This design comes from an exercise in tuning for small area, a short achievable clock period and few clock cycles per item on the open sky130 flow, not from production work.
Where RTL was checked, it was by simulation tests only, not by an equivalence proof against the original.
Some runs may be left out. An edit can pass the tests and still lose a function that they never use.
No functional check of the RTL was part of runs 2, 3 and 5 to 8.
Power and IR drop assume default switching activity.

$ cat design/flow/design.v
module flex_counter
#(
  parameter NUM_CNT_BITS=4
)
(
	input wire clk,
	input wire n_rst,
	input wire clear,
	input wire count_enable,
	input wire [NUM_CNT_BITS-1:0]rollover_val,
	output reg [NUM_CNT_BITS-1:0]count_out,
	output reg rollover_flag
);
reg flag_reg;
reg [NUM_CNT_BITS-1:0] counter_reg;
always_ff @(posedge clk)
begin
	if(n_rst == 0)
	begin
		count_out<='0;
		rollover_flag<='0;
	end
	else
	begin
		count_out <= counter_reg;
		rollover_flag<= flag_reg;
	end
end
always_comb
begin
	if(clear == 1)
	begin
		counter_reg = '0;
		flag_reg = '0;
	end
	else if (count_enable == 1)
	begin
		counter_reg=(count_out == rollover_val)? 1: count_out+1;
		flag_reg = (counter_reg == rollover_val)? 1:0;
	end else
	begin
		counter_reg= count_out;
		flag_reg = rollover_flag;
	end
end
endmodule
module color_invert(
	input wire clk,
	input wire n_rst,	
	input wire [23:0] rgb_in,
	output reg [23:0] rgb_out
);
reg [23:0] rgb_next;
always_ff @ (posedge clk) begin
  if (n_rst == 0)
	rgb_out <= 8'h0;
  else 
	rgb_out <= rgb_next;
end
assign rgb_next = {8'hFF - rgb_in[23:16], 8'hFF - rgb_in[15:8], 8'hFF - rgb_in[7:0]};
endmodule
module invert_toplevel
(
	input wire clk, 
	input wire n_rst,
	input wire [7:0] red_data,
	input wire [7:0] green_data,
	input wire [7:0] blue_data, 
	input wire w_count_enable,      
	input wire w_flag_clear,        
	output wire w_image_done,       
	output wire [23:0] pixel_data  	
);
	reg [7:0] r_out;
  	reg [7:0] g_out;
  	reg [7:0] b_out;
	color_invert inv_calc(.clk(clk), .n_rst(n_rst), .rgb_in({red_data, green_data, blue_data}), .rgb_out(pixel_data));
	flex_counter #(.NUM_CNT_BITS(18)) numpixels ( .clk(clk), .n_rst(n_rst), .clear(w_flag_clear), .count_enable(w_count_enable), .rollover_flag(w_image_done), .rollover_val(18'd307200)); 
endmodule 
module edge_detect_filter
  (
  input wire clk,
  input wire n_rst,
  input wire [71:0] r_in,
  input wire [71:0] g_in,
  input wire [71:0] b_in,
  output reg [7:0] r_out,
  output reg [7:0] g_out,
  output reg [7:0] b_out
  );
reg [7:0] r_next;
reg [7:0] g_next;
reg [7:0] b_next;
reg r_overflow;   
reg r_underflow;   
reg g_overflow;   
reg g_underflow;   
reg b_overflow;   
reg b_underflow;   
always_ff @ (posedge clk) begin
  if (n_rst == 0) begin
	r_out <= 8'h0;
	g_out <= 8'h0;
	b_out <= 8'h0;
  end else begin
	r_out <= r_next;
	g_out <= g_next;
	b_out <= b_next;
  end
end
  wire [10:0]r_ext_reg_2 ;
  wire [10:0]r_ext_reg_4 ;
  wire [10:0]r_ext_reg_6 ;
  wire [10:0]r_ext_reg_8 ;
  wire [10:0]r_ext_reg_5 ;
  wire [10:0]g_ext_reg_2 ;
  wire [10:0]g_ext_reg_4 ;
  wire [10:0]g_ext_reg_6 ;
  wire [10:0]g_ext_reg_8 ;
  wire [10:0]g_ext_reg_5 ;
  wire [10:0]b_ext_reg_2 ;
  wire [10:0]b_ext_reg_4 ;
  wire [10:0]b_ext_reg_6 ;
  wire [10:0]b_ext_reg_8 ;
  wire [10:0]b_ext_reg_5 ;
  reg [10:0]r_neg_reg_2;
  reg [10:0]r_neg_reg_4;
  reg [10:0]r_neg_reg_6;
  reg [10:0]r_neg_reg_8;
  reg [10:0]g_neg_reg_2;
  reg [10:0]g_neg_reg_4;
  reg [10:0]g_neg_reg_6;
  reg [10:0]g_neg_reg_8;
  reg [10:0]b_neg_reg_2;
  reg [10:0]b_neg_reg_4;
  reg [10:0]b_neg_reg_6;
  reg [10:0]b_neg_reg_8;
  reg [10:0]r_out_p1;
  reg [10:0]r_out_p2;
  reg [10:0]r_temp;
  reg [10:0]g_out_p1;
  reg [10:0]g_out_p2;
  reg [10:0]g_temp;
  reg [10:0]b_out_p1;
  reg [10:0]b_out_p2;
  reg [10:0]b_temp;
  assign r_ext_reg_5 = {1'b0,r_in[39:32],2'b00};
  assign g_ext_reg_5 = {1'b0,g_in[39:32],2'b00};
  assign b_ext_reg_5 = {1'b0,b_in[39:32],2'b00};
  assign r_ext_reg_8 = {3'b111, (~r_in[15:8])};
  assign r_ext_reg_6 = {3'b111,(~r_in[31:24])};
  assign r_ext_reg_4 = {3'b111,(~r_in[47:40])};
  assign r_ext_reg_2 = {3'b111,(~r_in[63:56])};
  assign g_ext_reg_8 = {3'b111, (~g_in[15:8])};
  assign g_ext_reg_6 = {3'b111,(~g_in[31:24])};
  assign g_ext_reg_4 = {3'b111,(~g_in[47:40])};
  assign g_ext_reg_2 = {3'b111,(~g_in[63:56])};
  assign b_ext_reg_8 = {3'b111, (~b_in[15:8])};
  assign b_ext_reg_6 = {3'b111,(~b_in[31:24])};
  assign b_ext_reg_4 = {3'b111,(~b_in[47:40])};
  assign b_ext_reg_2 = {3'b111,(~b_in[63:56])};
  always @(r_ext_reg_2, r_ext_reg_4, r_ext_reg_6, r_ext_reg_8)
  begin
    r_neg_reg_2 = r_ext_reg_2 + 11'd1;
    r_neg_reg_4 = r_ext_reg_4 + 11'd1;  
    r_neg_reg_6 = r_ext_reg_6 + 11'd1;
    r_neg_reg_8 = r_ext_reg_8 + 11'd1;
  end
  always @(g_ext_reg_2, g_ext_reg_4, g_ext_reg_6, g_ext_reg_8)
  begin
    g_neg_reg_2 = g_ext_reg_2 + 11'd1;
    g_neg_reg_4 = g_ext_reg_4 + 11'd1;  
    g_neg_reg_6 = g_ext_reg_6 + 11'd1;
    g_neg_reg_8 = g_ext_reg_8 + 11'd1;
  end
  always @(b_ext_reg_2, b_ext_reg_4, b_ext_reg_6, b_ext_reg_8)
  begin
    b_neg_reg_2 = b_ext_reg_2 + 11'd1;
    b_neg_reg_4 = b_ext_reg_4 + 11'd1;  
    b_neg_reg_6 = b_ext_reg_6 + 11'd1;
    b_neg_reg_8 = b_ext_reg_8 + 11'd1;
  end
  always @(r_neg_reg_2,r_neg_reg_4,r_ext_reg_5,r_neg_reg_6,r_neg_reg_8)
  begin
    r_out_p1 = r_neg_reg_2 + r_neg_reg_4;
    r_out_p2 = r_neg_reg_6 + r_neg_reg_8;  
    r_temp = r_out_p1 + r_out_p2 + r_ext_reg_5;   
  end  
  always @(g_neg_reg_2,g_neg_reg_4,g_ext_reg_5,g_neg_reg_6,g_neg_reg_8)
  begin
    g_out_p1 = g_neg_reg_2 + g_neg_reg_4;
    g_out_p2 = g_neg_reg_6 + g_neg_reg_8;  
    g_temp = g_out_p1 + g_out_p2 + g_ext_reg_5;   
  end 
  always @(b_neg_reg_2,b_neg_reg_4,b_ext_reg_5,b_neg_reg_6,b_neg_reg_8)
  begin
    b_out_p1 = b_neg_reg_2 + b_neg_reg_4;
    b_out_p2 = b_neg_reg_6 + b_neg_reg_8;  
    b_temp = b_out_p1 + b_out_p2 + b_ext_reg_5;   
  end 
  assign r_next = (r_overflow == 1'b1)? 8'hFF : (r_underflow == 1'b1)? 8'h00 : r_temp[7:0];
  assign r_underflow = r_temp[10];
  assign r_overflow = (r_underflow == 1'b0)? r_temp[8] | r_temp[9]:0;
  assign g_next = (g_overflow == 1'b1)? 8'hFF : (g_underflow == 1'b1)? 8'h00 : g_temp[7:0];
  assign g_underflow = g_temp[10];
  assign g_overflow = (g_underflow == 1'b0)? g_temp[8] | g_temp[9]:0; 
  assign b_next = (b_overflow == 1'b1)? 8'hFF : (b_underflow == 1'b1)? 8'h00 : b_temp[7:0];
  assign b_underflow = b_temp[10];
  assign b_overflow = (b_underflow == 1'b0)? b_temp[8] | b_temp[9]:0;
endmodule
module noise_toplevel
(
	input wire clk, 
	input wire n_rst,
	input wire [71:0] red_data,
	input wire [71:0] green_data,
	input wire [71:0] blue_data, 
	output wire [23:0] pixel_data  	
);
	reg [7:0] r_out;
  	reg [7:0] g_out;
  	reg [7:0] b_out;
	edge_detect_filter edge_calc(.clk(clk), .n_rst(n_rst), .r_in(red_data), .g_in(green_data), .b_in(blue_data), .r_out(r_out), .g_out(g_out), .b_out(b_out));
	assign pixel_data = {r_out, g_out, b_out};
endmodule 
module min_max_finder
(
  input wire clk,
  input wire n_rst,
  input wire [71:0] r_in,
  input wire [71:0] g_in,
  input wire [71:0] b_in,
  output reg [7:0] r_out,
  output reg [7:0] g_out,
  output reg [7:0] b_out
);
reg [7:0] r_next;  
reg [7:0] min_r_12;  
reg [7:0] min_r_34; 
reg [7:0] min_r_67; 
reg [7:0] min_r_89;
reg [7:0] min_r_1234;  
reg [7:0] min_r_6789;
reg [7:0] min_r_final;   
reg [7:0] max_r_12;
reg [7:0] max_r_34;
reg [7:0] max_r_67;
reg [7:0] max_r_89;
reg [7:0] max_r_1234;
reg [7:0] max_r_6789;
reg [7:0] max_r_final;
reg [7:0] g_next;
reg [7:0] min_g_12;
reg [7:0] min_g_34;
reg [7:0] min_g_67;
reg [7:0] min_g_89;
reg [7:0] min_g_1234;
reg [7:0] min_g_6789;
reg [7:0] min_g_final;  
reg [7:0] max_g_12;
reg [7:0] max_g_34;
reg [7:0] max_g_67;
reg [7:0] max_g_89;
reg [7:0] max_g_1234;
reg [7:0] max_g_6789;
reg [7:0] max_g_final;
reg [7:0] b_next;
reg [7:0] min_b_12;
reg [7:0] min_b_34;
reg [7:0] min_b_67;
reg [7:0] min_b_89;
reg [7:0] min_b_1234;
reg [7:0] min_b_6789;
reg [7:0] min_b_final;  
reg [7:0] max_b_12;
reg [7:0] max_b_34;
reg [7:0] max_b_67;
reg [7:0] max_b_89;
reg [7:0] max_b_1234;
reg [7:0] max_b_6789;
reg [7:0] max_b_final;
always_ff @ (posedge clk) begin
  if (n_rst == 0) begin
	r_out <= 8'h0;
	g_out <= 8'h0;
	b_out <= 8'h0;
  end else begin
	r_out <= r_next;
	g_out <= g_next;
	b_out <= b_next;
  end
end
assign min_r_12 = (r_in[71:64]<r_in[63:56]?r_in[71:64]:r_in[63:56]);
assign min_r_34 = (r_in[55:48]<r_in[47:40]?r_in[55:48]:r_in[47:40]);
assign min_r_67 = (r_in[31:24]<r_in[23:16]?r_in[31:24]:r_in[23:16]);
assign min_r_89 = (r_in[15:8]<r_in[7:0]?r_in[15:8]:r_in[7:0]);
assign min_r_1234 = (min_r_12 < min_r_34 ? min_r_12 : min_r_34);
assign min_r_6789 = (min_r_67 < min_r_89 ? min_r_67 : min_r_89);
assign min_r_final = (min_r_1234 < min_r_6789 ? min_r_1234 : min_r_6789);
assign max_r_12 = (r_in[71:64]>r_in[63:56]?r_in[71:64]:r_in[63:56]);
assign max_r_34 = (r_in[55:48]>r_in[47:40]?r_in[55:48]:r_in[47:40]);
assign max_r_67 = (r_in[31:24]>r_in[23:16]?r_in[31:24]:r_in[23:16]);
assign max_r_89 = (r_in[15:8]>r_in[7:0]?r_in[15:8]:r_in[7:0]);
assign max_r_1234 = (max_r_12 > max_r_34 ? max_r_12 : max_r_34);
assign max_r_6789 = (max_r_67 > max_r_89 ? max_r_67 : max_r_89);
assign max_r_final = (max_r_1234 > max_r_6789 ? max_r_1234 : max_r_6789);
assign r_next = (r_in[39:32] > max_r_final ? max_r_final : (r_in[39:32] < min_r_final ? min_r_final : r_in[39:32]));
assign min_g_12 = (g_in[71:64]<g_in[63:56]?g_in[71:64]:g_in[63:56]);
assign min_g_34 = (g_in[55:48]<g_in[47:40]?g_in[55:48]:g_in[47:40]);
assign min_g_67 = (g_in[31:24]<g_in[23:16]?g_in[31:24]:g_in[23:16]);
assign min_g_89 = (g_in[15:8]<g_in[7:0]?g_in[15:8]:g_in[7:0]);
assign min_g_1234 = (min_g_12 < min_g_34 ? min_g_12 : min_g_34);
assign min_g_6789 = (min_g_67 < min_g_89 ? min_g_67 : min_g_89);
assign min_g_final = (min_g_1234 < min_g_6789 ? min_g_1234 : min_g_6789);
assign max_g_12 = (g_in[71:64]>g_in[63:56]?g_in[71:64]:g_in[63:56]);
assign max_g_34 = (g_in[55:48]>g_in[47:40]?g_in[55:48]:g_in[47:40]);
assign max_g_67 = (g_in[31:24]>g_in[23:16]?g_in[31:24]:g_in[23:16]);
assign max_g_89 = (g_in[15:8]>g_in[7:0]?g_in[15:8]:g_in[7:0]);
assign max_g_1234 = (max_g_12 > max_g_34 ? max_g_12 : max_g_34);
assign max_g_6789 = (max_g_67 > max_g_89 ? max_g_67 : max_g_89);
assign max_g_final = (max_g_1234 > max_g_6789 ? max_g_1234 : max_g_6789);
assign g_next = (g_in[39:32] > max_g_final ? max_g_final : (g_in[39:32] < min_g_final ? min_g_final : g_in[39:32]));
assign min_b_12 = (b_in[71:64]<b_in[63:56]?b_in[71:64]:b_in[63:56]);
assign min_b_34 = (b_in[55:48]<b_in[47:40]?b_in[55:48]:b_in[47:40]);
assign min_b_67 = (b_in[31:24]<b_in[23:16]?b_in[31:24]:b_in[23:16]);
assign min_b_89 = (b_in[15:8]<b_in[7:0]?b_in[15:8]:b_in[7:0]);
assign min_b_1234 = (min_b_12 < min_b_34 ? min_b_12 : min_b_34);
assign min_b_6789 = (min_b_67 < min_b_89 ? min_b_67 : min_b_89);
assign min_b_final = (min_b_1234 < min_b_6789 ? min_b_1234 : min_b_6789);
assign max_b_12 = (b_in[71:64]>b_in[63:56]?b_in[71:64]:b_in[63:56]);
assign max_b_34 = (b_in[55:48]>b_in[47:40]?b_in[55:48]:b_in[47:40]);
assign max_b_67 = (b_in[31:24]>b_in[23:16]?b_in[31:24]:b_in[23:16]);
assign max_b_89 = (b_in[15:8]>b_in[7:0]?b_in[15:8]:b_in[7:0]);
assign max_b_1234 = (max_b_12 > max_b_34 ? max_b_12 : max_b_34);
assign max_b_6789 = (max_b_67 > max_b_89 ? max_b_67 : max_b_89);
assign max_b_final = (max_b_1234 > max_b_6789 ? max_b_1234 : max_b_6789);
assign b_next = (b_in[39:32] > max_b_final ? max_b_final : (b_in[39:32] < min_b_final ? min_b_final : b_in[39:32]));
endmodule
module smooth_toplevel
(
	input wire clk, 
	input wire n_rst,
	input wire [71:0] red_data,
	input wire [71:0] green_data,
	input wire [71:0] blue_data, 
	output wire [23:0] pixel_data  	
);
	reg [7:0] r_out;
  	reg [7:0] g_out;
  	reg [7:0] b_out;
	min_max_finder smooth_calc(.clk(clk), .n_rst(n_rst), .r_in(red_data), .g_in(green_data), .b_in(blue_data), .r_out(r_out), .g_out(g_out), .b_out(b_out));
	assign pixel_data = {b_out, g_out, r_out};
endmodule 
module custom_master_slave #(
	parameter MASTER_ADDRESSWIDTH = 28 ,  	 
	parameter DATAWIDTH = 32     		 
)	
(	
	input logic  clk,
        input logic  reset_n,
	input logic [2:0] filter_sel,
        output logic [MASTER_ADDRESSWIDTH-1:0] master_address,
        output logic [DATAWIDTH-1:0] master_writedata,
        output logic  master_write,
        output logic  master_read,
        input logic [DATAWIDTH-1:0] master_readdata,
        input logic  master_readdatavalid,
        input logic  master_waitrequest
);
logic [15:0] rdwr_address;
assign rdwr_address = {1'b0, filter_sel, 12'h000};
parameter START_BYTE = 32'hF00BF00B;
parameter STOP_BYTE = 32'hDEADF00B;
parameter SDRAM_ADDR = 32'h08000000;
parameter BYTEENABLEWIDTH = 32;
logic [MASTER_ADDRESSWIDTH-1:0] address_r_invert, nextAddress_r_invert;
logic [23:0] write_data_edge;
logic [23:0] write_data_invert;
logic [23:0] write_data_smooth;
logic [MASTER_ADDRESSWIDTH-1:0] top_r_address, next_top_r_address,mid_r_address, next_mid_r_address,bot_r_address, next_bot_r_address;
logic [MASTER_ADDRESSWIDTH-1:0] address_w_edge, nextAddress_w_edge;
logic [MASTER_ADDRESSWIDTH-1:0] address_w_invert, nextAddress_w_invert;
logic [DATAWIDTH-1:0] nextRead_data, read_data;
logic [DATAWIDTH-1:0] nextData, wr_data;
logic w_image_done;
logic new_data_flag;
logic w_count_enable;
logic w_flag_clear;
logic next_w_flag_clear;
logic next_w_count_enable;
logic [1:0] filter_select;
reg [23:0] pixel1;
reg [23:0] pixel2;
reg [23:0] pixel3;
reg [23:0] pixel4;
reg [23:0] pixel5;
reg [23:0] pixel6;
reg [23:0] pixel7;
reg [23:0] pixel8;
reg [23:0] pixel9;
reg [23:0] pixel10;
reg [23:0] pixel11;
reg [23:0] pixel12;
reg [23:0] pixel1_next;
reg [23:0] pixel2_next;
reg [23:0] pixel3_next;
reg [23:0] pixel4_next;
reg [23:0] pixel5_next;
reg [23:0] pixel6_next;
reg [23:0] pixel7_next;
reg [23:0] pixel8_next;
reg [23:0] pixel9_next;
reg [23:0] pixel10_next;
reg [23:0] pixel11_next;
reg [23:0] pixel12_next;
reg row_end;
reg [31:0] row_end_address;
reg [31:0] next_row_end_address;
typedef enum {IDLE, WRITE, DUMMY,DELAY1, DELAY2, TRAP,READ_REQ, READ_DATA, CALC_INVERT,CHOICE_IDLE,INVERT_IDLE,EDGE_IDLE, ADDR_LOAD,BOT_READ_REQ1,BOT_READ_DATA1,MID_READ_REQ1,MID_READ_DATA1,TOP_READ_REQ1,TOP_READ_DATA1,BOT_READ_REQ2,BOT_READ_DATA2,MID_READ_REQ2,MID_READ_DATA2,TOP_READ_REQ2,TOP_READ_DATA2,BOT_READ_REQ3,BOT_READ_DATA3,MID_READ_REQ3,MID_READ_DATA3,TOP_READ_REQ3,TOP_READ_DATA3,BOT_READ_REQ4,BOT_READ_DATA4,MID_READ_REQ4,MID_READ_DATA4,TOP_READ_REQ4,TOP_READ_DATA4,PIXEL_WRITE,ADDR_INC,ADDR_INC1,ADDR_INC2,ADDR_INC3} state_t;
state_t state, nextState;
noise_toplevel TOP(
	.clk(clk),
	.n_rst(reset_n),
	.red_data({pixel1[23:16],pixel4[23:16],pixel7[23:16],pixel2[23:16],pixel5[23:16],pixel8[23:16],pixel3[23:16],pixel6[23:16],pixel9[23:16]}),  
	.green_data({pixel1[15:8],pixel4[15:8],pixel7[15:8],pixel2[15:8],pixel5[15:8],pixel8[15:8],pixel3[15:8],pixel6[15:8],pixel9[15:8]}),
	.blue_data({pixel1[7:0],pixel4[7:0],pixel7[7:0],pixel2[7:0],pixel5[7:0],pixel8[7:0],pixel3[7:0],pixel6[7:0],pixel9[7:0]}),
	.pixel_data(write_data_edge) 
);
smooth_toplevel TOP3(
	.clk(clk),
	.n_rst(reset_n),
	.red_data({pixel1[23:16],pixel4[23:16],pixel7[23:16],pixel2[23:16],pixel5[23:16],pixel8[23:16],pixel3[23:16],pixel6[23:16],pixel9[23:16]}),  
	.green_data({pixel1[15:8],pixel4[15:8],pixel7[15:8],pixel2[15:8],pixel5[15:8],pixel8[15:8],pixel3[15:8],pixel6[15:8],pixel9[15:8]}),
	.blue_data({pixel1[7:0],pixel4[7:0],pixel7[7:0],pixel2[7:0],pixel5[7:0],pixel8[7:0],pixel3[7:0],pixel6[7:0],pixel9[7:0]}),
	.pixel_data(write_data_smooth) 
);
invert_toplevel TOP2(
	.clk(clk),
	.n_rst(reset_n),
	.red_data(read_data[15:8]),
	.green_data(read_data[23:16]),
	.blue_data(read_data[31:24]),
	.w_count_enable(w_count_enable),
	.w_flag_clear(w_flag_clear),
	.w_image_done(w_image_done), 
	.pixel_data(write_data_invert) 
);
always_ff @ ( posedge clk ) begin 
	if (!reset_n) begin 
		address_r_invert <= 32'h0812C000;
		address_w_invert <= 32'h08000000;
		row_end_address <= 32'h080013FC;
		top_r_address <= 32'h0812C000;
		mid_r_address <= 32'h0812CA00;
		bot_r_address <= 32'h0812D400;
		address_w_edge <= 32'h08000A04;
		w_flag_clear <= 1;
		w_count_enable <= 0;
		state <= CHOICE_IDLE;
		read_data <= 32'hFEEDFEED;
		pixel1 <= 0;
		pixel2 <= 0;
		pixel3 <= 0;
		pixel4 <= 0;
		pixel5 <= 0;
		pixel6 <= 0;
		pixel7 <= 0;
		pixel8 <= 0;
		pixel9 <= 0;
		pixel10 <= 0;
		pixel11 <= 0;
		pixel12 <= 0;
	end else begin 
		address_r_invert <= nextAddress_r_invert;
		address_w_invert <= nextAddress_w_invert;
		row_end_address <= next_row_end_address;
		state <= nextState;
		top_r_address <= next_top_r_address;
		mid_r_address <= next_mid_r_address;
		bot_r_address <= next_bot_r_address;
		address_w_edge <= nextAddress_w_edge;
		w_flag_clear <= next_w_flag_clear;
		w_count_enable <= next_w_count_enable;
		read_data <= nextRead_data;
		pixel1 <= pixel1_next;
		pixel2 <= pixel2_next;
		pixel3 <= pixel3_next;
		pixel4 <= pixel4_next;
		pixel5 <= pixel5_next;
		pixel6 <= pixel6_next;
		pixel7 <= pixel7_next;
		pixel8 <= pixel8_next;
		pixel9 <= pixel9_next;
		pixel10 <= pixel10_next;
		pixel11 <= pixel11_next;
		pixel12 <= pixel12_next;
	end
end
always_comb begin 
	nextAddress_r_invert = address_r_invert;
	nextAddress_w_invert = address_w_invert;
	nextRead_data = read_data;
	pixel1_next = pixel1;
	pixel2_next = pixel2;
	pixel3_next = pixel3;
	pixel4_next = pixel4;
	pixel5_next = pixel5;
	pixel6_next = pixel6;
	pixel7_next = pixel7;
	pixel8_next = pixel8;
	pixel9_next = pixel9;
	pixel10_next = pixel10;
	pixel11_next = pixel11;
	pixel12_next = pixel12;
	next_row_end_address = row_end_address;
	next_w_flag_clear = 0;
	next_w_count_enable = 0;
	nextState = state;
	next_top_r_address = top_r_address;
	next_mid_r_address = mid_r_address;
	next_bot_r_address = bot_r_address;
	nextAddress_w_edge = address_w_edge;
	case( state ) 
		TRAP : begin
			nextState = TRAP;
		end
		CHOICE_IDLE : begin
				next_w_flag_clear = 1;
				if (rdwr_address[12] == 1 || rdwr_address[14] == 1)  
					nextState = EDGE_IDLE;
				else if (rdwr_address[13] == 1)
					nextState = INVERT_IDLE;
				else 
					nextState = CHOICE_IDLE;
		end
		INVERT_IDLE : begin 
				if (address_w_invert <= 32'h0812BFFC) begin 
					nextState = READ_REQ;
				end else begin 
					nextState = CHOICE_IDLE; 				
				end
		end 
		WRITE: begin
				if (!master_waitrequest) begin 
					nextAddress_w_invert = address_w_invert + 4;
					nextState = INVERT_IDLE;
				end
		end 
		DUMMY : begin
			nextState = WRITE;
		end
		CALC_INVERT : begin
			nextState = DUMMY;
		end
		READ_REQ : begin 
				if (!master_waitrequest) begin
					nextState = READ_DATA;
					nextAddress_r_invert = address_r_invert + 4;	
				end
		end
		READ_DATA : begin
				if ( master_readdatavalid) begin
					nextRead_data = master_readdata;
					nextState = CALC_INVERT;
				end
		end
		EDGE_IDLE : begin 
				if (address_w_edge <= 32'h0812B5F8) begin 
					nextState = BOT_READ_REQ1;				
				end
		end 
		BOT_READ_REQ1: begin
			if (!master_waitrequest) begin
				nextState = BOT_READ_DATA1;
			end
		end
		BOT_READ_DATA1: begin
			if ( master_readdatavalid) begin
				pixel3_next = master_readdata[31:8];
				nextState = MID_READ_REQ1;
			end
		end
		MID_READ_REQ1: begin
			if (!master_waitrequest) begin
				nextState = MID_READ_DATA1;
			end
		end
		MID_READ_DATA1: begin
			if ( master_readdatavalid) begin
				pixel2_next = master_readdata[31:8];
				nextState = TOP_READ_REQ1;
			end
		end
		TOP_READ_REQ1: begin
			if (!master_waitrequest) begin
				nextState = TOP_READ_DATA1;
			end
		end
		TOP_READ_DATA1: begin
			if ( master_readdatavalid) begin
				pixel1_next = master_readdata[31:8];
				nextState = ADDR_INC1;
			end
		end
		ADDR_INC1: begin
			next_top_r_address = top_r_address + 4;
			next_bot_r_address = bot_r_address + 4;
			next_mid_r_address = mid_r_address + 4;
			nextState = BOT_READ_REQ2;			
		end	
		BOT_READ_REQ2: begin
			if (!master_waitrequest) begin
				nextState = BOT_READ_DATA2;
			end
		end
		BOT_READ_DATA2: begin
			if ( master_readdatavalid) begin
				pixel6_next = master_readdata[31:8];
				nextState = MID_READ_REQ2;
			end
		end
		MID_READ_REQ2: begin
			if (!master_waitrequest) begin
				nextState = MID_READ_DATA2;
			end
		end
		MID_READ_DATA2: begin
			if ( master_readdatavalid) begin
				pixel5_next = master_readdata[31:8];
				nextState = TOP_READ_REQ2;
			end
		end
		TOP_READ_REQ2: begin
			if (!master_waitrequest) begin
				nextState = TOP_READ_DATA2;
			end
		end
		TOP_READ_DATA2: begin
			if ( master_readdatavalid) begin
				pixel4_next = master_readdata[31:8];
				nextState = ADDR_INC2;
			end
		end
		ADDR_INC2: begin
			next_top_r_address = top_r_address + 4;
			next_bot_r_address = bot_r_address + 4;
			next_mid_r_address = mid_r_address + 4;
			nextState = BOT_READ_REQ3;			
		end	
		BOT_READ_REQ3: begin
			if (!master_waitrequest) begin
				nextState = BOT_READ_DATA3;
			end
		end
		BOT_READ_DATA3: begin
			if ( master_readdatavalid) begin
				pixel9_next = master_readdata[31:8];
				nextState = MID_READ_REQ3;
			end
		end
		MID_READ_REQ3: begin
			if (!master_waitrequest) begin
				nextState = MID_READ_DATA3;
			end
		end
		MID_READ_DATA3: begin
			if ( master_readdatavalid) begin
				pixel8_next = master_readdata[31:8];
				nextState = TOP_READ_REQ3;
			end
		end
		TOP_READ_REQ3: begin
			if (!master_waitrequest) begin
				nextState = TOP_READ_DATA3;
			end
		end
		TOP_READ_DATA3: begin
			if ( master_readdatavalid) begin
				pixel7_next = master_readdata[31:8];
				nextState = ADDR_INC3;
			end
		end
		ADDR_INC3: begin  
			next_top_r_address = top_r_address + 4;
			next_bot_r_address = bot_r_address + 4;
			next_mid_r_address = mid_r_address + 4;
			nextState = BOT_READ_REQ4;			
		end	
		BOT_READ_REQ4: begin
			if (!master_waitrequest) begin
				nextState = BOT_READ_DATA4;
			end
		end
		BOT_READ_DATA4: begin
			if ( master_readdatavalid) begin
				pixel12_next = master_readdata[31:8];
				nextState = MID_READ_REQ4;
			end
		end
		MID_READ_REQ4: begin
			if (!master_waitrequest) begin
				nextState = MID_READ_DATA4;
			end
		end
		MID_READ_DATA4: begin
			if ( master_readdatavalid) begin
				pixel11_next = master_readdata[31:8];
				nextState = TOP_READ_REQ4;
			end
		end
		TOP_READ_REQ4: begin
			if (!master_waitrequest) begin
				nextState = TOP_READ_DATA4;
			end
		end
		TOP_READ_DATA4: begin
			if ( master_readdatavalid) begin
				pixel10_next = master_readdata[31:8];
				nextState = DELAY1;
			end
		end
		PIXEL_WRITE: begin
			if (!master_waitrequest) begin 
				nextState = ADDR_INC;
			end			
		end
		DELAY1: begin
				nextState = DELAY2;
		end
		DELAY2: begin
				nextState = PIXEL_WRITE;
		end
		ADDR_INC: begin
			nextAddress_w_edge =  address_w_edge + 4;
			next_top_r_address = top_r_address + 4;
			next_bot_r_address = bot_r_address + 4;
			next_mid_r_address = mid_r_address + 4;
			pixel1_next = pixel4;
			pixel2_next = pixel5;
			pixel3_next = pixel6;
			pixel4_next = pixel7;
			pixel5_next = pixel8;
			pixel6_next = pixel9;
			pixel7_next = pixel10;
			pixel8_next = pixel11;
			pixel9_next = pixel12;
			if (address_w_edge >= 32'h0812B5F8)
				nextState = TRAP;
			else begin
				if (address_w_edge == (row_end_address - 4)) 
				begin
					next_row_end_address = row_end_address + 32'h00000A00;
					nextAddress_w_edge = address_w_edge + 12;
					nextState = BOT_READ_REQ1;
					next_top_r_address = top_r_address; 
					next_mid_r_address = mid_r_address; 
					next_bot_r_address = bot_r_address; 
				end 
				else		
					nextState = BOT_READ_REQ4;	
			end		
		end
	endcase
end
always_comb begin 
	master_write = 1'b0;
	master_read = 1'b0;
	master_writedata = 32'h0;
	master_address = {MASTER_ADDRESSWIDTH{1'b0}};
	case(state) 
		WRITE : begin 
			master_write = 1;
			master_address =  address_w_invert;
			master_writedata = {8'h00,write_data_invert};
		end 
		READ_REQ : begin 
			master_address = address_r_invert;
			master_read = 1;	
		end
		PIXEL_WRITE : begin 
			master_write = 1;
			master_address =  address_w_edge;
			if (rdwr_address[12] == 1)
				master_writedata = {8'h00,write_data_edge};
			else
				master_writedata = {8'h00,write_data_smooth};
		end 
		BOT_READ_REQ1 : begin 
			master_address = bot_r_address;
			master_read = 1;	
		end
		BOT_READ_REQ2 : begin 
			master_address = bot_r_address;
			master_read = 1;	
		end
		BOT_READ_REQ3 : begin 
			master_address = bot_r_address;
			master_read = 1;	
		end
		BOT_READ_REQ4 : begin 
			master_address = bot_r_address;
			master_read = 1;	
		end
		MID_READ_REQ1 : begin
			master_address = mid_r_address;
			master_read = 1;	
		end
		MID_READ_REQ2 : begin
			master_address = mid_r_address;
			master_read = 1;	
		end
		MID_READ_REQ3 : begin
			master_address = mid_r_address;
			master_read = 1;	
		end
		MID_READ_REQ4 : begin
			master_address = mid_r_address;
			master_read = 1;	
		end
		TOP_READ_REQ1 : begin
			master_address = top_r_address;
			master_read = 1;	
		end
		TOP_READ_REQ2 : begin
			master_address = top_r_address;
			master_read = 1;	
		end
		TOP_READ_REQ3 : begin
			master_address = top_r_address;
			master_read = 1;	
		end
		TOP_READ_REQ4 : begin
			master_address = top_r_address;
			master_read = 1;	
		end
	endcase
end
endmodule
$ cat design/flow/run.sh
#!/bin/bash
# synth_recipe.tcl (not shown) runs the flow's synth.tcl, then flattens the netlist and writes it again
# the make line also repeats each setting of config.mk as NAME=value (left out here)
make -C /OpenROAD-flow-scripts/flow DESIGN_CONFIG=/design/flow/config.mk WORK_HOME=/design/flow/orfs CLKGATE_MAP_FILE= SYNTH_SCRIPT=/design/flow/synth_recipe.tcl finish
$ cat design/flow/config.mk
export PLATFORM = sky130hd
export DESIGN_NAME = custom_master_slave
export DESIGN_NICKNAME = custom_master_slave
export VERILOG_FILES = /design/flow/design.v
export SDC_FILE = /design/flow/constraint.sdc
export NUM_CORES = 4
export LEC_CHECK = 0
export CAP_MARGIN = 20
export CORE_MARGIN = 2
export CORE_UTILIZATION = 40
export PLACE_DENSITY = 0.6
export SLEW_MARGIN = 20
$ cat design/flow/constraint.sdc
create_clock -name core_clock -period 8.0 [get_ports {clk}]
set_input_delay 1.6000 -clock core_clock [delete_from_list [all_inputs] [get_ports {clk}]]
set_output_delay 1.6000 -clock core_clock [all_outputs]
set_load 0.01 [all_outputs]
==> notes.md, run 1 <==
CTS Sinks=569; final hold vios=0; Synth cell types=86; Fin Clk Skew=25.3 ps; Cells after Synth=between 4000 and 5000; Worst Setup Start Kind=register; pre-CTS setup slack=around 230 ps; worst vdd ir=roughly 0.24 mV; XOR/XNOR Fraction of Synth Area=0.0433; fin util=0.454; Worst-Skew Late Latency=around 650 ps; DIE AREA=between 100000 and 150000 um2; Sum Neg Setup Slack=0 ps; DP HPWL=89600 um; most common cell after layout, fill and taps aside=nand2_1; Critical Path Sink Type=register; Max-Cap Viols=0; # setup viols final=0; post-cts hold buffer count=0; Initial Util=0.405; mean area per synthesized cell=approximately 8.2 um2; Pre-Repair DR Iteration Count=6; WHS=between 400 and 500 ps; Pwr Density=around 220 nW/um2; die height=317 um; core area=around 97000 um2; sequential cell area fraction in the yosys report=0.290; slowest stage delay, CP=approximately 390 ps; largest net degree at the start of global routing=~180; ys async rst share=0; routed wire length=125000 um; fin cells=around 6100; largest fanout on the critical path=13; Root Buffer=clkbuf_16; Pleak=20.9 nW; DRC Markers=0; Slew @ Worst Pin=~1100 ps; post-route ant nets=0; placed instance area=about 41000 um2; nets@finish=around 5200; #FFs+latches synth=~570; WP data required=about 8500 ps; status=no timing/DRC/antenna violations; DP Cell Count=about 6000; flop2flop setup slack=between 300 and 400 ps; detail-routed via count per cell=between 5 and 6; CTS max path bufs=3; vias in the first global route=between 30000 and 40000; most frequent cells in the layout=nand2_1 (593), dfxtp_1 (569), a21oi_1 (385); Final Power=9.49 mW; largest family of logic cells by synthesized area=compound AO/OA/AOI/OAI gates; WP data arrival=about 8100 ps; post-synthesis adder-cell area fraction=0.137; fin crit period=roughly 7700 ps; fmax=131 MHz; Netlist Area Pre-Place=about 39000 um2; kind of path behind the tightest hold check=register to register; GPL Wtd Cong=0.945; H-tree lvl count=3; GRT Residual Overflow=0; Synth Area in Simple Gates=0.170; clock slew at reported path FFs=60 ps; Horiz. Die Dim=between 300 and 400 um; Syn-to-layout area delta=12.3%; mux share of post-synthesis cell area=0.103; slew margin rel.=0.264; share of cells above drive strength 1=0.0746; warnings from Yosys=a little over 60; Initial DRC Count=between 2000 and 3000; EDFF count, synth=0; initial antenna violation count=2; crit share post-route=0.956; CTS tree=built; crit path buf inv count=3; Rows=between 100 and 150; setup ws final=around 350 ps; CP max-delay cell=dfxtp_1; CP top delay family=compound AO/OA/AOI/OAI gates; CTS Buf Count=71; Critical Path Most Common Cell=a21oi_1; Final Max Tran Viols=0; post-synthesis compound-gate area fraction=0.196; port buffer count=82; Primary FF master, synth=dfxtp_1; fin area=between 40000 and 50000 um2; first-pass GRT wire length=around 190000 um; I/O pin cnt=101; CP Class=register to register
Testbench counts for the RTL of run 1, summed over its fixed seeds: cycles 33,370,768, pixels 2,751,384.
## run 1: flip-flops by register name, indices dropped and copies added (netlist names), 23 cells and up
name and cells:
pixel12 24, row_end_address 23, mid_r_address 26, pixel9 24
top_r_address 26, pixel11 24, pixel1 24, pixel3 24
pixel6 24, pixel5 24, pixel4 24, address_w_invert 26
address_w_edge 26, pixel8 24, address_r_invert 26, bot_r_address 26
pixel2 24, pixel7 24, read_data 24, TOP2.inv_calc.rgb_out 24
pixel10 24
## run 1: final timing paths
path / startpoint / endpoint / depth (start not counted)
setup / recovery: pixel3[13] / TOP3.smooth_calc.g_out[0] / 36
setup reg to reg: pixel3[13] / TOP3.smooth_calc.g_out[0] / 36
hold reg to reg: read_data[31] / TOP2.inv_calc.rgb_out[7] / 1
hold / removal: read_data[31] / TOP2.inv_calc.rgb_out[7] / 1
## run 1: what timing repair did
item	CTS	global route
gates resized for setup	0	40
endpoints found under the hold margin	0	0
endpoints found under the setup margin	0	24
buffers inserted	0	8
## run 1: layout make-up
class	instances	area (um2)
Clock buffer	100	2050
Tap cell	1276	1600
Inverter	352	1320
Timing Repair Buffer	187	1670
Clock inverter	25	264
Fill cell	9547	52900
Multi-Input combinational cell	3580	25800
Antenna cell	1	2.50
Sequential cell	569	11400
## run 1: logic make-up after synthesis
logic type | after synthesis
AND/OR/NAND/NOR | 1458
AO/OA/AOI/OAI | 1130
buffers and inverters | 625
flip-flops | 569
multiplexers | 399
adder cells (fa/ha/maj) | 389
XOR/XNOR | 194
other | 1
## run 1: synthesized netlist by cell type, types with 10 or more instances
cell / n / area, um2
o21ai_0: 178 / 891
a21o_1: 52 / 390
o211a_1: 168 / 1680
o21bai_1: 10 / 75.1
ha_1: 321 / 4020
nand4_1: 74 / 463
nor2_1: 324 / 1220
dfxtp_1: 569 / 11400
fa_1: 66 / 1320
inv_1: 352 / 1320
xnor2_1: 70 / 613
nor2b_1: 74 / 463
o211ai_1: 19 / 143
mux2_2: 48 / 541
and2_1: 47 / 294
buf_1: 33 / 124
mux2i_1: 349 / 3490
and4_1: 14 / 123
buf_4: 10 / 75.1
clkbuf_1: 227 / 852
nand2_1: 600 / 2250
or3_1: 14 / 87.6
nand3_1: 142 / 711
a211oi_1: 14 / 105
nand2b_1: 25 / 156
a22oi_1: 33 / 248
a21boi_0: 79 / 593
a21oi_1: 389 / 1950
o22ai_1: 17 / 106
or2_2: 14 / 87.6
o21a_1: 41 / 308
and3_1: 57 / 357
a222oi_1: 26 / 260
nor3_1: 37 / 185
xor2_1: 124 / 1090
## run 1: routing by layer
| layer | track usage | vias up | wire (um) |
|---|---|---|---|
| li1 | - | 16600 | - |
| met1 | 0.346 | 16500 | 58400 |
| met2 | 0.386 | 898 | 55700 |
| met3 | 0.0258 | 190 | 6660 |
| met4 | 0.0790 | 0 | 4040 |
| met5 | 0 | - | 0 |
## run 1: worst register-to-register path, delay by kind of cell (launching register included)
kind                     cells  cell delay [ps]
multiplexers                 2              630
AO/OA/AOI/OAI               21             3850
adder cells (fa/ha/maj)      4             1170
flip-flops                   1              390
AND/OR/NAND/NOR              6             1090
buffers and inverters        3              360
## run 1: power breakdown
group	internal, mW	switching (mW)	leakage [nW]
Sequential	2.93	0.0605	4.59
Combinational	1.32	1.94	15.2
Clock	1.86	1.37	1.13
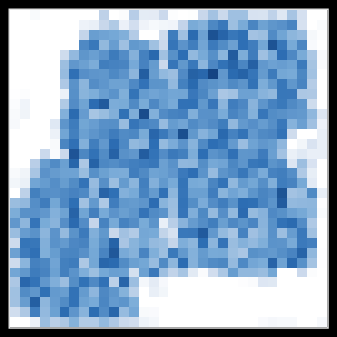
**Above:** run 1 (local utilization).
(1 px per um) The die is cut into 32 by 32 equal tiles; white is low, dark blue is high, 0 to 100% covered.
19% of the tiles are nearly empty. The densest ninth of the die: centre. The fullest tile reaches 92%.

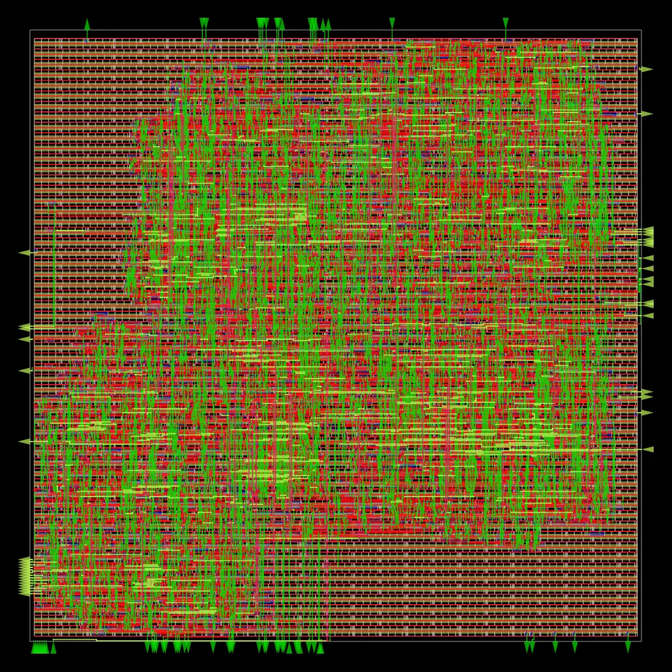
**Above:** run 1 (the routed nets).
total track usage: 0.244
total number of vias: 34200
routed length per instance: 20.5 um
met1 wire length: 58400 um
met2 wire len: 55700 um

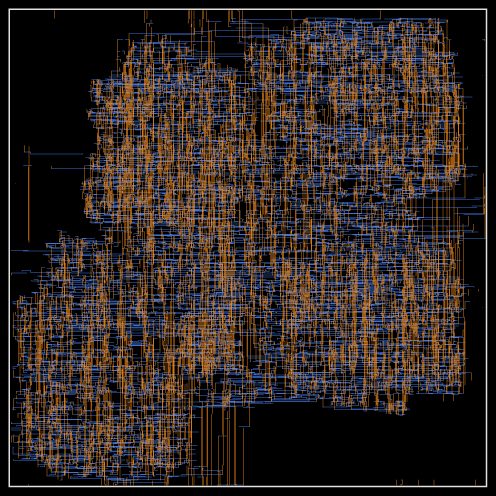
**Above:** run 1 (signal wires by layer).
(1.5 px per um) Only two layers are drawn.
Orange stands for metal 2, wire length 55.7 mm. Blue stands for metal 1, wire length 58.4 mm.

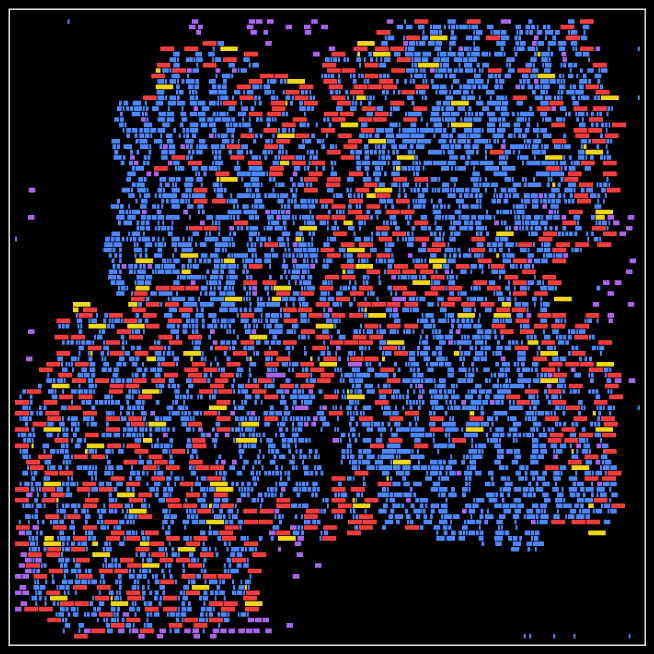
**Above:** run 1 (placement by cell class).
(2 px per um)
Blue stands for combinational and other logic, cells 3932. Red stands for sequential cells, cells 569. Yellow stands for clock drivers and dummy loads, cells 125. Purple stands for remaining buffers and delay cells, cells 187.

--- run 2 (changed files replaced; the others as in run 1) ---
==> design/flow/design.v <==
module lt8 (
	input  wire [7:0] a,
	input  wire [7:0] b,
	output wire       lt
);
	wire [7:0] g = ~a & b;           
	wire [7:0] n = ~a | b;           
	wire [8:0] c;
	assign c[0] = 1'b0;
	genvar i;
	generate
	for (i = 0; i < 8; i++) begin : ch
		assign c[i+1] = g[i] | (n[i] & c[i]);
	end
	endgenerate
	assign lt = c[8];
endmodule
module custom_master_slave #(
	parameter MASTER_ADDRESSWIDTH = 28,
	parameter DATAWIDTH = 32
)
(
	input  logic clk,
	input  logic reset_n,
	input  logic [2:0] filter_sel,
	output logic [MASTER_ADDRESSWIDTH-1:0] master_address,
	output logic [DATAWIDTH-1:0] master_writedata,
	output logic master_write,
	output logic master_read,
	input  logic [DATAWIDTH-1:0] master_readdata,
	input  logic master_readdatavalid,
	input  logic master_waitrequest
);
localparam int D = 4;                  
localparam int PW = 2;                 
localparam logic [19:0] IN_BASE  = 20'd307200;    
localparam logic [19:0] W_EDGE0  = 20'd641;       
logic running, inv, edge_m;
logic [19:0] maddr;                    
logic [23:0] wdata;
assign master_address   = {1'b1, 5'b00000, maddr, 2'b00};
assign master_writedata = {8'h00, wdata};
logic [19:0] raddr;
logic [1:0]  rj;                       
logic [9:0]  rc;                       
logic [8:0]  rr;                       
logic        rdone;
logic [PW:0] cnt;                      
logic [19:0] waddr;
logic        wj;
logic [9:0]  wc;
logic [1:0]  aj;
logic [9:0]  ac;
logic [23:0] dl [0:10];                
logic        v0, v1;
logic [23:0] fmem [0:D-1];
logic [PW-1:0] fwp, frp;
logic [PW:0] fcnt;
logic go, want_w, r_prod, r_last, rd_ok, do_w, do_r;
assign go     = !(master_read || master_write) || !master_waitrequest;
assign want_w = (fcnt != '0);
assign r_prod = inv || (rj[1] && (rc[9:1] != 9'd0));
assign r_last = (rc == 10'd639) && (inv ? (rr == 9'd479) : (rr == 9'd238 && rj == 2'd3));
assign rd_ok  = running && !rdone && (!r_prod || cnt < D);
assign do_w   = go && want_w;
assign do_r   = go && !want_w && rd_ok;
logic [19:0] rinc, winc;
always_comb begin
	if (inv)               rinc = 20'd1;
	else if (rj != 2'd3)   rinc = 20'd640;
	else if (rc != 10'd639) rinc = -20'd1919;
	else                   rinc = -20'd1279;
	if (inv)               winc = 20'd1;
	else if (!wj)          winc = 20'd640;
	else if (wc != 10'd638) winc = -20'd639;
	else                   winc = 20'd3;
end
always_ff @(posedge clk) begin
	if (!reset_n) begin
		running <= 1'b0;
		inv     <= 1'b0;
		edge_m  <= 1'b0;
		master_read  <= 1'b0;
		master_write <= 1'b0;
		raddr <= IN_BASE;
		waddr <= W_EDGE0;
		rj <= 2'd0; rc <= 10'd0; rr <= 9'd0;
		rdone <= 1'b0;
		cnt <= '0;
		wj <= 1'b0; wc <= 10'd1;
		frp <= '0;
	end else begin
		if (!running) begin
			if (filter_sel != 3'b000) begin
				running <= 1'b1;
				edge_m  <= filter_sel[0];
				inv     <= !filter_sel[0] && !filter_sel[2];
				if (!filter_sel[0] && !filter_sel[2]) waddr <= 20'd0;
			end
		end
		if (go) begin
			master_write <= want_w;
			master_read  <= !want_w && rd_ok;
		end
		if (do_w) begin
			maddr <= waddr;
			wdata <= fmem[frp];
			frp   <= (frp == PW'(D-1)) ? '0 : frp + 1'b1;
			waddr <= waddr + winc;
			wj    <= !wj;
			if (wj) wc <= (wc == 10'd638) ? 10'd1 : wc + 10'd1;
		end
		if (do_r) begin
			maddr <= raddr;
			raddr <= raddr + rinc;
			if (inv) begin
				if (rc == 10'd639) begin rc <= 10'd0; rr <= rr + 9'd1; end
				else rc <= rc + 10'd1;
			end else begin
				rj <= rj + 2'd1;
				if (rj == 2'd3) begin
					if (rc == 10'd639) begin rc <= 10'd0; rr <= rr + 9'd1; end
					else rc <= rc + 10'd1;
				end
			end
			if (r_last) rdone <= 1'b1;
		end
		cnt <= cnt + (PW+1)'(do_r && r_prod) - (PW+1)'(do_w);
	end
end
always_ff @(posedge clk) begin
	if (!reset_n) begin
		aj <= 2'd0; ac <= 10'd0;
		v0 <= 1'b0; v1 <= 1'b0;
	end else begin
		v0 <= master_readdatavalid && (inv || (aj[1] && (ac[9:1] != 9'd0)));
		v1 <= v0;
		if (master_readdatavalid) begin
			aj <= aj + 2'd1;
			if (aj == 2'd3) ac <= (ac == 10'd639) ? 10'd0 : ac + 10'd1;
		end
	end
end
always_ff @(posedge clk) begin
	if (master_readdatavalid) begin
		dl[0] <= master_readdata[31:8];
		for (int i = 1; i < 11; i++) dl[i] <= dl[i-1];
	end
end
logic [7:0]  cq [0:2];
logic [7:0]  mnq [0:2];
logic [7:0]  mxq [0:2];
logic [10:0] tq [0:2];
genvar L;
generate
for (L = 0; L < 3; L++) begin : lane
	wire [7:0] n0 = dl[10][8*L+7:8*L];
	wire [7:0] n1 = dl[6][8*L+7:8*L];
	wire [7:0] n2 = dl[2][8*L+7:8*L];
	wire [7:0] n3 = dl[9][8*L+7:8*L];
	wire [7:0] n4 = dl[1][8*L+7:8*L];
	wire [7:0] n5 = dl[8][8*L+7:8*L];
	wire [7:0] n6 = dl[4][8*L+7:8*L];
	wire [7:0] n7 = dl[0][8*L+7:8*L];
	wire [7:0] c  = dl[5][8*L+7:8*L];
	wire c01, c23, c45, c67, l03, l47, h03, h47, cmn, cmx;
	lt8 u01 (.a(n0), .b(n1), .lt(c01));
	lt8 u23 (.a(n2), .b(n3), .lt(c23));
	lt8 u45 (.a(n4), .b(n5), .lt(c45));
	lt8 u67 (.a(n6), .b(n7), .lt(c67));
	wire [7:0] lo01 = c01 ? n0 : n1;
	wire [7:0] hi01 = c01 ? n1 : n0;
	wire [7:0] lo23 = c23 ? n2 : n3;
	wire [7:0] hi23 = c23 ? n3 : n2;
	wire [7:0] lo45 = c45 ? n4 : n5;
	wire [7:0] hi45 = c45 ? n5 : n4;
	wire [7:0] lo67 = c67 ? n6 : n7;
	wire [7:0] hi67 = c67 ? n7 : n6;
	lt8 ul03 (.a(lo01), .b(lo23), .lt(l03));
	lt8 ul47 (.a(lo45), .b(lo67), .lt(l47));
	lt8 uh03 (.a(hi23), .b(hi01), .lt(h03));
	lt8 uh47 (.a(hi67), .b(hi45), .lt(h47));
	wire [7:0] lo03 = l03 ? lo01 : lo23;
	wire [7:0] lo47 = l47 ? lo45 : lo67;
	wire [7:0] hi03 = h03 ? hi01 : hi23;
	wire [7:0] hi47 = h47 ? hi45 : hi67;
	lt8 umn (.a(lo03), .b(lo47), .lt(cmn));
	lt8 umx (.a(hi47), .b(hi03), .lt(cmx));
	wire [7:0] mn = cmn ? lo03 : lo47;
	wire [7:0] mx = cmx ? hi03 : hi47;
	wire [10:0] t = {1'b0, c, 2'b00} - {3'b000, n1} - {3'b000, n6} - {3'b000, n3} - {3'b000, n4};
	always_ff @(posedge clk) begin
		cq[L]  <= inv ? dl[0][8*L+7:8*L] : c;
		mnq[L] <= mn;
		mxq[L] <= mx;
		tq[L]  <= t;
	end
end
endgenerate
logic [23:0] res, e_w, s_w, i_w;
generate
for (L = 0; L < 3; L++) begin : fin
	assign e_w[8*L+7:8*L] = tq[L][10] ? 8'h00 : (tq[L][9] || tq[L][8]) ? 8'hFF : tq[L][7:0];
	wire sgt, slt;
	lt8 usg (.a(mxq[L]), .b(cq[L]), .lt(sgt));
	lt8 usl (.a(cq[L]), .b(mnq[L]), .lt(slt));
	assign s_w[23-8*L:16-8*L] = sgt ? mxq[L] : slt ? mnq[L] : cq[L];
	assign i_w[23-8*L:16-8*L] = ~cq[L];
end
endgenerate
assign res = inv ? i_w : edge_m ? e_w : s_w;
always_ff @(posedge clk) begin
	if (v1) fmem[fwp] <= res;
end
always_ff @(posedge clk) begin
	if (!reset_n) begin
		fwp  <= '0;
		fcnt <= '0;
	end else begin
		if (v1) fwp <= (fwp == PW'(D-1)) ? '0 : fwp + 1'b1;
		fcnt <= fcnt + (PW+1)'(v1) - (PW+1)'(do_w);
	end
end
endmodule
==> design/flow/config.mk <==
export PLATFORM = sky130hd
export DESIGN_NAME = custom_master_slave
export DESIGN_NICKNAME = custom_master_slave
export VERILOG_FILES = /design/flow/design.v
export SDC_FILE = /design/flow/constraint.sdc
export NUM_CORES = 4
export LEC_CHECK = 0
export ABC_CLOCK_PERIOD_IN_PS = 3000
export CAP_MARGIN = 20
export CORE_MARGIN = 2
export CORE_UTILIZATION = 40
export PLACE_DENSITY = 0.6
export SETUP_SLACK_MARGIN = 4.5
export SLEW_MARGIN = 20
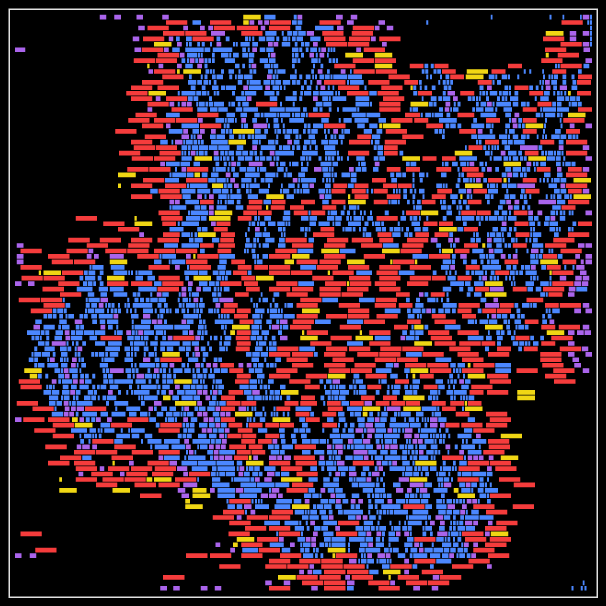
**Above:** run 2 (placement by cell class).
(2 px per um)
Blue stands for combinational and other logic, cells 2403. Red stands for sequential cells, cells 611. Yellow stands for clock drivers and dummy loads, cells 133. Purple stands for remaining buffers and delay cells, cells 462.

==> notes.md, run 2 <==
nets@finish=3744 (-28%); slew margin rel.=0.280 (+0.0162); initial antenna violation count=1 (-1); Rows=106 (-7.0%); Post-synth top cells=edfxtp_1 (404), inv_1 (240), nand2_1 (230), nor2_1 (230), dfxtp_1 (207); GRT Residual Overflow=0 (unchanged); Root Buffer=clkbuf_16; total number of vias=25900 (-24%); Reg with most FFs=dl; top-count cell post-synth=edfxtp_1; share of cells above drive strength 1=0.308 (+0.233); Pre-Repair DR Iteration Count=7 (+1); fin crit period=4920 ps (-2730 ps); filler cell count=7127 (-25%); CTS tree=built; CTS max path bufs=3 (unchanged); largest fanout on the critical path=6 (-7); Sequential Power Share=0.340 (+0.025); #FFs+latches synth=611 (+7.4%); CTS Buf Count=72 (+1.4%); Pint=8.38 mW (+37%); # setup viols final=0 (unchanged); post-route ant nets=0 (unchanged); die height=293 um (-7.6%); EDFF count, synth=404 (+404); Syn-to-layout area delta=30.9%; Fin Clk Skew=36.2 ps (+10.9 ps); RSZ-0062 raised after global routing=true; combinational group share of total power=0.389 (+0.045); Sum Neg Setup Slack=0 ps (unchanged); Clk pwr share=0.271 (-0.070); mean area per synthesized cell=10.8 um2 (+31%); vias in the first global route=24600 (-23%); Initial DRC Count=2102 (-29%); Max-Cap Viols=0 (unchanged); top cells by area, synth=edfxtp_1 (36%), dfxtp_1 (12%), mux2i_1 (4.5%), fa_1 (4.3%), ha_1 (3.1%); final hold vios=0 (unchanged); routed length per instance=20.1 um (-1.8%); Psw=4.29 mW (+27%); WP data arrival=5450 ps (-2690 ps); grt met3 use=0.0302 (+0.00442); setup ws final=3080 ps (+2730 ps); fin cells=4689 (-23%); crit share post-route=0.616 (-0.341); Initial Util=0.402 (-0.00287); DIE AREA=86000 um2 (-15%); routed wire length=94400 um (-24%); Switching Fraction=0.339 (-0.0170); Synth cell types=103 (+20%); number of flip-flops in the largest register=264; pre-CTS setup slack=2080 ps (+1850 ps); total track usage=0.211 (-0.0331); ys async rst share=0 (unchanged); DP Cell Count=4175 (-30%); most common cell after layout, fill and taps aside=edfxtp_1; kind of path behind the tightest hold check=register to register; Slew @ Worst Pin=1080 ps (-24.3 ps); Netlist Area Pre-Place=33500 um2 (-15%); Primary FF master, synth=edfxtp_1; met2 Usage GRT=0.333 (-0.0531); fmax=203 MHz (+55%); Worst-Skew Late Latency=650 ps (about the same); n_diodes=0 (-1); WP data required=8530 ps (+40 ps); Pleak=17.1 nW (-18%); DRC Markers=0 (unchanged); GPL Wtd Cong=0.886 (-6.2%); Pwr Density=289 nW/um2 (+34%); most frequent cells in the layout=edfxtp_1 (404), buf_4 (310), inv_1 (225); flop2flop setup slack=3080 ps (+2730 ps); largest net degree at the start of global routing=133 (-25%); Worst Setup Start Kind=register; DP HPWL=60200 um (-33%); Critical Path Sink Type=register; sequential cell area fraction in the yosys report=0.486 (+0.196); I/O pin cnt=101 (unchanged); area share of the largest cell type after synthesis=0.363 (+0.0723); H-tree lvl count=3 (unchanged); clock slew at reported path FFs=60 ps (about the same); status=no timing/DRC/antenna violations; Final Max Tran Viols=0 (unchanged); first-pass GRT wire length=142000 um (-26%); port buffer count=76 (-7.3%); Regs by FF count=dl: 264 flops, fmem: 96 flops, tq: 33 flops; multi-input combinational cell area=18600 um2 (-28%); GR Util met1=0.300 (-0.0465); core area=83300 um2 (-14%); detail-routed via count per cell=5.53 (-1.6%); Final Power=12.7 mW (+34%); post-cts hold buffer count=0 (unchanged); CP Class=register to register; Reg area=16300 um2 (+43%); Synth area leader=edfxtp_1; Cells after Synth=3092 (-35%); Horiz. Die Dim=293 um (-7.6%); CTS Sinks=611 (+7.4%); most utilized layer in the global route result=met2; worst vdd ir=0.162 mV (-32%); warnings from Yosys=11 (-82%)
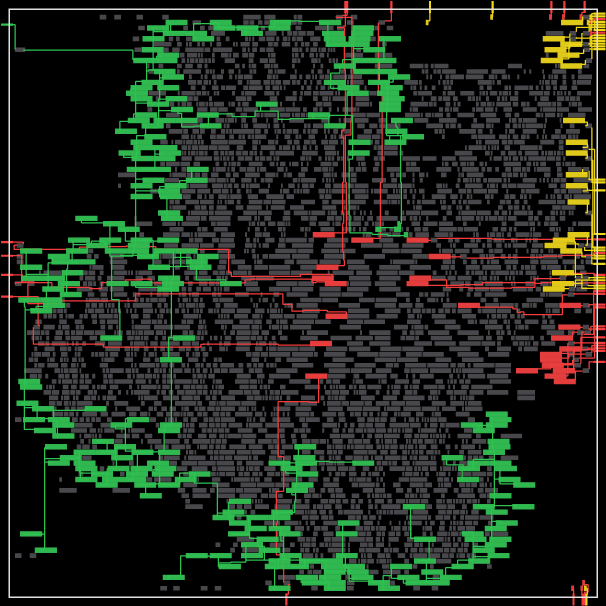
**Above:** run 2 (I/O nets highlighted).
(2 px per um)
Yellow stands for master_address, direction output, edge 25 east, 2 north, 1 south, end cells 28, buffers 20, wire 419 um. Red stands for master_writedata, direction output, edge 18 east, 6 north, 4 south, 4 west, end cells 32, buffers 24, wire 1990 um. Green stands for master_readdatavalid, direction input, edge west, end cells 268, buffers 3, wire 2870 um.

-- run 2: cell count changes in the layout (fill, tap and decap cells not counted), moves of 209 or more --
cell      previous run  this run
edfxtp_1             0       404
dfxtp_1            569       185
nand2_1            593       223
a21oi_1            385       100
ha_1               321        62
mux2i_1            345       110
buf_4              101       310
-- run 2: path summary, 6_finish.rpt --
kind                                 from         to  cells past startpoint
worst max register to register   dl[0][8]  mnq[1][1]                     18
worst min-delay path            dl[3][16]  dl[4][16]                      0
worst max-delay path             dl[0][8]  mnq[1][1]                     18
worst min register to register  dl[3][16]  dl[4][16]                      0
-- run 2: stage by stage --
| stage | area, um2 | hold WS (ps) | util |
|---|---|---|---|
| after floorplan | 34100 | 400 | - |
| after global placement | 35800 | 401 | 0.429 |
| after detailed placement | 35800 | 405 | 0.429 |
| after CTS | 42000 | 407 | 0.505 |
| after global routing | 43800 | 422 | 0.526 |
| final | 43800 | 415 | 0.526 |
-- run 2: critical path: stages, from the launching register on --
cell	delay [ps]
edfxtp_1	390
nor2b_1	150
maj3_2	330
o221ai_4	260
a221oi_4	130
or2_4	320
mux2_4	310
maj3_2	320
a2111oi_4	280
buf_4	180
buf_4	120
nor3_4	40
or3_4	430
mux2_4	350
maj3_2	340
a311oi_4	320
o31ai_4	80
buf_6	140
mux2_4	290
-- run 2: kinds of logic (layout without fill, tap and decap cells) --
group           Yosys count  in the layout  share of synthesized area
simple gates            847            848                      0.121
compound gates          709            716                      0.141
flops                   611            611                      0.486
buf+inv                 344            835                     0.0412
mux                     258            258                     0.0896
fa+ha+maj               230            234                     0.0967
xor+xnor                 91             91                     0.0238
other cells               2             16                   0.000224
-- run 2: power groups by stage --
stage          logic (mW)  registers [mW]  clock network [mW]
6_report             4.93            4.32                3.43
5_1_grt              5.33            4.37                3.63
4_1_cts              4.37            4.31                3.51
2_1_floorplan        2.65            4.23                   0
3_5_place_dp         3.49            4.38                   0
3_3_place_gp         3.45            4.37                   0
-- run 2: what timing repair did --
item	in CTS	in global routing
endpoints found under the setup margin	153	159
setup buffers	277	89
pin swaps	206	185
gates resized for setup	363	222
cloned	10	5
-- run 2: area by class of cell --
cell class / instances / area share
clock inverter: 38 / 0.0112
inverter: 240 / 0.0207
timing repair buffer: 462 / 0.0939
sequential: 611 / 0.373
tap: 1080 / 0.0308
clock buffer: 95 / 0.0465
multi-input combinational: 2163 / 0.424
-- run 2: routing by layer --
layer,wire length [um],vias to the layer above
li1,-,12200
met1,42300,12600
met2,43100,918
met3,6080,192
met4,2910,0
met5,0,-
--- run 3 (diff from run 2) ---
--- a/design/flow/config.mk
+++ b/design/flow/config.mk
@@ -6,9 +6,9 @@
 export NUM_CORES = 4
 export LEC_CHECK = 0
-export ABC_CLOCK_PERIOD_IN_PS = 3000
+export ABC_CLOCK_PERIOD_IN_PS = 4000
 export CAP_MARGIN = 20
 export CORE_MARGIN = 2
 export CORE_UTILIZATION = 40
 export PLACE_DENSITY = 0.6
-export SETUP_SLACK_MARGIN = 4.5
+export SETUP_SLACK_MARGIN = 3.5
 export SLEW_MARGIN = 20
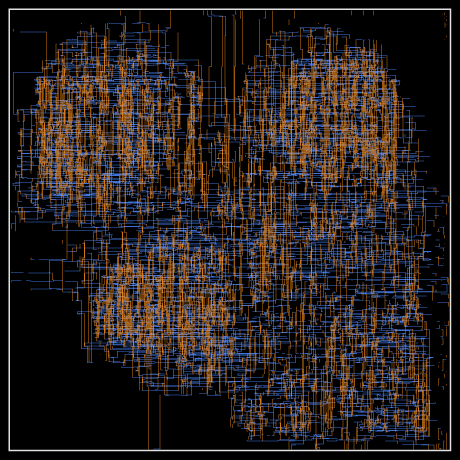
**Above:** run 3 (signal wires by layer).
(1.5 px per um) Only two layers are drawn.
total number of vias: 24700
total track usage: 0.199
routed wire length: 87600 um

==> notes.md, run 3 <==
Synth cell types=103 (unchanged); die height=293 um (unchanged); crit path buf inv count=1 (-2); Psw=3.89 mW (-9.4%); DRC Markers=0 (unchanged); H-tree lvl count=3 (unchanged); port buffer count=76 (unchanged); Switching Fraction=0.335 (-0.00327); placed instance area=35400 um2 (-0.92%); largest fanout on the critical path=7 (+1); flop2flop setup slack=3100 ps (+20 ps); first-pass GRT wire length=134000 um (-5.6%); CP Class=register to register; Pwr Density=282 nW/um2 (-2.5%); DIE AREA=86000 um2 (unchanged); fin crit period=4900 ps (-24.9 ps); post-cts hold buffer count=0 (unchanged); DP Cell Count=4178 (+0.072%); top-count cell post-synth=edfxtp_1; status=no timing/DRC/antenna violations; most frequent cells in the layout=edfxtp_1 (404), inv_1 (235), nor2_1 (226); EDFF count, synth=404 (unchanged); Critical Path Sink Type=register; n_diodes=0 (unchanged); # setup viols final=0 (unchanged); area share of the largest cell type after synthesis=0.363 (unchanged); Cells after Synth=3092 (unchanged); initial antenna violation count=0 (-1); share of cells above drive strength 1=0.210 (-0.0978); #FFs+latches synth=611 (unchanged); Initial DRC Count=2081 (-1.0%); nets@finish=3588 (-4.2%); ys async rst share=0 (unchanged); Hold Crit Depth=0 (unchanged); sequential cell area fraction in the yosys report=0.486 (unchanged); post-synthesis adder-cell area fraction=0.0967 (unchanged); WP data required=8500 ps (-30 ps); fin area=41100 um2 (-6.2%); final hold vios=0 (unchanged); largest net degree at the start of global routing=92 (-31%); Root Buffer=clkbuf_16; Slew @ Worst Pin=984 ps (-96.0 ps); GRT Residual Overflow=0 (unchanged); CP Capture Point=mxq[2][2]; Horiz. Die Dim=293 um (unchanged); R2R depth=17 (-1); Post-synth top cells=edfxtp_1 (404), inv_1 (240), nand2_1 (230), nor2_1 (230), dfxtp_1 (207); CTS Buf Count=69 (-4.2%); Final Max Tran Viols=0 (unchanged); Netlist Area Pre-Place=33500 um2 (unchanged); kind of path behind the tightest hold check=register to register; Rows=106 (unchanged); Critical Path Stages=17 (-1); Crit. Startpoint=dl[9][23]; post-route ant nets=0 (unchanged); RSZ-0062 raised after global routing=true; CP top delay family=compound AO/OA/AOI/OAI gates; number of flip-flops in the largest register=264 (unchanged); Regs by FF count=dl: 264 flops, fmem: 96 flops, tq: 33 flops; Synth Area in Simple Gates=0.121 (unchanged); mean area per synthesized cell=10.8 um2 (unchanged); r2r startpoint=dl[9][23]; crit path cell chain=nand2b_4, nor3b_1, a311o_1, a21oi_4, buf_12, mux2_4, a211o_1, o41a_1, o311a_1, or2_1, a221o_1, maj3_2, o221ai_2, o211ai_1, maj3_2, a211oi_4, mux2_4; Reg with most FFs=dl; WP data arrival=5400 ps (-50 ps); slew margin rel.=0.344 (+0.0640); warnings from Yosys=11 (unchanged); detail-routed via count per cell=5.46 (-1.2%); CTS Sinks=611 (unchanged); XOR/XNOR Fraction of Synth Area=0.0238 (unchanged); CTS tree=built; Worst-Skew Late Latency=640 ps (about the same); RR Endpoint=mxq[2][2]; Fin Clk Skew=46.2 ps (+10.0 ps); Pleak=16.0 nW (-6.8%); Worst Setup Start Kind=register; Sequential Power Share=0.369 (+0.029); vias in the first global route=23400 (-5.1%); Primary FF master, synth=edfxtp_1; Synth area leader=edfxtp_1; Pre-Repair DR Iteration Count=9 (+2); Syn-to-layout area delta=22.9%; combinational group share of total power=0.353 (-0.036); GPL Wtd Cong=0.891 (+0.52%); most common cell after layout, fill and taps aside=edfxtp_1; Pint=7.71 mW (-8.1%); crit share post-route=0.612 (-0.00312); clock slew at reported path FFs=60 ps (about the same); I/O pin cnt=101 (unchanged); worst vdd ir=0.176 mV (+8.8%); largest family of logic cells by synthesized area=compound AO/OA/AOI/OAI gates; CP max-delay cell=edfxtp_1
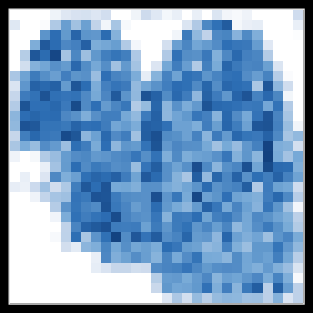
**Above:** run 3 (local utilization).
(1 px per um) The die is cut into 29 by 29 equal tiles; white is low, dark blue is high, 0 to 100% covered.
core area: 83300 um2
fin util: 0.494
Initial Util: 0.402

-- run 3: cell counts after synthesis --
No cell type changed its count.
-- run 3: power groups by stage --
| stage | Sequential (mW) | Clock, mW | Combinational [mW] |
|---|---|---|---|
| 2_1_floorplan | 4.23 | 0 | 2.52 |
| 3_3_place_gp | 4.36 | 0 | 3.37 |
| 3_5_place_dp | 4.37 | 0 | 3.39 |
| 4_1_cts | 4.29 | 3.30 | 3.84 |
| 5_1_grt | 4.34 | 3.41 | 4.49 |
| 6_report | 4.28 | 3.22 | 4.10 |
-- run 3: cell type report --
cell class / instances / area, um2
Multi-Input combinational cell: 2155 / 17500
Fill cell: 7448 / 42200
Inverter: 240 / 905
Timing Repair Buffer: 317 / 2750
Clock buffer: 87 / 1830
Clock inverter: 41 / 508
Tap cell: 1080 / 1350
Sequential cell: 611 / 16300
-- run 3: cell families (layout without fill, tap and decap cells) --
family,after synthesis,in the layout
and+or+nand+nor,847,848
AOI/OAI and AO/OA,709,712
DFF,611,611
buffers and inverters,344,685
muxes,258,258
adders and majority gates,230,230
xor gates and xnor gates,91,91
other,2,16
-- run 3: through the flow --
stage | util | power [mW] | hold WS, ps | setup slack (ps)
2_1_floorplan | - | 6.75 | 400 | 3460
3_3_place_gp | 0.425 | 7.73 | 401 | 2180
6_report | 0.494 | 11.6 | 378 | 3100
5_1_grt | 0.494 | 12.2 | 390 | 2940
4_1_cts | 0.478 | 11.4 | 368 | 3200
3_5_place_dp | 0.425 | 7.76 | 405 | 2180
-- run 3: how the worst min path moves through the flow --
stage	startpoint	end	slack [ps]
after floorplan	dl[3][0]	dl[4][0]	400
after global placement	dl[3][1]	dl[4][1]	400
after detailed placement	dl[3][0]	dl[4][0]	400
after CTS	dl[3][1]	dl[4][1]	370
after global routing	dl[7][0]	dl[8][0]	390
final	dl[3][1]	dl[4][1]	380
-- run 3: routing by layer --
metal	track usage	share of wire	vias to the layer above
met2	0.321	0.46	745
met4	0.0631	0.029	0
met5	0	0	-
met1	0.279	0.46	12000
li1	-	-	11900
met3	0.0236	0.051	165
-- run 3: worst register-to-register path, delay by kind of cell (launching register included) --
family,cells,cell delay (ps)
muxes,2,640
adders and majority gates,2,680
AOI/OAI and AO/OA,9,2260
and+or+nand+nor,3,590
buffers and inverters,1,150
DFF,1,470
-- run 3: what timing repair did --
item | in CTS | in global routing
setup endpoints to repair | 39 | 67
gates cloned | 3 | 2
pin swaps | 74 | 74
gates resized for setup | 171 | 157
setup buffers | 147 | 73
--- run 4 (diff from run 3) ---
--- a/design/flow/design.v
+++ b/design/flow/design.v
@@ -1,19 +1,2 @@
-module lt8 (
-	input  wire [7:0] a,
-	input  wire [7:0] b,
-	output wire       lt
-);
-	wire [7:0] g = ~a & b;           
-	wire [7:0] n = ~a | b;           
-	wire [8:0] c;
-	assign c[0] = 1'b0;
-	genvar i;
-	generate
-	for (i = 0; i < 8; i++) begin : ch
-		assign c[i+1] = g[i] | (n[i] & c[i]);
-	end
-	endgenerate
-	assign lt = c[8];
-endmodule
 module custom_master_slave #(
 	parameter MASTER_ADDRESSWIDTH = 28,
@@ -164,9 +147,8 @@
 	wire [7:0] n7 = dl[0][8*L+7:8*L];
 	wire [7:0] c  = dl[5][8*L+7:8*L];
-	wire c01, c23, c45, c67, l03, l47, h03, h47, cmn, cmx;
-	lt8 u01 (.a(n0), .b(n1), .lt(c01));
-	lt8 u23 (.a(n2), .b(n3), .lt(c23));
-	lt8 u45 (.a(n4), .b(n5), .lt(c45));
-	lt8 u67 (.a(n6), .b(n7), .lt(c67));
+	wire c01 = n0 < n1;
+	wire c23 = n2 < n3;
+	wire c45 = n4 < n5;
+	wire c67 = n6 < n7;
 	wire [7:0] lo01 = c01 ? n0 : n1;
 	wire [7:0] hi01 = c01 ? n1 : n0;
@@ -177,16 +159,10 @@
 	wire [7:0] lo67 = c67 ? n6 : n7;
 	wire [7:0] hi67 = c67 ? n7 : n6;
-	lt8 ul03 (.a(lo01), .b(lo23), .lt(l03));
-	lt8 ul47 (.a(lo45), .b(lo67), .lt(l47));
-	lt8 uh03 (.a(hi23), .b(hi01), .lt(h03));
-	lt8 uh47 (.a(hi67), .b(hi45), .lt(h47));
-	wire [7:0] lo03 = l03 ? lo01 : lo23;
-	wire [7:0] lo47 = l47 ? lo45 : lo67;
-	wire [7:0] hi03 = h03 ? hi01 : hi23;
-	wire [7:0] hi47 = h47 ? hi45 : hi67;
-	lt8 umn (.a(lo03), .b(lo47), .lt(cmn));
-	lt8 umx (.a(hi47), .b(hi03), .lt(cmx));
-	wire [7:0] mn = cmn ? lo03 : lo47;
-	wire [7:0] mx = cmx ? hi03 : hi47;
+	wire [7:0] lo03 = (lo01 < lo23) ? lo01 : lo23;
+	wire [7:0] lo47 = (lo45 < lo67) ? lo45 : lo67;
+	wire [7:0] hi03 = (hi01 > hi23) ? hi01 : hi23;
+	wire [7:0] hi47 = (hi45 > hi67) ? hi45 : hi67;
+	wire [7:0] mn = (lo03 < lo47) ? lo03 : lo47;
+	wire [7:0] mx = (hi03 > hi47) ? hi03 : hi47;
 	wire [10:0] t = {1'b0, c, 2'b00} - {3'b000, n1} - {3'b000, n6} - {3'b000, n3} - {3'b000, n4};
 	always_ff @(posedge clk) begin
@@ -202,8 +178,5 @@
 for (L = 0; L < 3; L++) begin : fin
 	assign e_w[8*L+7:8*L] = tq[L][10] ? 8'h00 : (tq[L][9] || tq[L][8]) ? 8'hFF : tq[L][7:0];
-	wire sgt, slt;
-	lt8 usg (.a(mxq[L]), .b(cq[L]), .lt(sgt));
-	lt8 usl (.a(cq[L]), .b(mnq[L]), .lt(slt));
-	assign s_w[23-8*L:16-8*L] = sgt ? mxq[L] : slt ? mnq[L] : cq[L];
+	assign s_w[23-8*L:16-8*L] = (cq[L] > mxq[L]) ? mxq[L] : (cq[L] < mnq[L]) ? mnq[L] : cq[L];
 	assign i_w[23-8*L:16-8*L] = ~cq[L];
 end
--- a/design/flow/config.mk
+++ b/design/flow/config.mk
@@ -6,9 +6,7 @@
 export NUM_CORES = 4
 export LEC_CHECK = 0
-export ABC_CLOCK_PERIOD_IN_PS = 4000
 export CAP_MARGIN = 20
 export CORE_MARGIN = 2
 export CORE_UTILIZATION = 40
 export PLACE_DENSITY = 0.6
-export SETUP_SLACK_MARGIN = 3.5
 export SLEW_MARGIN = 20
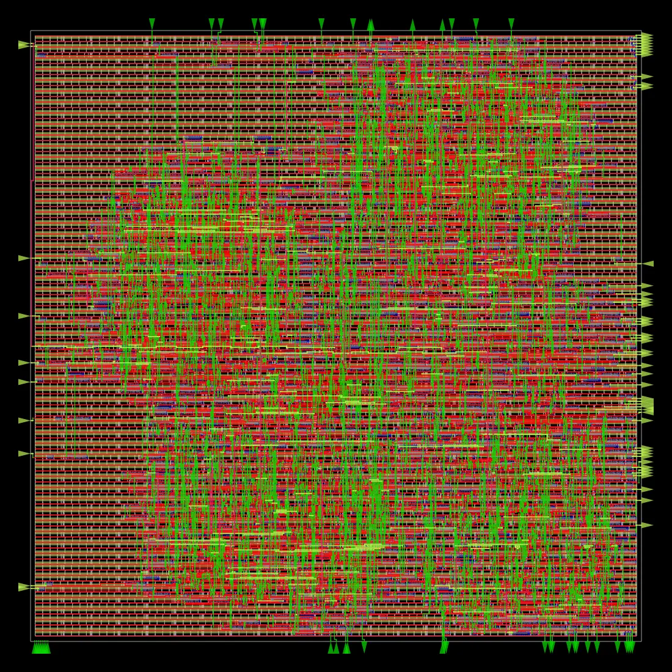
**Above:** run 4 (the routed nets).
met2 wire len: 36100 um
total number of vias: 23300
routed length per instance: 18.2 um

==> notes.md, run 4 <==
crit path buf inv count=3 (+2); die height=302 um (+2.9%); Syn-to-layout area delta=13.0%; most common cell after layout, fill and taps aside=edfxtp_1; clock slew at reported path FFs=60 ps (about the same); kind of path behind the tightest hold check=register to register; Pleak=17.1 nW (+6.8%); total track usage=0.181 (-0.0182); vias in the first global route=22500 (-3.6%); port buffer count=76 (unchanged); most frequent cells in the layout=edfxtp_1 (404), inv_1 (355), ha_1 (341); crit share post-route=0.829 (+0.217); area share of the largest cell type after synthesis=0.342 (-0.0207); Synth area leader=edfxtp_1; I/O pin cnt=101 (unchanged); DP Cell Count=4382 (+4.9%); Final Power=12.3 mW (+6.0%); Root Buffer=clkbuf_16; RSZ-0062 raised after global routing=false; Worst Setup Start Kind=register; CTS Buf Count=70 (+1.4%); CTS tree=built; Synth cell types=90 (-13%); post-CTS setup buffers=0 (-100%); Horiz. Die Dim=302 um (+2.9%); Netlist Area Pre-Place=35500 um2 (+6.1%); post-cts hold buffer count=0 (unchanged); DRC Markers=0 (unchanged); Rows=109 (+2.8%); H-tree lvl count=3 (unchanged); CP max-delay cell=a21oi_1; largest fanout on the critical path=12 (+5); Initial DRC Count=1356 (-35%); n_diodes=0 (unchanged); mean area per synthesized cell=11.1 um2 (+2.5%); Reg with most FFs=dl; core area=88100 um2 (+5.8%); DIE AREA=91100 um2 (+6.0%); post-route ant nets=0 (unchanged); routed wire length=82000 um (-6.4%); Worst-Skew Late Latency=630 ps (about the same); #FFs+latches synth=611 (unchanged); status=no timing/DRC/antenna violations; Final Max Tran Viols=0 (unchanged); fin crit period=6630 ps (+1730 ps); worst vdd ir=0.183 mV (+4.2%); WP data required=8520 ps (+20 ps); # setup viols final=0 (unchanged); Fin Clk Skew=22.7 ps (-23.5 ps); sequential cell area fraction in the yosys report=0.459 (-0.0278); post-CTS sizing=0 (-100%); filler cell count=8241 (+11%); ys async rst share=0 (unchanged); GRT Residual Overflow=0 (unchanged); slew margin rel.=0.297 (-0.0468)
Testbench counts for the RTL of run 4, summed over its fixed seeds: cycles 9,354,121, pixels 2,751,384.
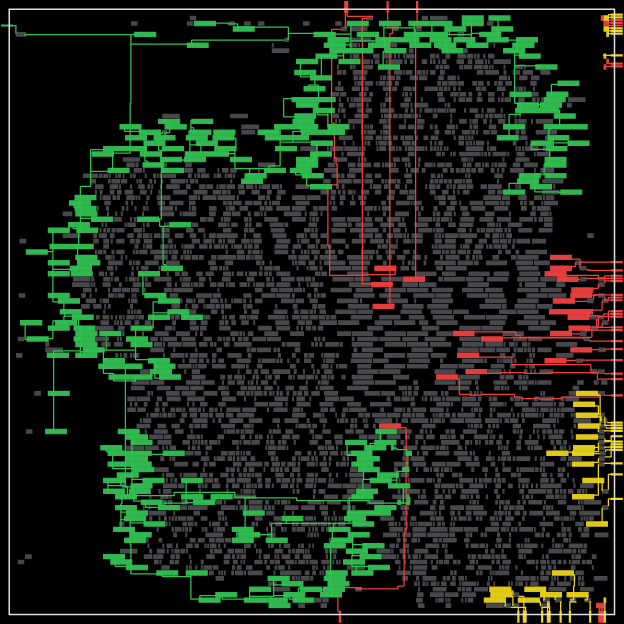
**Above:** run 4 (I/O nets highlighted).
(2 px per um)
Red stands for master_writedata, direction output, edge 24 east, 4 north, 4 south, end cells 32, buffers 24, wire 1390 um. Green stands for master_readdatavalid, direction input, edge west, end cells 270, buffers 5, wire 2930 um. Yellow stands for master_address, direction output, edge 18 east, 10 south, end cells 28, buffers 20, wire 290 um.

run 4: power breakdown:
part           total [mW]  switching [mW]  internal, mW  leakage [nW]
logic                4.50            2.48          2.02          10.3
registers            4.39           0.358          4.03          5.58
clock network        3.40            1.36          2.04          1.21
run 4: cell type report:
| cell class | count | area, um2 | area share |
|---|---|---|---|
| Clock buffer | 86 | 1940 | 0.0483 |
| Multi-Input combinational cell | 2147 | 17600 | 0.438 |
| Timing Repair Buffer | 102 | 968 | 0.0242 |
| Clock inverter | 41 | 544 | 0.0136 |
| Tap cell | 1165 | 1460 | 0.0364 |
| Sequential cell | 611 | 16300 | 0.406 |
| Inverter | 358 | 1340 | 0.0335 |
run 4: worst reg2reg max path, cell delays in order, from the launching register on:
cell       delay (ps)
edfxtp_1          440
inv_1             160
ha_1              260
a21oi_1           130
a2bb2oi_1         320
o211ai_1          170
a21oi_2           490
buf_4             290
mux2_2            360
ha_1              310
a21o_1            160
a21o_1            170
a21o_1            190
a211oi_1          280
nor2_1            110
a222oi_1          390
buf_4             260
a21oi_1            80
a31oi_1           240
ha_1              200
o21a_1            120
o21ai_0            70
nand2b_1           80
a21oi_1            60
nor2_1             90
a211oi_1           60
a21oi_1           640
mux2_2            420
run 4: kinds of logic (layout without fill, tap and decap cells):
group / after synthesis / after routing / synth area share
adder cells (fa/ha/maj): 416 / 416 / 0.162
AO/OA/AOI/OAI: 610 / 610 / 0.113
flip-flops: 611 / 611 / 0.459
other: 2 / 16 / 0.000212
AND/OR/NAND/NOR: 704 / 704 / 0.0940
multiplexers: 302 / 302 / 0.0975
XOR/XNOR: 99 / 99 / 0.0244
buffers and inverters: 454 / 587 / 0.0501
run 4: per-stage QoR:
step	area [um2]	util	setup WS [ps]	hold slack, ps
finish	40100	0.455	1370	404
CTS	40100	0.455	1420	413
global placement	37600	0.427	1510	401
global route	40100	0.455	783	420
detailed placement	37600	0.427	1470	405
floorplan	35500	-	2180	400
run 4: path summary, 6_finish.rpt:
kind / startpoint / to / slack (ps) / depth (start not counted)
max: dl[6][4] / mxq[0][7] / 1370 / 27
min: dl[7][13] / dl[8][13] / 400 / 0
max reg2reg: dl[6][4] / mxq[0][7] / 1370 / 27
min reg2reg: dl[7][13] / dl[8][13] / 400 / 0
run 4: metal layers:
metal,wire (um),part of all wire,global-route usage
met1,40300,0.49,0.265
met2,36100,0.44,0.277
met3,3720,0.045,0.0251
met4,1840,0.022,0.0533
met5,0,0,0
--- run 5 (changed files replaced; the others as in run 4) ---
==> design/flow/design.v <==
module lt8 (
	input  wire [7:0] a,
	input  wire [7:0] b,
	output wire       lt
);
	wire [7:0] g = ~a & b;           
	wire [7:0] n = ~a | b;           
	wire [8:0] c;
	assign c[0] = 1'b0;
	genvar i;
	generate
	for (i = 0; i < 8; i++) begin : ch
		assign c[i+1] = g[i] | (n[i] & c[i]);
	end
	endgenerate
	assign lt = c[8];
endmodule
module minmax4 (
	input  wire [7:0] v0,
	input  wire [7:0] v1,
	input  wire [7:0] v2,
	input  wire [7:0] v3,
	output wire [7:0] mn,
	output wire [7:0] mx
);
	wire x01, x02, x03, x12, x13, x23;
	lt8 c01 (.a(v1), .b(v0), .lt(x01));
	lt8 c02 (.a(v2), .b(v0), .lt(x02));
	lt8 c03 (.a(v3), .b(v0), .lt(x03));
	lt8 c12 (.a(v2), .b(v1), .lt(x12));
	lt8 c13 (.a(v3), .b(v1), .lt(x13));
	lt8 c23 (.a(v3), .b(v2), .lt(x23));
	wire n0 = !x01 && !x02 && !x03;
	wire n1 =  x01 && !x12 && !x13;
	wire n2 =  x02 &&  x12 && !x23;
	wire n3 =  x03 &&  x13 &&  x23;
	wire m0 =  x01 &&  x02 &&  x03;
	wire m1 = !x01 &&  x12 &&  x13;
	wire m2 = !x02 && !x12 &&  x23;
	wire m3 = !x03 && !x13 && !x23;
	assign mn = ({8{n0}} & v0) | ({8{n1}} & v1) | ({8{n2}} & v2) | ({8{n3}} & v3);
	assign mx = ({8{m0}} & v0) | ({8{m1}} & v1) | ({8{m2}} & v2) | ({8{m3}} & v3);
endmodule
module custom_master_slave #(
	parameter MASTER_ADDRESSWIDTH = 28,
	parameter DATAWIDTH = 32
)
(
	input  logic clk,
	input  logic reset_n,
	input  logic [2:0] filter_sel,
	output logic [MASTER_ADDRESSWIDTH-1:0] master_address,
	output logic [DATAWIDTH-1:0] master_writedata,
	output logic master_write,
	output logic master_read,
	input  logic [DATAWIDTH-1:0] master_readdata,
	input  logic master_readdatavalid,
	input  logic master_waitrequest
);
localparam int D = 4;                  
localparam int PW = 2;                 
localparam logic [19:0] IN_BASE  = 20'd307200;    
localparam logic [19:0] W_EDGE0  = 20'd641;       
logic running, inv, edge_m;
logic [19:0] maddr;                    
logic [23:0] wdata;
assign master_address   = {1'b1, 5'b00000, maddr, 2'b00};
assign master_writedata = {8'h00, wdata};
logic [19:0] raddr;
logic [1:0]  rj;                       
logic [9:0]  rc;                       
logic [8:0]  rr;                       
logic        rdone;
logic [PW:0] cnt;                      
logic [19:0] waddr;
logic        wj;
logic [9:0]  wc;
logic [1:0]  aj;
logic [9:0]  ac;
logic [23:0] dl [0:10];                
logic        v0, v1;
logic [23:0] fmem [0:D-1];
logic [PW-1:0] fwp, frp;
logic [PW:0] fcnt;
logic go, want_w, r_prod, r_last, rd_ok, do_w, do_r;
assign go     = !(master_read || master_write) || !master_waitrequest;
assign want_w = (fcnt != '0);
assign r_prod = inv || (rj[1] && (rc[9:1] != 9'd0));
assign r_last = (rc == 10'd639) && (inv ? (rr == 9'd479) : (rr == 9'd238 && rj == 2'd3));
assign rd_ok  = running && !rdone && (!r_prod || cnt < D);
assign do_w   = go && want_w;
assign do_r   = go && !want_w && rd_ok;
logic [19:0] rinc, winc;
always_comb begin
	if (inv)               rinc = 20'd1;
	else if (rj != 2'd3)   rinc = 20'd640;
	else if (rc != 10'd639) rinc = -20'd1919;
	else                   rinc = -20'd1279;
	if (inv)               winc = 20'd1;
	else if (!wj)          winc = 20'd640;
	else if (wc != 10'd638) winc = -20'd639;
	else                   winc = 20'd3;
end
always_ff @(posedge clk) begin
	if (!reset_n) begin
		running <= 1'b0;
		inv     <= 1'b0;
		edge_m  <= 1'b0;
		master_read  <= 1'b0;
		master_write <= 1'b0;
		raddr <= IN_BASE;
		waddr <= W_EDGE0;
		rj <= 2'd0; rc <= 10'd0; rr <= 9'd0;
		rdone <= 1'b0;
		cnt <= '0;
		wj <= 1'b0; wc <= 10'd1;
		frp <= '0;
	end else begin
		if (!running) begin
			if (filter_sel != 3'b000) begin
				running <= 1'b1;
				edge_m  <= filter_sel[0];
				inv     <= !filter_sel[0] && !filter_sel[2];
				if (!filter_sel[0] && !filter_sel[2]) waddr <= 20'd0;
			end
		end
		if (go) begin
			master_write <= want_w;
			master_read  <= !want_w && rd_ok;
		end
		if (do_w) begin
			maddr <= waddr;
			wdata <= fmem[frp];
			frp   <= (frp == PW'(D-1)) ? '0 : frp + 1'b1;
			waddr <= waddr + winc;
			wj    <= !wj;
			if (wj) wc <= (wc == 10'd638) ? 10'd1 : wc + 10'd1;
		end
		if (do_r) begin
			maddr <= raddr;
			raddr <= raddr + rinc;
			if (inv) begin
				if (rc == 10'd639) begin rc <= 10'd0; rr <= rr + 9'd1; end
				else rc <= rc + 10'd1;
			end else begin
				rj <= rj + 2'd1;
				if (rj == 2'd3) begin
					if (rc == 10'd639) begin rc <= 10'd0; rr <= rr + 9'd1; end
					else rc <= rc + 10'd1;
				end
			end
			if (r_last) rdone <= 1'b1;
		end
		cnt <= cnt + (PW+1)'(do_r && r_prod) - (PW+1)'(do_w);
	end
end
always_ff @(posedge clk) begin
	if (!reset_n) begin
		aj <= 2'd0; ac <= 10'd0;
		v0 <= 1'b0; v1 <= 1'b0;
	end else begin
		v0 <= master_readdatavalid && (inv || (aj[1] && (ac[9:1] != 9'd0)));
		v1 <= v0;
		if (master_readdatavalid) begin
			aj <= aj + 2'd1;
			if (aj == 2'd3) ac <= (ac == 10'd639) ? 10'd0 : ac + 10'd1;
		end
	end
end
always_ff @(posedge clk) begin
	if (master_readdatavalid) begin
		dl[0] <= master_readdata[31:8];
		for (int i = 1; i < 11; i++) dl[i] <= dl[i-1];
	end
end
logic [7:0]  cq  [0:2];               
logic [7:0]  la  [0:2];               
logic [7:0]  lb  [0:2];               
logic [7:0]  ha  [0:2];               
logic [7:0]  hb  [0:2];               
logic [9:0]  sq  [0:2];               
genvar L;
generate
for (L = 0; L < 3; L++) begin : lane
	wire [7:0] c = dl[5][8*L+7:8*L];
	wire [7:0] lo_a, hi_a, lo_b, hi_b;
	minmax4 ga (.v0(dl[10][8*L+7:8*L]), .v1(dl[6][8*L+7:8*L]), .v2(dl[2][8*L+7:8*L]), .v3(dl[9][8*L+7:8*L]),
	            .mn(lo_a), .mx(hi_a));
	minmax4 gb (.v0(dl[1][8*L+7:8*L]), .v1(dl[8][8*L+7:8*L]), .v2(dl[4][8*L+7:8*L]), .v3(dl[0][8*L+7:8*L]),
	            .mn(lo_b), .mx(hi_b));
	always_ff @(posedge clk) begin
		cq[L] <= inv ? dl[0][8*L+7:8*L] : c;
		la[L] <= lo_a;
		lb[L] <= lo_b;
		ha[L] <= hi_a;
		hb[L] <= hi_b;
		sq[L] <= {2'b00, dl[6][8*L+7:8*L]} + {2'b00, dl[4][8*L+7:8*L]}
		       + {2'b00, dl[9][8*L+7:8*L]} + {2'b00, dl[1][8*L+7:8*L]};
	end
end
endgenerate
logic [23:0] res, e_w, s_w, i_w;
generate
for (L = 0; L < 3; L++) begin : fin
	wire [10:0] t = {1'b0, cq[L], 2'b00} - {1'b0, sq[L]};
	assign e_w[8*L+7:8*L] = t[10] ? 8'h00 : (t[9] || t[8]) ? 8'hFF : t[7:0];
	wire p, q, cla, clb, hac, hbc;
	lt8 u0 (.a(lb[L]), .b(la[L]), .lt(p));      
	lt8 u1 (.a(ha[L]), .b(hb[L]), .lt(q));      
	lt8 u2 (.a(cq[L]), .b(la[L]), .lt(cla));
	lt8 u3 (.a(cq[L]), .b(lb[L]), .lt(clb));
	lt8 u4 (.a(ha[L]), .b(cq[L]), .lt(hac));
	lt8 u5 (.a(hb[L]), .b(cq[L]), .lt(hbc));
	wire above = hac && hbc;                    
	wire below = cla && clb;                    
	assign s_w[23-8*L:16-8*L] = ({8{above &&  q}} & hb[L]) | ({8{above && !q}} & ha[L])
	                          | ({8{below &&  p}} & lb[L]) | ({8{below && !p}} & la[L])
	                          | ({8{!above && !below}} & cq[L]);
	assign i_w[23-8*L:16-8*L] = ~cq[L];
end
endgenerate
assign res = inv ? i_w : edge_m ? e_w : s_w;
always_ff @(posedge clk) begin
	if (v1) fmem[fwp] <= res;
end
always_ff @(posedge clk) begin
	if (!reset_n) begin
		fwp  <= '0;
		fcnt <= '0;
	end else begin
		if (v1) fwp <= (fwp == PW'(D-1)) ? '0 : fwp + 1'b1;
		fcnt <= fcnt + (PW+1)'(v1) - (PW+1)'(do_w);
	end
end
endmodule
==> design/flow/config.mk <==
export PLATFORM = sky130hd
export DESIGN_NAME = custom_master_slave
export DESIGN_NICKNAME = custom_master_slave
export VERILOG_FILES = /design/flow/design.v
export SDC_FILE = /design/flow/constraint.sdc
export NUM_CORES = 4
export LEC_CHECK = 0
export ABC_CLOCK_PERIOD_IN_PS = 3000
export CAP_MARGIN = 20
export CORE_MARGIN = 2
export CORE_UTILIZATION = 40
export PLACE_DENSITY = 0.6
export SETUP_SLACK_MARGIN = 5
export SLEW_MARGIN = 20
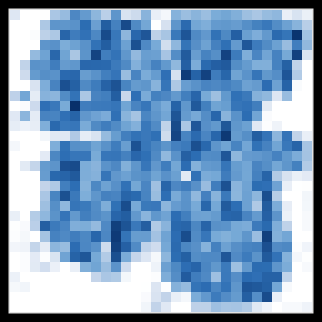
**Above:** run 5 (local utilization).
(1 px per um) The die is cut into 30 by 30 equal tiles; white is low, dark blue is high, 0 to 100% covered.
The emptiest ninth of the die: south-west. The fullest tile reaches 100%. 15% of the tiles are over 75% full.

==> notes.md, run 5 <==
fin crit period=3190 ps (-3450 ps); largest fanout on the critical path=4 (-8); Netlist Area Pre-Place=35500 um2 (+0.12%); Regs by FF count=dl: 264 flops, fmem: 96 flops, sq: 30 flops; Syn-to-layout area delta=23.4%; WHS=400 ps (-4.47 ps); post-route ant nets=0 (unchanged); R2R depth=17 (-37%); most common cell after layout, fill and taps aside=edfxtp_1; CTS tree=built; Rows=109 (unchanged); sequential cell area fraction in the yosys report=0.483 (+0.0248); largest family of logic cells by synthesized area=compound AO/OA/AOI/OAI gates; port buffer count=76 (unchanged); XOR/XNOR Fraction of Synth Area=0.0251 (+0.000710); RR Endpoint=waddr[16]; most frequent cells in the layout=edfxtp_1 (404), inv_1 (287), nand2_1 (267); Synth area leader=edfxtp_1; Final Max Tran Viols=0 (unchanged); H-tree lvl count=3 (unchanged); Root Buffer=clkbuf_16; core area=88200 um2 (+0.15%); die height=302 um (about the same); mean area per synthesized cell=10.5 um2 (-5.0%); #FFs+latches synth=656 (+7.4%); Reg area=17200 um2 (+5.8%); CP Capture Point=waddr[16]; routed length per instance=19.8 um (+8.8%); Critical Path Sink Type=register; CTS Buf Count=75 (+7.1%); Primary FF master, synth=edfxtp_1; mux share of post-synthesis cell area=0.0310 (-0.0665); Crit. Startpoint=wc[0]; Reg with most FFs=dl; CP Class=register to register; WP data arrival=3680 ps; multi-input combinational cell area=18800 um2 (+6.9%); flop2flop setup slack=4810 ps (+3450 ps); I/O pin cnt=101 (unchanged); Worst-Skew Late Latency=640 ps (about the same); RSZ-0062 raised after global routing=true; Initial DRC Count=3029 (+120%); worst vdd ir=0.164 mV (-10%); clock slew at reported path FFs=60 ps (about the same); Hold Crit Depth=0 (unchanged); n_diodes=0 (unchanged); DIE AREA=91200 um2 (+0.12%); post-cts hold buffer count=0 (unchanged); Synth cell types=90 (unchanged); area share of the largest cell type after synthesis=0.341 (-0.000409); largest net degree at the start of global routing=around 130; warnings from Yosys=15; r2r startpoint=wc[0]; total track usage=0.205 (+0.0243); DRC Markers=0 (unchanged); kind of path behind the tightest hold check=register to register; Initial Util=0.403; setup ws final=4810 ps (+3450 ps); slew margin rel.=0.464 (+0.167); # setup viols final=0 (unchanged); routed wire length=96900 um (+18%); status=no timing/DRC/antenna violations; pre-CTS setup slack=3230 ps (+1770 ps); fmax=314 MHz; Pleak=16.9 nW (-1.3%); initial antenna violation count=3; fin util=0.497 (+0.0418); filler cell count=7841 (-4.9%); ys async rst share=0 (unchanged); Horiz. Die Dim=302 um (about the same); GRT Residual Overflow=0 (unchanged); Worst Setup Start Kind=register; share of cells above drive strength 1=0.211; vias in the first global route=25900 (+15%); Fin Clk Skew=16.3 ps (-6.40 ps); post-synthesis compound-gate area fraction=0.169 (+0.0557); WP data required=8500 ps (-20 ps); total number of vias=27800 (+19%); crit share post-route=0.398 (-0.431); top-count cell post-synth=edfxtp_1; Synth Area in Simple Gates=0.138 (+0.0437); post-synthesis adder-cell area fraction=0.107 (-0.0544)
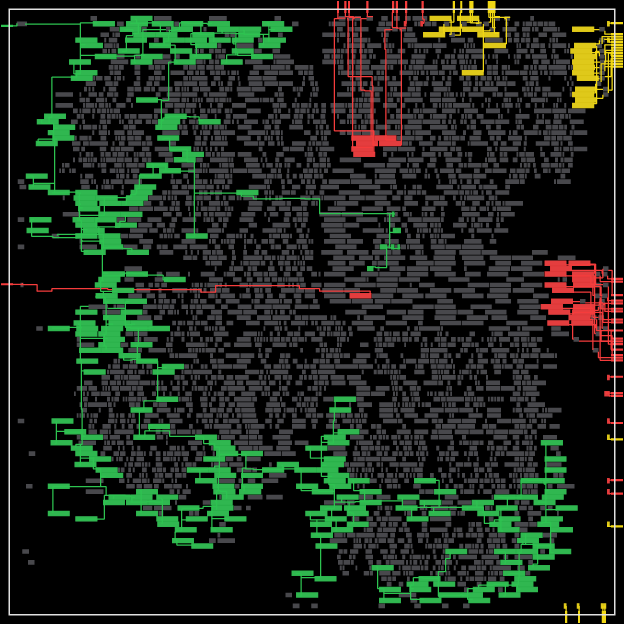
**Above:** run 5 (I/O nets highlighted).
(2 px per um)
Red stands for master_writedata, direction output, edge 23 east, 8 north, 1 west, end cells 32, buffers 24, wire 1200 um. Yellow stands for master_address, direction output, edge 16 east, 8 north, 4 south, end cells 28, buffers 20, wire 371 um. Green stands for master_readdatavalid, direction input, edge west, end cells 271, buffers 4, wire 2710 um.

==> run 5: power by group <==
part | internal, mW | leakage, nW | switching [mW]
clock network | 2.04 | 1.23 | 1.43
registers | 4.13 | 5.96 | 0.432
logic | 1.80 | 9.66 | 2.22
total | 7.97 | 16.9 | 4.09
==> run 5: cell type report <==
type,count,share of cell area
timing repair inverter,1,0.000171
inverter,309,0.0267
clock buffer,110,0.0504
tap,1165,0.0332
clock inverter,30,0.00716
sequential,656,0.393
timing repair buffer,316,0.0612
multi-input combinational,2312,0.428
==> run 5: cells by family (layout without fill, tap and decap cells) <==
| family | after synthesis | count (layout) |
|---|---|---|
| XOR/XNOR | 102 | 102 |
| buffers and inverters | 418 | 766 |
| AO/OA/AOI/OAI | 837 | 838 |
| adder cells (fa/ha/maj) | 293 | 295 |
| multiplexers | 76 | 76 |
| AND/OR/NAND/NOR | 985 | 985 |
| flip-flops | 656 | 656 |
| other | 2 | 16 |
==> run 5: routing by layer <==
layer,GRT usage,up-vias,share of wire
li1,-,13200,-
met1,0.289,13500,0.45
met2,0.327,932,0.47
met3,0.0282,165,0.058
met4,0.0627,0,0.025
met5,0,-,0
==> run 5: critical path, stage by stage (launching register included) <==
cell and delay [ps]:
dfxtp_2 330, inv_2 40, ha_4 150, nand2_2 60
nor3_2 40, and3_4 190, and3_4 190, fa_2 360
and3_4 190, a41oi_2 150, o21bai_1 140, a211oi_2 270
o31ai_2 110, o41ai_2 390, buf_4 180, xnor2_1 60
a22oi_1 140, nor2_1 50
==> run 5: what timing repair did <==
| action | 4_1_cts | 5_1_grt |
|---|---|---|
| pin swaps | 98 | 181 |
| cloned | 3 | 2 |
| setup endpoints to repair | 475 | 312 |
| setup buffers | 127 | 93 |
| gates resized for setup | 303 | 218 |
==> run 5: worst min-delay path by stage <==
stage	start	endpoint
CTS	dl[7][5]	dl[8][5]
finish	dl[7][5]	dl[8][5]
global placement	dl[3][17]	dl[4][17]
global route	dl[3][9]	dl[4][9]
floorplan	dl[3][0]	dl[4][0]
detailed placement	dl[3][12]	dl[4][12]
==> run 5: through the flow <==
| stage | total power [mW] | std cells | cell area (um2) |
|---|---|---|---|
| floorplan | 6.88 | 3383 | 35800 |
| global placement | 7.87 | 4534 | 37700 |
| detailed placement | 7.91 | 4534 | 37700 |
| CTS | 11.8 | 4804 | 42100 |
| global route | 12.7 | 4899 | 43800 |
| finish | 12.1 | 4899 | 43800 |
--- run 6 (diff from run 5) ---
--- a/design/flow/config.mk
+++ b/design/flow/config.mk
@@ -6,9 +6,9 @@
 export NUM_CORES = 4
 export LEC_CHECK = 0
-export ABC_CLOCK_PERIOD_IN_PS = 3000
+export ABC_CLOCK_PERIOD_IN_PS = 3500
 export CAP_MARGIN = 20
 export CORE_MARGIN = 2
 export CORE_UTILIZATION = 40
 export PLACE_DENSITY = 0.6
-export SETUP_SLACK_MARGIN = 5
+export SETUP_SLACK_MARGIN = 4
 export SLEW_MARGIN = 20
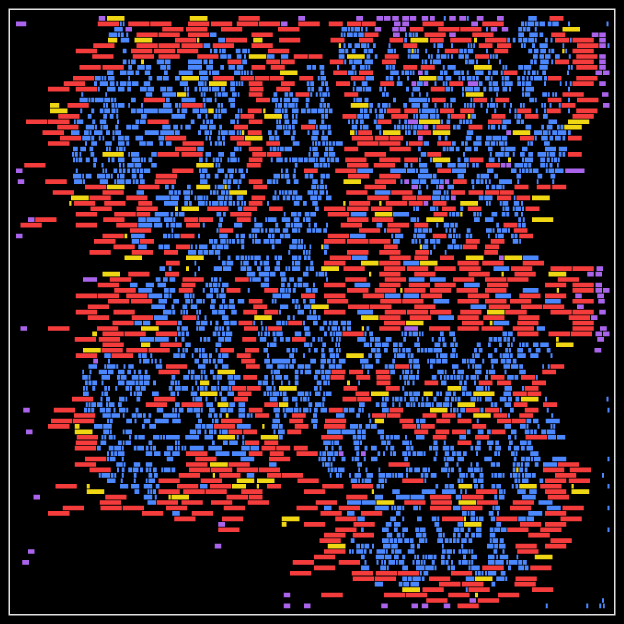
**Above:** run 6 (placement by cell class).
(2 px per um)
Purple stands for remaining buffers and delay cells, cells 99. Yellow stands for clock drivers and dummy loads, cells 139. Red stands for sequential cells, cells 656. Blue stands for combinational and other logic, cells 2618.

==> notes.md, run 6 <==
status=no timing/DRC/antenna violations; DIE AREA=91200 um2 (unchanged); Synth cell types=90 (unchanged); fmax=268 MHz (-15%); Switching Fraction=0.330 (-0.00845); Rows=109 (unchanged); WHS=403 ps (+3.40 ps); Final Max Tran Viols=0 (unchanged); DRC Markers=0 (unchanged); warnings from Yosys=15 (unchanged); post-cts hold buffer count=0 (unchanged); CTS Buf Count=75 (unchanged); Fin Clk Skew=28.8 ps (+12.4 ps); Final Power=11.3 mW (-6.3%); sequential cell area fraction in the yosys report=0.483 (unchanged); slew margin rel.=0.264 (-0.199); Psw=3.73 mW (-8.6%); Reg with most FFs=dl; met3 routed WL=4960 um (-11%); RSZ-0062 raised after global routing=false; clock slew at reported path FFs=60 ps (about the same); Netlist Area Pre-Place=35500 um2 (unchanged); I/O pin cnt=101 (unchanged); H-tree lvl count=3 (unchanged); Worst Setup Start Kind=input port; Initial DRC Count=2573 (-15%); met1 wire length=42900 um (-1.8%); post-route ant nets=0 (unchanged); GRT Residual Overflow=0 (unchanged); routed length per instance=19.7 um (-0.39%); CTS tree=built; Horiz. Die Dim=302 um (unchanged); port buffer count=76 (unchanged); # setup viols final=0 (unchanged); Syn-to-layout area delta=12.9%; largest net degree at the start of global routing=156 (+19%); routed wire length=92100 um (-4.9%); Clk pwr share=0.307 (+0.019); Worst-Skew Late Latency=650 ps (about the same); total number of vias=26400 (-5.1%); Critical Path Sink Type=register; most frequent cells in the layout=edfxtp_1 (404), inv_1 (305), nand2_1 (271); Regs by FF count=dl: 264 flops, fmem: 96 flops, sq: 30 flops; total track usage=0.200 (-0.00518); Synth area leader=edfxtp_1; crit share post-route=0.467 (+0.0682); worst vdd ir=0.181 mV (+10%); Root Buffer=clkbuf_16; die height=302 um (unchanged); filler cell count=8155 (+4.0%)
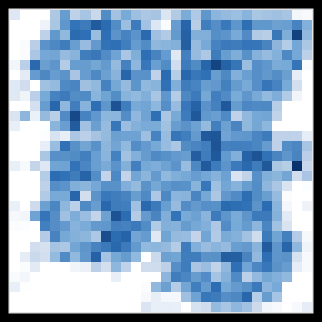
**Above:** run 6 (local utilization).
(1 px per um) The die is cut into 30 by 30 equal tiles; white is low, dark blue is high, 0 to 100% covered.
Initial Util: 0.403
core area: 88200 um2
fin util: 0.455

## run 6: cell counts after synthesis
Identical to the previous run, type by type.
## run 6: kinds of logic after synthesis
group | Yosys count | synth area share
flops | 656 | 0.483
xor+xnor | 102 | 0.0251
fa+ha+maj | 293 | 0.107
other cells | 2 | 0.000211
buf+inv | 418 | 0.0461
mux | 76 | 0.0310
compound gates | 837 | 0.169
simple gates | 985 | 0.138
## run 6: worst max-delay path, stage by stage
cell and delay [ps]:
clkdlybuf4s50_1 490, o21ai_0 250, nand2b_2 220, clkinvlp_4 300, ha_1 370, inv_1 50
ha_1 120, inv_1 50, fa_1 400, xor2_1 160, xnor2_1 160, nor2_1 50
## run 6: area by class of cell
class / count / area (um2) / area share
sequential: 656 / 17200 / 0.428
multi-input combinational: 2309 / 16800 / 0.420
clock buffer: 102 / 2100 / 0.0523
tap: 1165 / 1460 / 0.0363
inverter: 309 / 1170 / 0.0292
timing repair buffer: 99 / 998 / 0.0249
clock inverter: 37 / 377 / 0.00939
antenna: 1 / 2.50 / 0.0000624
## run 6: power groups by stage
stage	Clock (mW)	Combinational, mW	Sequential (mW)
after detailed placement	0	3.20	4.65
final	3.46	3.26	4.58
after global routing	3.68	3.63	4.64
after global placement	0	3.16	4.65
after CTS	3.55	3.23	4.58
after floorplan	0	2.33	4.47
## run 6: path summary, 6_finish.rpt
kind                            from           to  slack [ps]  depth (start not counted)
setup / recovery  master_waitrequest      fcnt[2]        4270                         12
setup reg to reg            cq[2][0]  fmem[0][19]        4280                         10
hold / removal             dl[7][15]    dl[8][15]         400                          0
hold reg to reg            dl[7][15]    dl[8][15]         400                          0
## run 6: repair_timing
action                                  CTS  global route
gates resized for setup                   8             7
buffers inserted                          3             2
endpoints found under the setup margin   35            51
pin swaps                                 1             0
## run 6: stage by stage
| stage | utilization | setup WS (ps) | cell area [um2] | instances |
|---|---|---|---|---|
| floorplan | - | 4140 | 35600 | 3383 |
| global placement | 0.425 | 2840 | 37500 | 4531 |
| detailed placement | 0.425 | 2810 | 37500 | 4533 |
| CTS | 0.454 | 4010 | 40100 | 4675 |
| global route | 0.455 | 3990 | 40100 | 4677 |
| finish | 0.455 | 4270 | 40100 | 4678 |
## run 6: per-layer routing
metal  track usage  up-vias
li1              -    12700
met1         0.284    12700
met2         0.318      772
met3        0.0244      157
met4        0.0631        0
met5             0        -
## Run 7: files that changed since run 6, shown whole
==> design/flow/design.v <==
module lt8 (
	input  wire [7:0] a,
	input  wire [7:0] b,
	output wire       lt
);
	wire [7:0] g = ~a & b;           
	wire [7:0] n = ~a | b;           
	wire [8:0] c;
	assign c[0] = 1'b0;
	genvar i;
	generate
	for (i = 0; i < 8; i++) begin : ch
		assign c[i+1] = g[i] | (n[i] & c[i]);
	end
	endgenerate
	assign lt = c[8];
endmodule
module minmax4 (
	input  wire [7:0] v0,
	input  wire [7:0] v1,
	input  wire [7:0] v2,
	input  wire [7:0] v3,
	output wire [7:0] mn,
	output wire [7:0] mx
);
	wire x01, x02, x03, x12, x13, x23;
	lt8 c01 (.a(v1), .b(v0), .lt(x01));
	lt8 c02 (.a(v2), .b(v0), .lt(x02));
	lt8 c03 (.a(v3), .b(v0), .lt(x03));
	lt8 c12 (.a(v2), .b(v1), .lt(x12));
	lt8 c13 (.a(v3), .b(v1), .lt(x13));
	lt8 c23 (.a(v3), .b(v2), .lt(x23));
	wire n0 = !x01 && !x02 && !x03;
	wire n1 =  x01 && !x12 && !x13;
	wire n2 =  x02 &&  x12 && !x23;
	wire n3 =  x03 &&  x13 &&  x23;
	wire m0 =  x01 &&  x02 &&  x03;
	wire m1 = !x01 &&  x12 &&  x13;
	wire m2 = !x02 && !x12 &&  x23;
	wire m3 = !x03 && !x13 && !x23;
	assign mn = ({8{n0}} & v0) | ({8{n1}} & v1) | ({8{n2}} & v2) | ({8{n3}} & v3);
	assign mx = ({8{m0}} & v0) | ({8{m1}} & v1) | ({8{m2}} & v2) | ({8{m3}} & v3);
endmodule
module custom_master_slave #(
	parameter MASTER_ADDRESSWIDTH = 28,
	parameter DATAWIDTH = 32
)
(
	input  logic clk,
	input  logic reset_n,
	input  logic [2:0] filter_sel,
	output logic [MASTER_ADDRESSWIDTH-1:0] master_address,
	output logic [DATAWIDTH-1:0] master_writedata,
	output logic master_write,
	output logic master_read,
	input  logic [DATAWIDTH-1:0] master_readdata,
	input  logic master_readdatavalid,
	input  logic master_waitrequest
);
localparam int D  = 5;                 
localparam int PW = 3;                 
localparam int H  = 6;                 
localparam logic [19:0] IN_BASE = 20'd307200;     
localparam logic [19:0] W_EDGE0 = 20'd641;        
logic running, inv, edge_m;
logic [19:0] maddr;                    
logic [23:0] wdata;
assign master_address   = {1'b1, 5'b00000, maddr, 2'b00};
assign master_writedata = {8'h00, wdata};
logic [19:0] raddr;
logic [2:0]  rj;                       
logic [9:0]  rc;                       
logic [8:0]  rr;                       
logic        rdone;
logic [PW:0] cnt;                      
logic [19:0] waddr;
logic [1:0]  wj;                       
logic [9:0]  wc;                       
logic [6:0]  ws;                       
logic [2:0]  aj;
logic [9:0]  ac;
logic [6:0]  as_;
logic [23:0] dl [0:2*H+2];             
logic        v0, v1;
logic [23:0] fmem [0:D-1];
logic [PW-1:0] fwp, frp;
logic [PW:0] fcnt;
logic go, want_w, r_prod, r_last, rd_ok, do_w, do_r;
logic r_jend, r_cend, w_jend, w_cend, w_lastst;
logic r_jend_q, r_cend_q, w_jend_q, w_cend_q, w_last_q;
assign r_jend   = r_jend_q;
assign r_cend   = r_cend_q;
assign w_lastst = w_last_q;
assign w_jend   = w_jend_q;
assign w_cend   = w_cend_q;
assign go     = !(master_read || master_write) || !master_waitrequest;
assign want_w = (fcnt != '0);
assign r_prod = inv || (rj >= 3'd2 && rc >= 10'd2 && !(rr == 9'd119 && rj >= 3'd4));
assign r_last = r_cend && (inv ? (rr == 9'd479) : (rr == 9'd119 && r_jend));
assign rd_ok  = running && !rdone && (!r_prod || cnt < D);
assign do_w   = go && want_w;
assign do_r   = go && !want_w && rd_ok;
logic [19:0] rinc, winc;
always_comb begin
	if (inv)               rinc = 20'd1;
	else if (!r_jend)      rinc = 20'd640;
	else if (!r_cend)      rinc = -20'd3199;
	else                   rinc = -20'd1279;
	if (inv)               winc = 20'd1;
	else if (!w_jend)      winc = 20'd640;
	else if (!w_cend)      winc = w_lastst ? -20'd639 : -20'd1919;
	else                   winc = 20'd3;
end
always_ff @(posedge clk) begin
	if (!reset_n) begin
		running <= 1'b0;
		inv     <= 1'b0;
		edge_m  <= 1'b0;
		master_read  <= 1'b0;
		master_write <= 1'b0;
		raddr <= IN_BASE;
		waddr <= W_EDGE0;
		rj <= 3'd0; rc <= 10'd0; rr <= 9'd0;
		rdone <= 1'b0;
		cnt <= '0;
		wj <= 2'd0; wc <= 10'd1; ws <= 7'd0;
		r_jend_q <= 1'b0; r_cend_q <= 1'b0;
		w_jend_q <= 1'b0; w_cend_q <= 1'b0; w_last_q <= 1'b0;
		frp <= '0;
	end else begin
		if (!running) begin
			if (filter_sel != 3'b000) begin
				running <= 1'b1;
				edge_m  <= filter_sel[0];
				inv     <= !filter_sel[0] && !filter_sel[2];
				if (!filter_sel[0] && !filter_sel[2]) waddr <= 20'd0;
			end
		end
		if (go) begin
			master_write <= want_w;
			master_read  <= !want_w && rd_ok;
		end
		if (do_w) begin
			maddr <= waddr;
			wdata <= fmem[frp];
			frp   <= (frp == PW'(D-1)) ? '0 : frp + 1'b1;
			waddr <= waddr + winc;
			if (!w_jend) begin
				wj <= wj + 2'd1;
				w_jend_q <= w_last_q ? 1'b1 : (wj == 2'd2);
			end else begin
				wj <= 2'd0;
				w_jend_q <= 1'b0;
				if (w_cend) begin
					wc <= 10'd1;
					w_cend_q <= 1'b0;
					ws <= ws + 7'd1;
					w_last_q <= (ws == 7'd118);
				end else begin
					wc <= wc + 10'd1;
					w_cend_q <= (wc == 10'd637);
				end
			end
		end
		if (do_r) begin
			maddr <= raddr;
			raddr <= raddr + rinc;
			if (inv || r_jend) begin
				rj <= 3'd0;
				r_jend_q <= 1'b0;
				if (r_cend) begin
					rc <= 10'd0;
					r_cend_q <= 1'b0;
					rr <= rr + 9'd1;
				end else begin
					rc <= rc + 10'd1;
					r_cend_q <= (rc == 10'd638);
				end
			end else begin
				rj <= rj + 3'd1;
				r_jend_q <= (rj == 3'd4);
			end
			if (r_last) rdone <= 1'b1;
		end
		cnt <= cnt + (PW+1)'(do_r && r_prod) - (PW+1)'(do_w);
	end
end
always_ff @(posedge clk) begin
	if (!reset_n) begin
		aj <= 3'd0; ac <= 10'd0; as_ <= 7'd0;
		v0 <= 1'b0; v1 <= 1'b0;
	end else begin
		v0 <= master_readdatavalid && (inv || (aj >= 3'd2 && ac >= 10'd2 && !(as_ == 7'd119 && aj >= 3'd4)));
		v1 <= v0;
		if (master_readdatavalid) begin
			if (aj == 3'd5) begin
				aj <= 3'd0;
				if (ac == 10'd639) begin ac <= 10'd0; as_ <= as_ + 7'd1; end
				else ac <= ac + 10'd1;
			end else aj <= aj + 3'd1;
		end
	end
end
always_ff @(posedge clk) begin
	if (master_readdatavalid) begin
		dl[0] <= master_readdata[31:8];
		for (int i = 1; i <= 2*H+2; i++) dl[i] <= dl[i-1];
	end
end
logic [7:0]  cq  [0:2];               
logic [7:0]  la  [0:2];               
logic [7:0]  lb  [0:2];               
logic [7:0]  ha  [0:2];               
logic [7:0]  hb  [0:2];               
logic [9:0]  sq  [0:2];               
genvar L;
generate
for (L = 0; L < 3; L++) begin : lane
	wire [7:0] c = dl[H+1][8*L+7:8*L];
	wire [7:0] lo_a, hi_a, lo_b, hi_b;
	minmax4 ga (.v0(dl[2*H+2][8*L+7:8*L]), .v1(dl[H+2][8*L+7:8*L]), .v2(dl[2][8*L+7:8*L]), .v3(dl[2*H+1][8*L+7:8*L]),
	            .mn(lo_a), .mx(hi_a));
	minmax4 gb (.v0(dl[1][8*L+7:8*L]), .v1(dl[2*H][8*L+7:8*L]), .v2(dl[H][8*L+7:8*L]), .v3(dl[0][8*L+7:8*L]),
	            .mn(lo_b), .mx(hi_b));
	always_ff @(posedge clk) begin
		cq[L] <= inv ? dl[0][8*L+7:8*L] : c;
		la[L] <= lo_a;
		lb[L] <= lo_b;
		ha[L] <= hi_a;
		hb[L] <= hi_b;
		sq[L] <= {2'b00, dl[H+2][8*L+7:8*L]} + {2'b00, dl[H][8*L+7:8*L]}
		       + {2'b00, dl[2*H+1][8*L+7:8*L]} + {2'b00, dl[1][8*L+7:8*L]};
	end
end
endgenerate
logic [23:0] res, e_w, s_w, i_w;
generate
for (L = 0; L < 3; L++) begin : fin
	wire [10:0] t = {1'b0, cq[L], 2'b00} - {1'b0, sq[L]};
	assign e_w[8*L+7:8*L] = t[10] ? 8'h00 : (t[9] || t[8]) ? 8'hFF : t[7:0];
	wire p, q, cla, clb, hac, hbc;
	lt8 u0 (.a(lb[L]), .b(la[L]), .lt(p));      
	lt8 u1 (.a(ha[L]), .b(hb[L]), .lt(q));      
	lt8 u2 (.a(cq[L]), .b(la[L]), .lt(cla));
	lt8 u3 (.a(cq[L]), .b(lb[L]), .lt(clb));
	lt8 u4 (.a(ha[L]), .b(cq[L]), .lt(hac));
	lt8 u5 (.a(hb[L]), .b(cq[L]), .lt(hbc));
	wire above = hac && hbc;                    
	wire below = cla && clb;                    
	assign s_w[23-8*L:16-8*L] = ({8{above &&  q}} & hb[L]) | ({8{above && !q}} & ha[L])
	                          | ({8{below &&  p}} & lb[L]) | ({8{below && !p}} & la[L])
	                          | ({8{!above && !below}} & cq[L]);
	assign i_w[23-8*L:16-8*L] = ~cq[L];
end
endgenerate
assign res = inv ? i_w : edge_m ? e_w : s_w;
always_ff @(posedge clk) begin
	if (v1) fmem[fwp] <= res;
end
always_ff @(posedge clk) begin
	if (!reset_n) begin
		fwp  <= '0;
		fcnt <= '0;
	end else begin
		if (v1) fwp <= (fwp == PW'(D-1)) ? '0 : fwp + 1'b1;
		fcnt <= fcnt + (PW+1)'(v1) - (PW+1)'(do_w);
	end
end
endmodule
==> design/flow/config.mk <==
export PLATFORM = sky130hd
export DESIGN_NAME = custom_master_slave
export DESIGN_NICKNAME = custom_master_slave
export VERILOG_FILES = /design/flow/design.v
export SDC_FILE = /design/flow/constraint.sdc
export NUM_CORES = 4
export LEC_CHECK = 0
export ABC_CLOCK_PERIOD_IN_PS = 3000
export CAP_MARGIN = 20
export CORE_MARGIN = 2
export CORE_UTILIZATION = 40
export PLACE_DENSITY = 0.6
export SETUP_SLACK_MARGIN = 5
export SLEW_MARGIN = 20
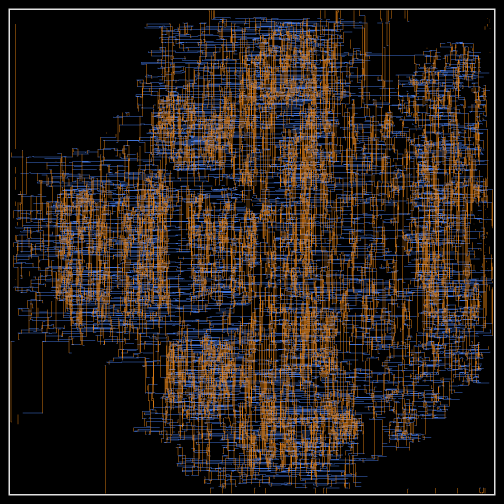
**Above:** run 7 (signal wires by layer).
(1.5 px per um) Only two layers are drawn.
total number of vias: 29900
routed length per instance: 20.2 um
total track usage: 0.201

==> notes.md, run 7 <==
worst vdd ir=0.226 mV (+25%); setup ws final=4910 ps (+642 ps); fin crit period=around 3000 ps; Initial DRC Count=3070 (+19%); CP top delay family=flip-flops; grt met3 use=0.0292 (+0.00478); HP Start=dl[3][16]; Netlist Area Pre-Place=40600 um2 (+14%); Synth cell types=92 (+2.2%); DP Cell Count=4960 (+9.4%); Max-Cap Viols=0; I/O pin cnt=101 (unchanged); crit path cell chain=buf_2; met2 Usage GRT=0.328 (+0.0102); Pint=between 9 and 10 mW; top-count cell post-synth=edfxtp_1; Slew @ Worst Pin=about 1000 ps; Reg with most FFs=dl; mean area per synthesized cell=~11 um2; Synth area leader=edfxtp_1; Initial Util=0.405 (+0.00219); Worst Setup Start Kind=register; Final Power=14.0 mW (+24%); port buffer count=76 (unchanged); CTS Buf Count=88 (+17%); share of cells above drive strength 1=0.206; Cells after Synth=between 3000 and 4000; Pleak=18.7 nW; RSZ-0062 raised after global routing=true; placed instance area=42900 um2 (+14%); area share of the largest cell type after synthesis=0.388; largest net degree at the start of global routing=144 (-7.7%); fin util=0.493 (+0.0387); CTS tree=built; r2r startpoint=dl[1][1]; crit path buf inv count=1 (-3); Hold Crit Depth=0 (unchanged); GRT Residual Overflow=0 (unchanged); crit share post-route=0.386 (-0.0803); slew margin rel.=0.314 (+0.0493); fin area=49500 um2 (+23%); Syn-to-layout area delta=21.9%; Horiz. Die Dim=323 um (+6.8%); Clk pwr share=0.318 (+0.011); ys async rst share=0; filler cell count=8925 (+9.4%); slowest stage delay, CP=600 ps (+110 ps); #FFs+latches synth=802; WHS=402 ps (-0.960 ps); DIE AREA=104000 um2 (+14%); WP data required=6400 ps; Final Max Tran Viols=0 (unchanged); post-route ant nets=0 (unchanged); kind of path behind the tightest hold check=register to register; fin cells=5353 (+14%); Sequential Power Share=0.393; Rows=116 (+6.4%); post-cts hold buffer count=0 (unchanged); warnings from Yosys=15 (unchanged); Root Buffer=clkbuf_16; Post-synth top cells=edfxtp_1 (524), inv_1 (311), dfxtp_1 (278), nand2_1 (271), nor2_1 (267); H-tree lvl count=3 (unchanged); Sum Neg Setup Slack=0 ps; GR Util met1=0.276 (-0.00786); Worst-Skew Late Latency=680 ps (+30 ps); pre-CTS setup slack=3580 ps (+777 ps); Primary FF master, synth=edfxtp_1; core area=100000 um2 (+14%); R2R depth=13 (+3); most utilized layer in the global route result=met2; hold endpoint=dl[4][16]; Switching Fraction=0.316 (-0.0144); status=no timing/DRC/antenna violations; largest fanout on the critical path=1; n_diodes=0 (-1); fmax=324 MHz (+21%); flop2flop setup slack=4920 ps (+640 ps); Regs by FF count=dl: 360 flops, fmem: 120 flops, sq: 30 flops; Fin Clk Skew=31.4 ps (+2.67 ps); combinational group share of total power=0.289; Psw=4.42 mW (+18%); clock slew at reported path FFs=60 ps (about the same); # setup viols final=0 (unchanged); GPL Wtd Cong=0.884; vias in the first global route=28300; DP HPWL=approximately 71000 um; most frequent cells in the layout=edfxtp_1 (524), inv_1 (294), nand2_1 (266); RR Endpoint=sq[0][9]; die height=323 um (+6.8%); Critical Path Sink Type=primary output; CP max-delay cell=edfxtp_1; nets@finish=about 4200; detail-routed via count per cell=roughly 5.6; sequential cell area fraction in the yosys report=0.525 (+0.0412); DRC Markers=0 (unchanged)
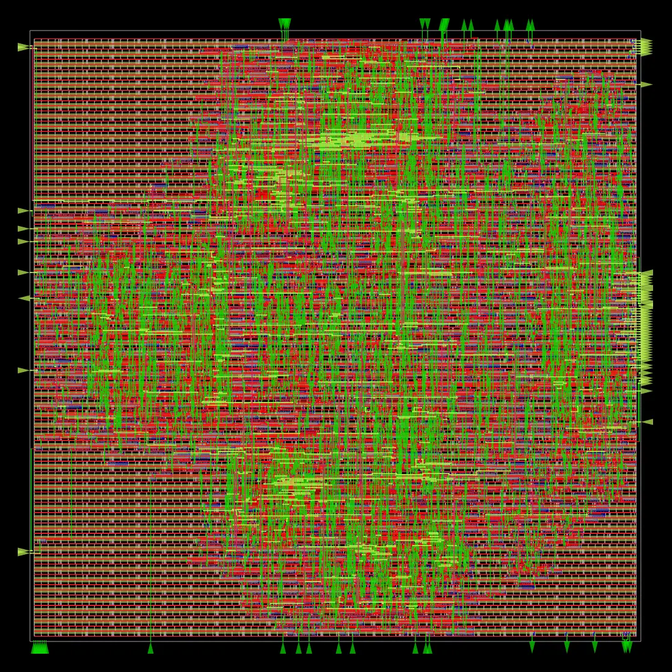
**Above:** run 7 (the routed nets).
met3 routed WL: 6040 um
routed wire length: 108000 um

run 7: cell count changes after synthesis, moves of 23 or more:
cell and delta:
a221o_1 +53, a22oi_1 -29, a32o_1 +23, dfxtp_1 +26, edfxtp_1 +120, nor2_1 +47
run 7: metal layers:
| metal | vias to the layer above | routed length [um] | share of wire |
|---|---|---|---|
| met1 | 14800 | 48400 | 0.45 |
| met2 | 885 | 50900 | 0.47 |
| li1 | 14100 | - | - |
| met4 | 0 | 2750 | 0.025 |
| met3 | 182 | 6040 | 0.056 |
| met5 | - | 0 | 0 |
run 7: layout make-up:
| type | count | area, um2 | area share |
|---|---|---|---|
| flip-flops and latches | 802 | 21400 | 0.432 |
| multi-input cells | 2391 | 19300 | 0.390 |
| repair buffers | 323 | 2740 | 0.0553 |
| clock buffers | 109 | 2390 | 0.0482 |
| well taps | 1357 | 1700 | 0.0343 |
| inverters | 315 | 1210 | 0.0245 |
| clock inverters | 55 | 792 | 0.0160 |
| repair inverters | 1 | 7.51 | 0.000152 |
run 7: what timing repair did:
action | CTS | global route
gates cloned | 2 | 1
setup endpoints to repair | 501 | 286
hold endpoints to repair | 0 | 0
buffers inserted | 117 | 109
pin swaps | 80 | 158
resized for setup | 277 | 229
run 7: power by group through the flow:
| stage | registers (mW) | clock network (mW) | logic [mW] |
|---|---|---|---|
| floorplan | 5.36 | 0 | 2.43 |
| global placement | 5.59 | 0 | 3.25 |
| detailed placement | 5.60 | 0 | 3.28 |
| CTS | 5.48 | 4.55 | 3.70 |
| global route | 5.54 | 4.70 | 4.41 |
| finish | 5.49 | 4.45 | 4.04 |
run 7: logic make-up after synthesis:
group,count (synthesis),synth area share
xor gates and xnor gates,111,0.0239
other,2,0.000185
AOI/OAI and AO/OA,860,0.156
adders and majority gates,312,0.0991
and+or+nand+nor,980,0.117
buffers and inverters,444,0.0428
DFF,802,0.525
muxes,111,0.0363
run 7: how the worst max path moves through the flow:
| stage | startpoint | endpoint | slack, ps | cells after the start |
|---|---|---|---|---|
| 2_1_floorplan | master_waitrequest | cnt[1] | 4930 | 9 |
| 3_3_place_gp | master_waitrequest | waddr[17] | 3620 | 8 |
| 3_5_place_dp | master_waitrequest | waddr[1] | 3580 | 8 |
| 4_1_cts | wdata[12] | master_writedata[12] | 4900 | 1 |
| 5_1_grt | dl[1][1] | sq[0][9] | 4780 | 13 |
| 6_report | wdata[12] | master_writedata[12] | 4910 | 1 |
--- run 8 (diff from run 7) ---
--- a/design/flow/config.mk
+++ b/design/flow/config.mk
@@ -10,4 +10,6 @@
 export CORE_MARGIN = 2
 export CORE_UTILIZATION = 40
+export CTS_BUF_LIST = sky130_fd_sc_hd__clkbuf_4 sky130_fd_sc_hd__clkbuf_8
+export CTS_CLUSTER_SIZE = 30
 export PLACE_DENSITY = 0.6
 export SETUP_SLACK_MARGIN = 5
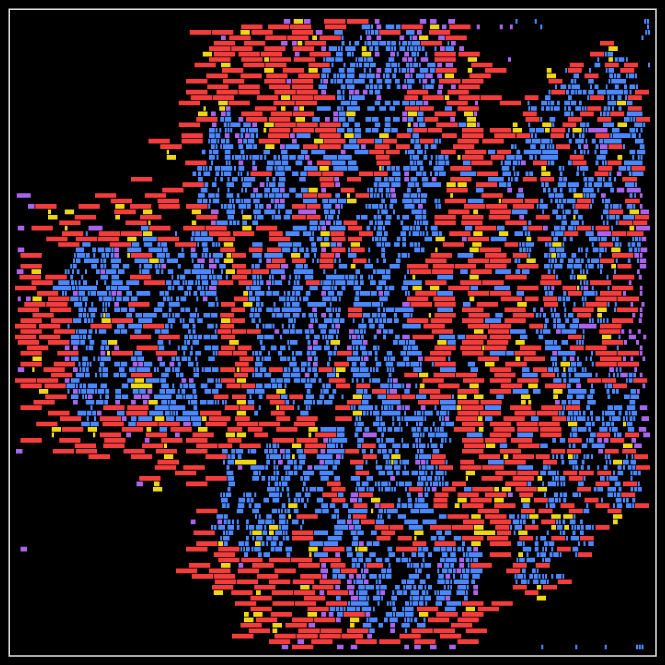
**Above:** run 8 (placement by cell class).
(2 px per um)
Red stands for sequential cells, cells 802. Purple stands for remaining buffers and delay cells, cells 330. Yellow stands for clock drivers and dummy loads, cells 248. Blue stands for combinational and other logic, cells 2709.

==> notes.md, run 8 <==
status=no timing/DRC/antenna violations; Critical Path Sink Type=primary output; port buffer count=76 (unchanged); Rows=116 (unchanged); fin cells=5447 (+1.8%); sequential cell area fraction in the yosys report=0.525 (unchanged); routed wire length=110000 um (+1.4%); Final Power=13.3 mW (-5.1%); post-cts hold buffer count=0 (unchanged); Fin Clk Skew=43.9 ps (+12.4 ps); placed instance area=42900 um2 (unchanged); grt met3 use=0.0319 (+0.00270); post-route ant nets=0 (unchanged); Worst Setup Start Kind=register; CP max-delay cell=edfxtp_1; Sum Neg Setup Slack=0 ps (unchanged); detail-routed via count per cell=5.57 (-0.44%); warnings from Yosys=15 (unchanged); GRT Residual Overflow=0 (unchanged); ys async rst share=0 (unchanged); nets@finish=4223 (+1.4%); Root Buffer=clkbuf_8; Syn-to-layout area delta=20.8%; total track usage=0.203 (+0.00242); crit share post-route=0.400 (+0.0140); Critical Path Stages=1 (unchanged); most utilized layer in the global route result=met2; Netlist Area Pre-Place=40600 um2 (unchanged); met2 Usage GRT=0.333 (+0.00483); Worst-Skew Late Latency=810 ps (+130 ps); mean area per synthesized cell=11.2 um2 (unchanged); fin crit period=3200 ps (+112 ps); WP data required=6400 ps (about the same); DP HPWL=71200 um (unchanged); vias in the first global route=28800 (+1.7%); I/O pin cnt=101 (unchanged); share of cells above drive strength 1=0.231 (+0.0249); Initial DRC Count=3009 (-2.0%); RR Endpoint=sq[0][9]; CTS Buf Count=138 (+57%); crit path buf inv count=1 (unchanged); Final Max Tran Viols=0 (unchanged); most frequent cells in the layout=edfxtp_1 (524), inv_1 (295), nand2_1 (269); CTS tree=built; top-count cell post-synth=edfxtp_1; R2R depth=13 (unchanged); clock slew at reported path FFs=80 ps (+20 ps); Slew @ Worst Pin=1030 ps (-0.273 ps); Pleak=18.7 nW (-0.20%); #FFs+latches synth=802 (unchanged); largest fanout on the critical path=1 (unchanged); total number of vias=30300 (+1.3%); die height=323 um (unchanged)
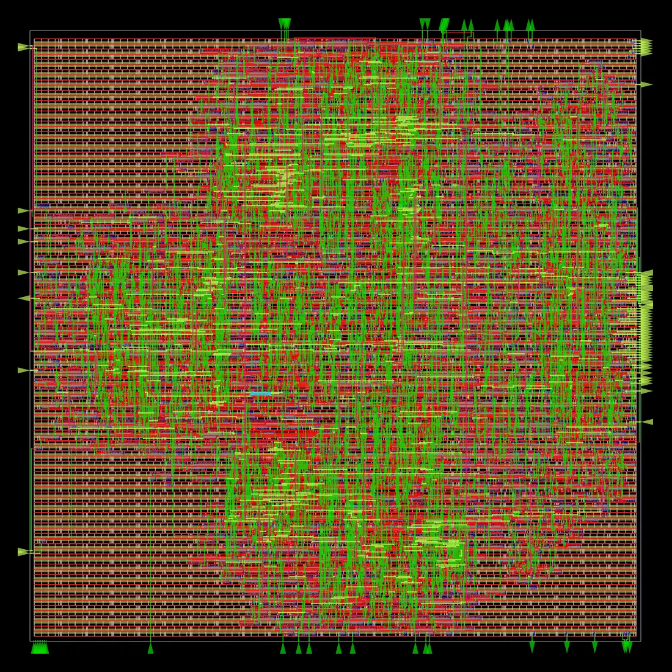
**Above:** run 8 (the routed nets).
Highest Signal Layer: met5
met1 wire length: 49000 um

run 8: report_power, final:
part | switching (mW) | total, mW | internal, mW
logic | 2.20 | 4.04 | 1.84
registers | 0.473 | 5.49 | 5.02
clock network | 1.70 | 3.74 | 2.04
run 8: worst reg2reg max path: stages (launching register included):
cell	delay, ps
edfxtp_1	440
buf_6	160
fa_1	480
fa_1	500
ha_2	200
inv_2	50
fa_2	370
inv_2	70
a21oi_2	40
o21bai_1	180
a21oi_1	100
o21bai_1	200
a21o_1	140
a21o_1	90
run 8: what timing repair did:
item | CTS | global route
gates resized for setup | 400 | 210
pin swaps | 85 | 180
buffers inserted | 123 | 109
cloned | 2 | 4
endpoints found under the setup margin | 386 | 386
run 8: cells by family (layout without fill, tap and decap cells):
logic type / after synthesis / in the layout / synth area share
and+or+nand+nor: 980 / 980 / 0.117
AOI/OAI and AO/OA: 860 / 862 / 0.156
DFF: 802 / 802 / 0.525
buffers and inverters: 444 / 894 / 0.0428
adders and majority gates: 312 / 313 / 0.0991
xor gates and xnor gates: 111 / 111 / 0.0239
muxes: 111 / 111 / 0.0363
other: 2 / 17 / 0.000185
run 8: worst min-delay path by stage:
| stage | slack (ps) | start | depth (start not counted) | to |
|---|---|---|---|---|
| floorplan | 400 | dl[9][0] | 0 | dl[10][0] |
| global placement | 400 | dl[3][20] | 0 | dl[4][20] |
| detailed placement | 400 | dl[10][13] | 0 | dl[11][13] |
| CTS | 390 | dl[4][18] | 0 | dl[5][18] |
| global route | 410 | dl[10][0] | 0 | dl[11][0] |
| finish | 390 | dl[9][19] | 0 | dl[10][19] |
run 8: metrics by stage:
stage,util,worst slack [ps]
4_1_cts,0.471,4760
3_3_place_gp,0.428,3620
6_report,0.489,4800
5_1_grt,0.489,4760
2_1_floorplan,-,4930
3_5_place_dp,0.428,3580
run 8: cell type report:
type,instances,area (um2)
Clock inverter,54,350
Clock buffer,194,2400
Inverter,315,1200
Fill cell,9014,51200
Tap cell,1357,1700
Antenna cell,1,2.50
Multi-Input combinational cell,2393,19300
Timing Repair Buffer,330,2680
Sequential cell,802,21400
Timing Repair inverter,1,7.51
run 8: metal layers:
layer	up-vias	wire length, um
li1	14300	-
met1	14900	49000
met4	2	2410
met3	177	6120
met2	972	52000
met5	-	9

## static timing again, ports no longer ideal
No port has a modelled driver above. Below, the same layouts with a new extraction and two added sets of constraints.
Step 1: set_driving_cell puts a clkbuf_16 on clk and a buf_2 on each other input, an assumption about the parent block.
Step 2 also shifts input and output timing later by t, the mid clock arrival at the registers, as if the neighbouring blocks saw the same clock.
Slacks: ideal ports / drivers / drivers and shift; pairs: ideal ports / drivers.
run | t (ns) | slack for setup (ns) | worst setup path at the end | latest minus earliest clock arrival (ns)
run 1 | 0.703 | 0.348 / 0.348 / 0.348 | register to register | 0.029 / 0.028
run 2 | 0.695 | 3.076 / 3.076 / 3.076 | register to register | 0.044 / 0.044
run 3 | 0.686 | 3.101 / 3.101 / 3.101 | register to register | 0.055 / 0.055
run 4 | 0.685 | 1.366 / 1.366 / 1.366 | register to register | 0.024 / 0.024
run 5 | 0.696 | 4.812 / 4.812 / 4.398 | input to register | 0.019 / 0.019
run 6 | 0.697 | 4.267 / 4.282 / 3.605 | input to register | 0.031 / 0.031
run 7 | 0.734 | 4.909 / 4.839 / 4.382 | input to register | 0.035 / 0.035
run 8 | 0.853 | 4.797 / 4.728 / 4.256 | input to register | 0.045 / 0.045
After both steps setup and hold are still met in every run listed. For run 6, which loses most, drivers alone change the setup slack by +0.015 ns; drivers and shift together by -0.662 ns.
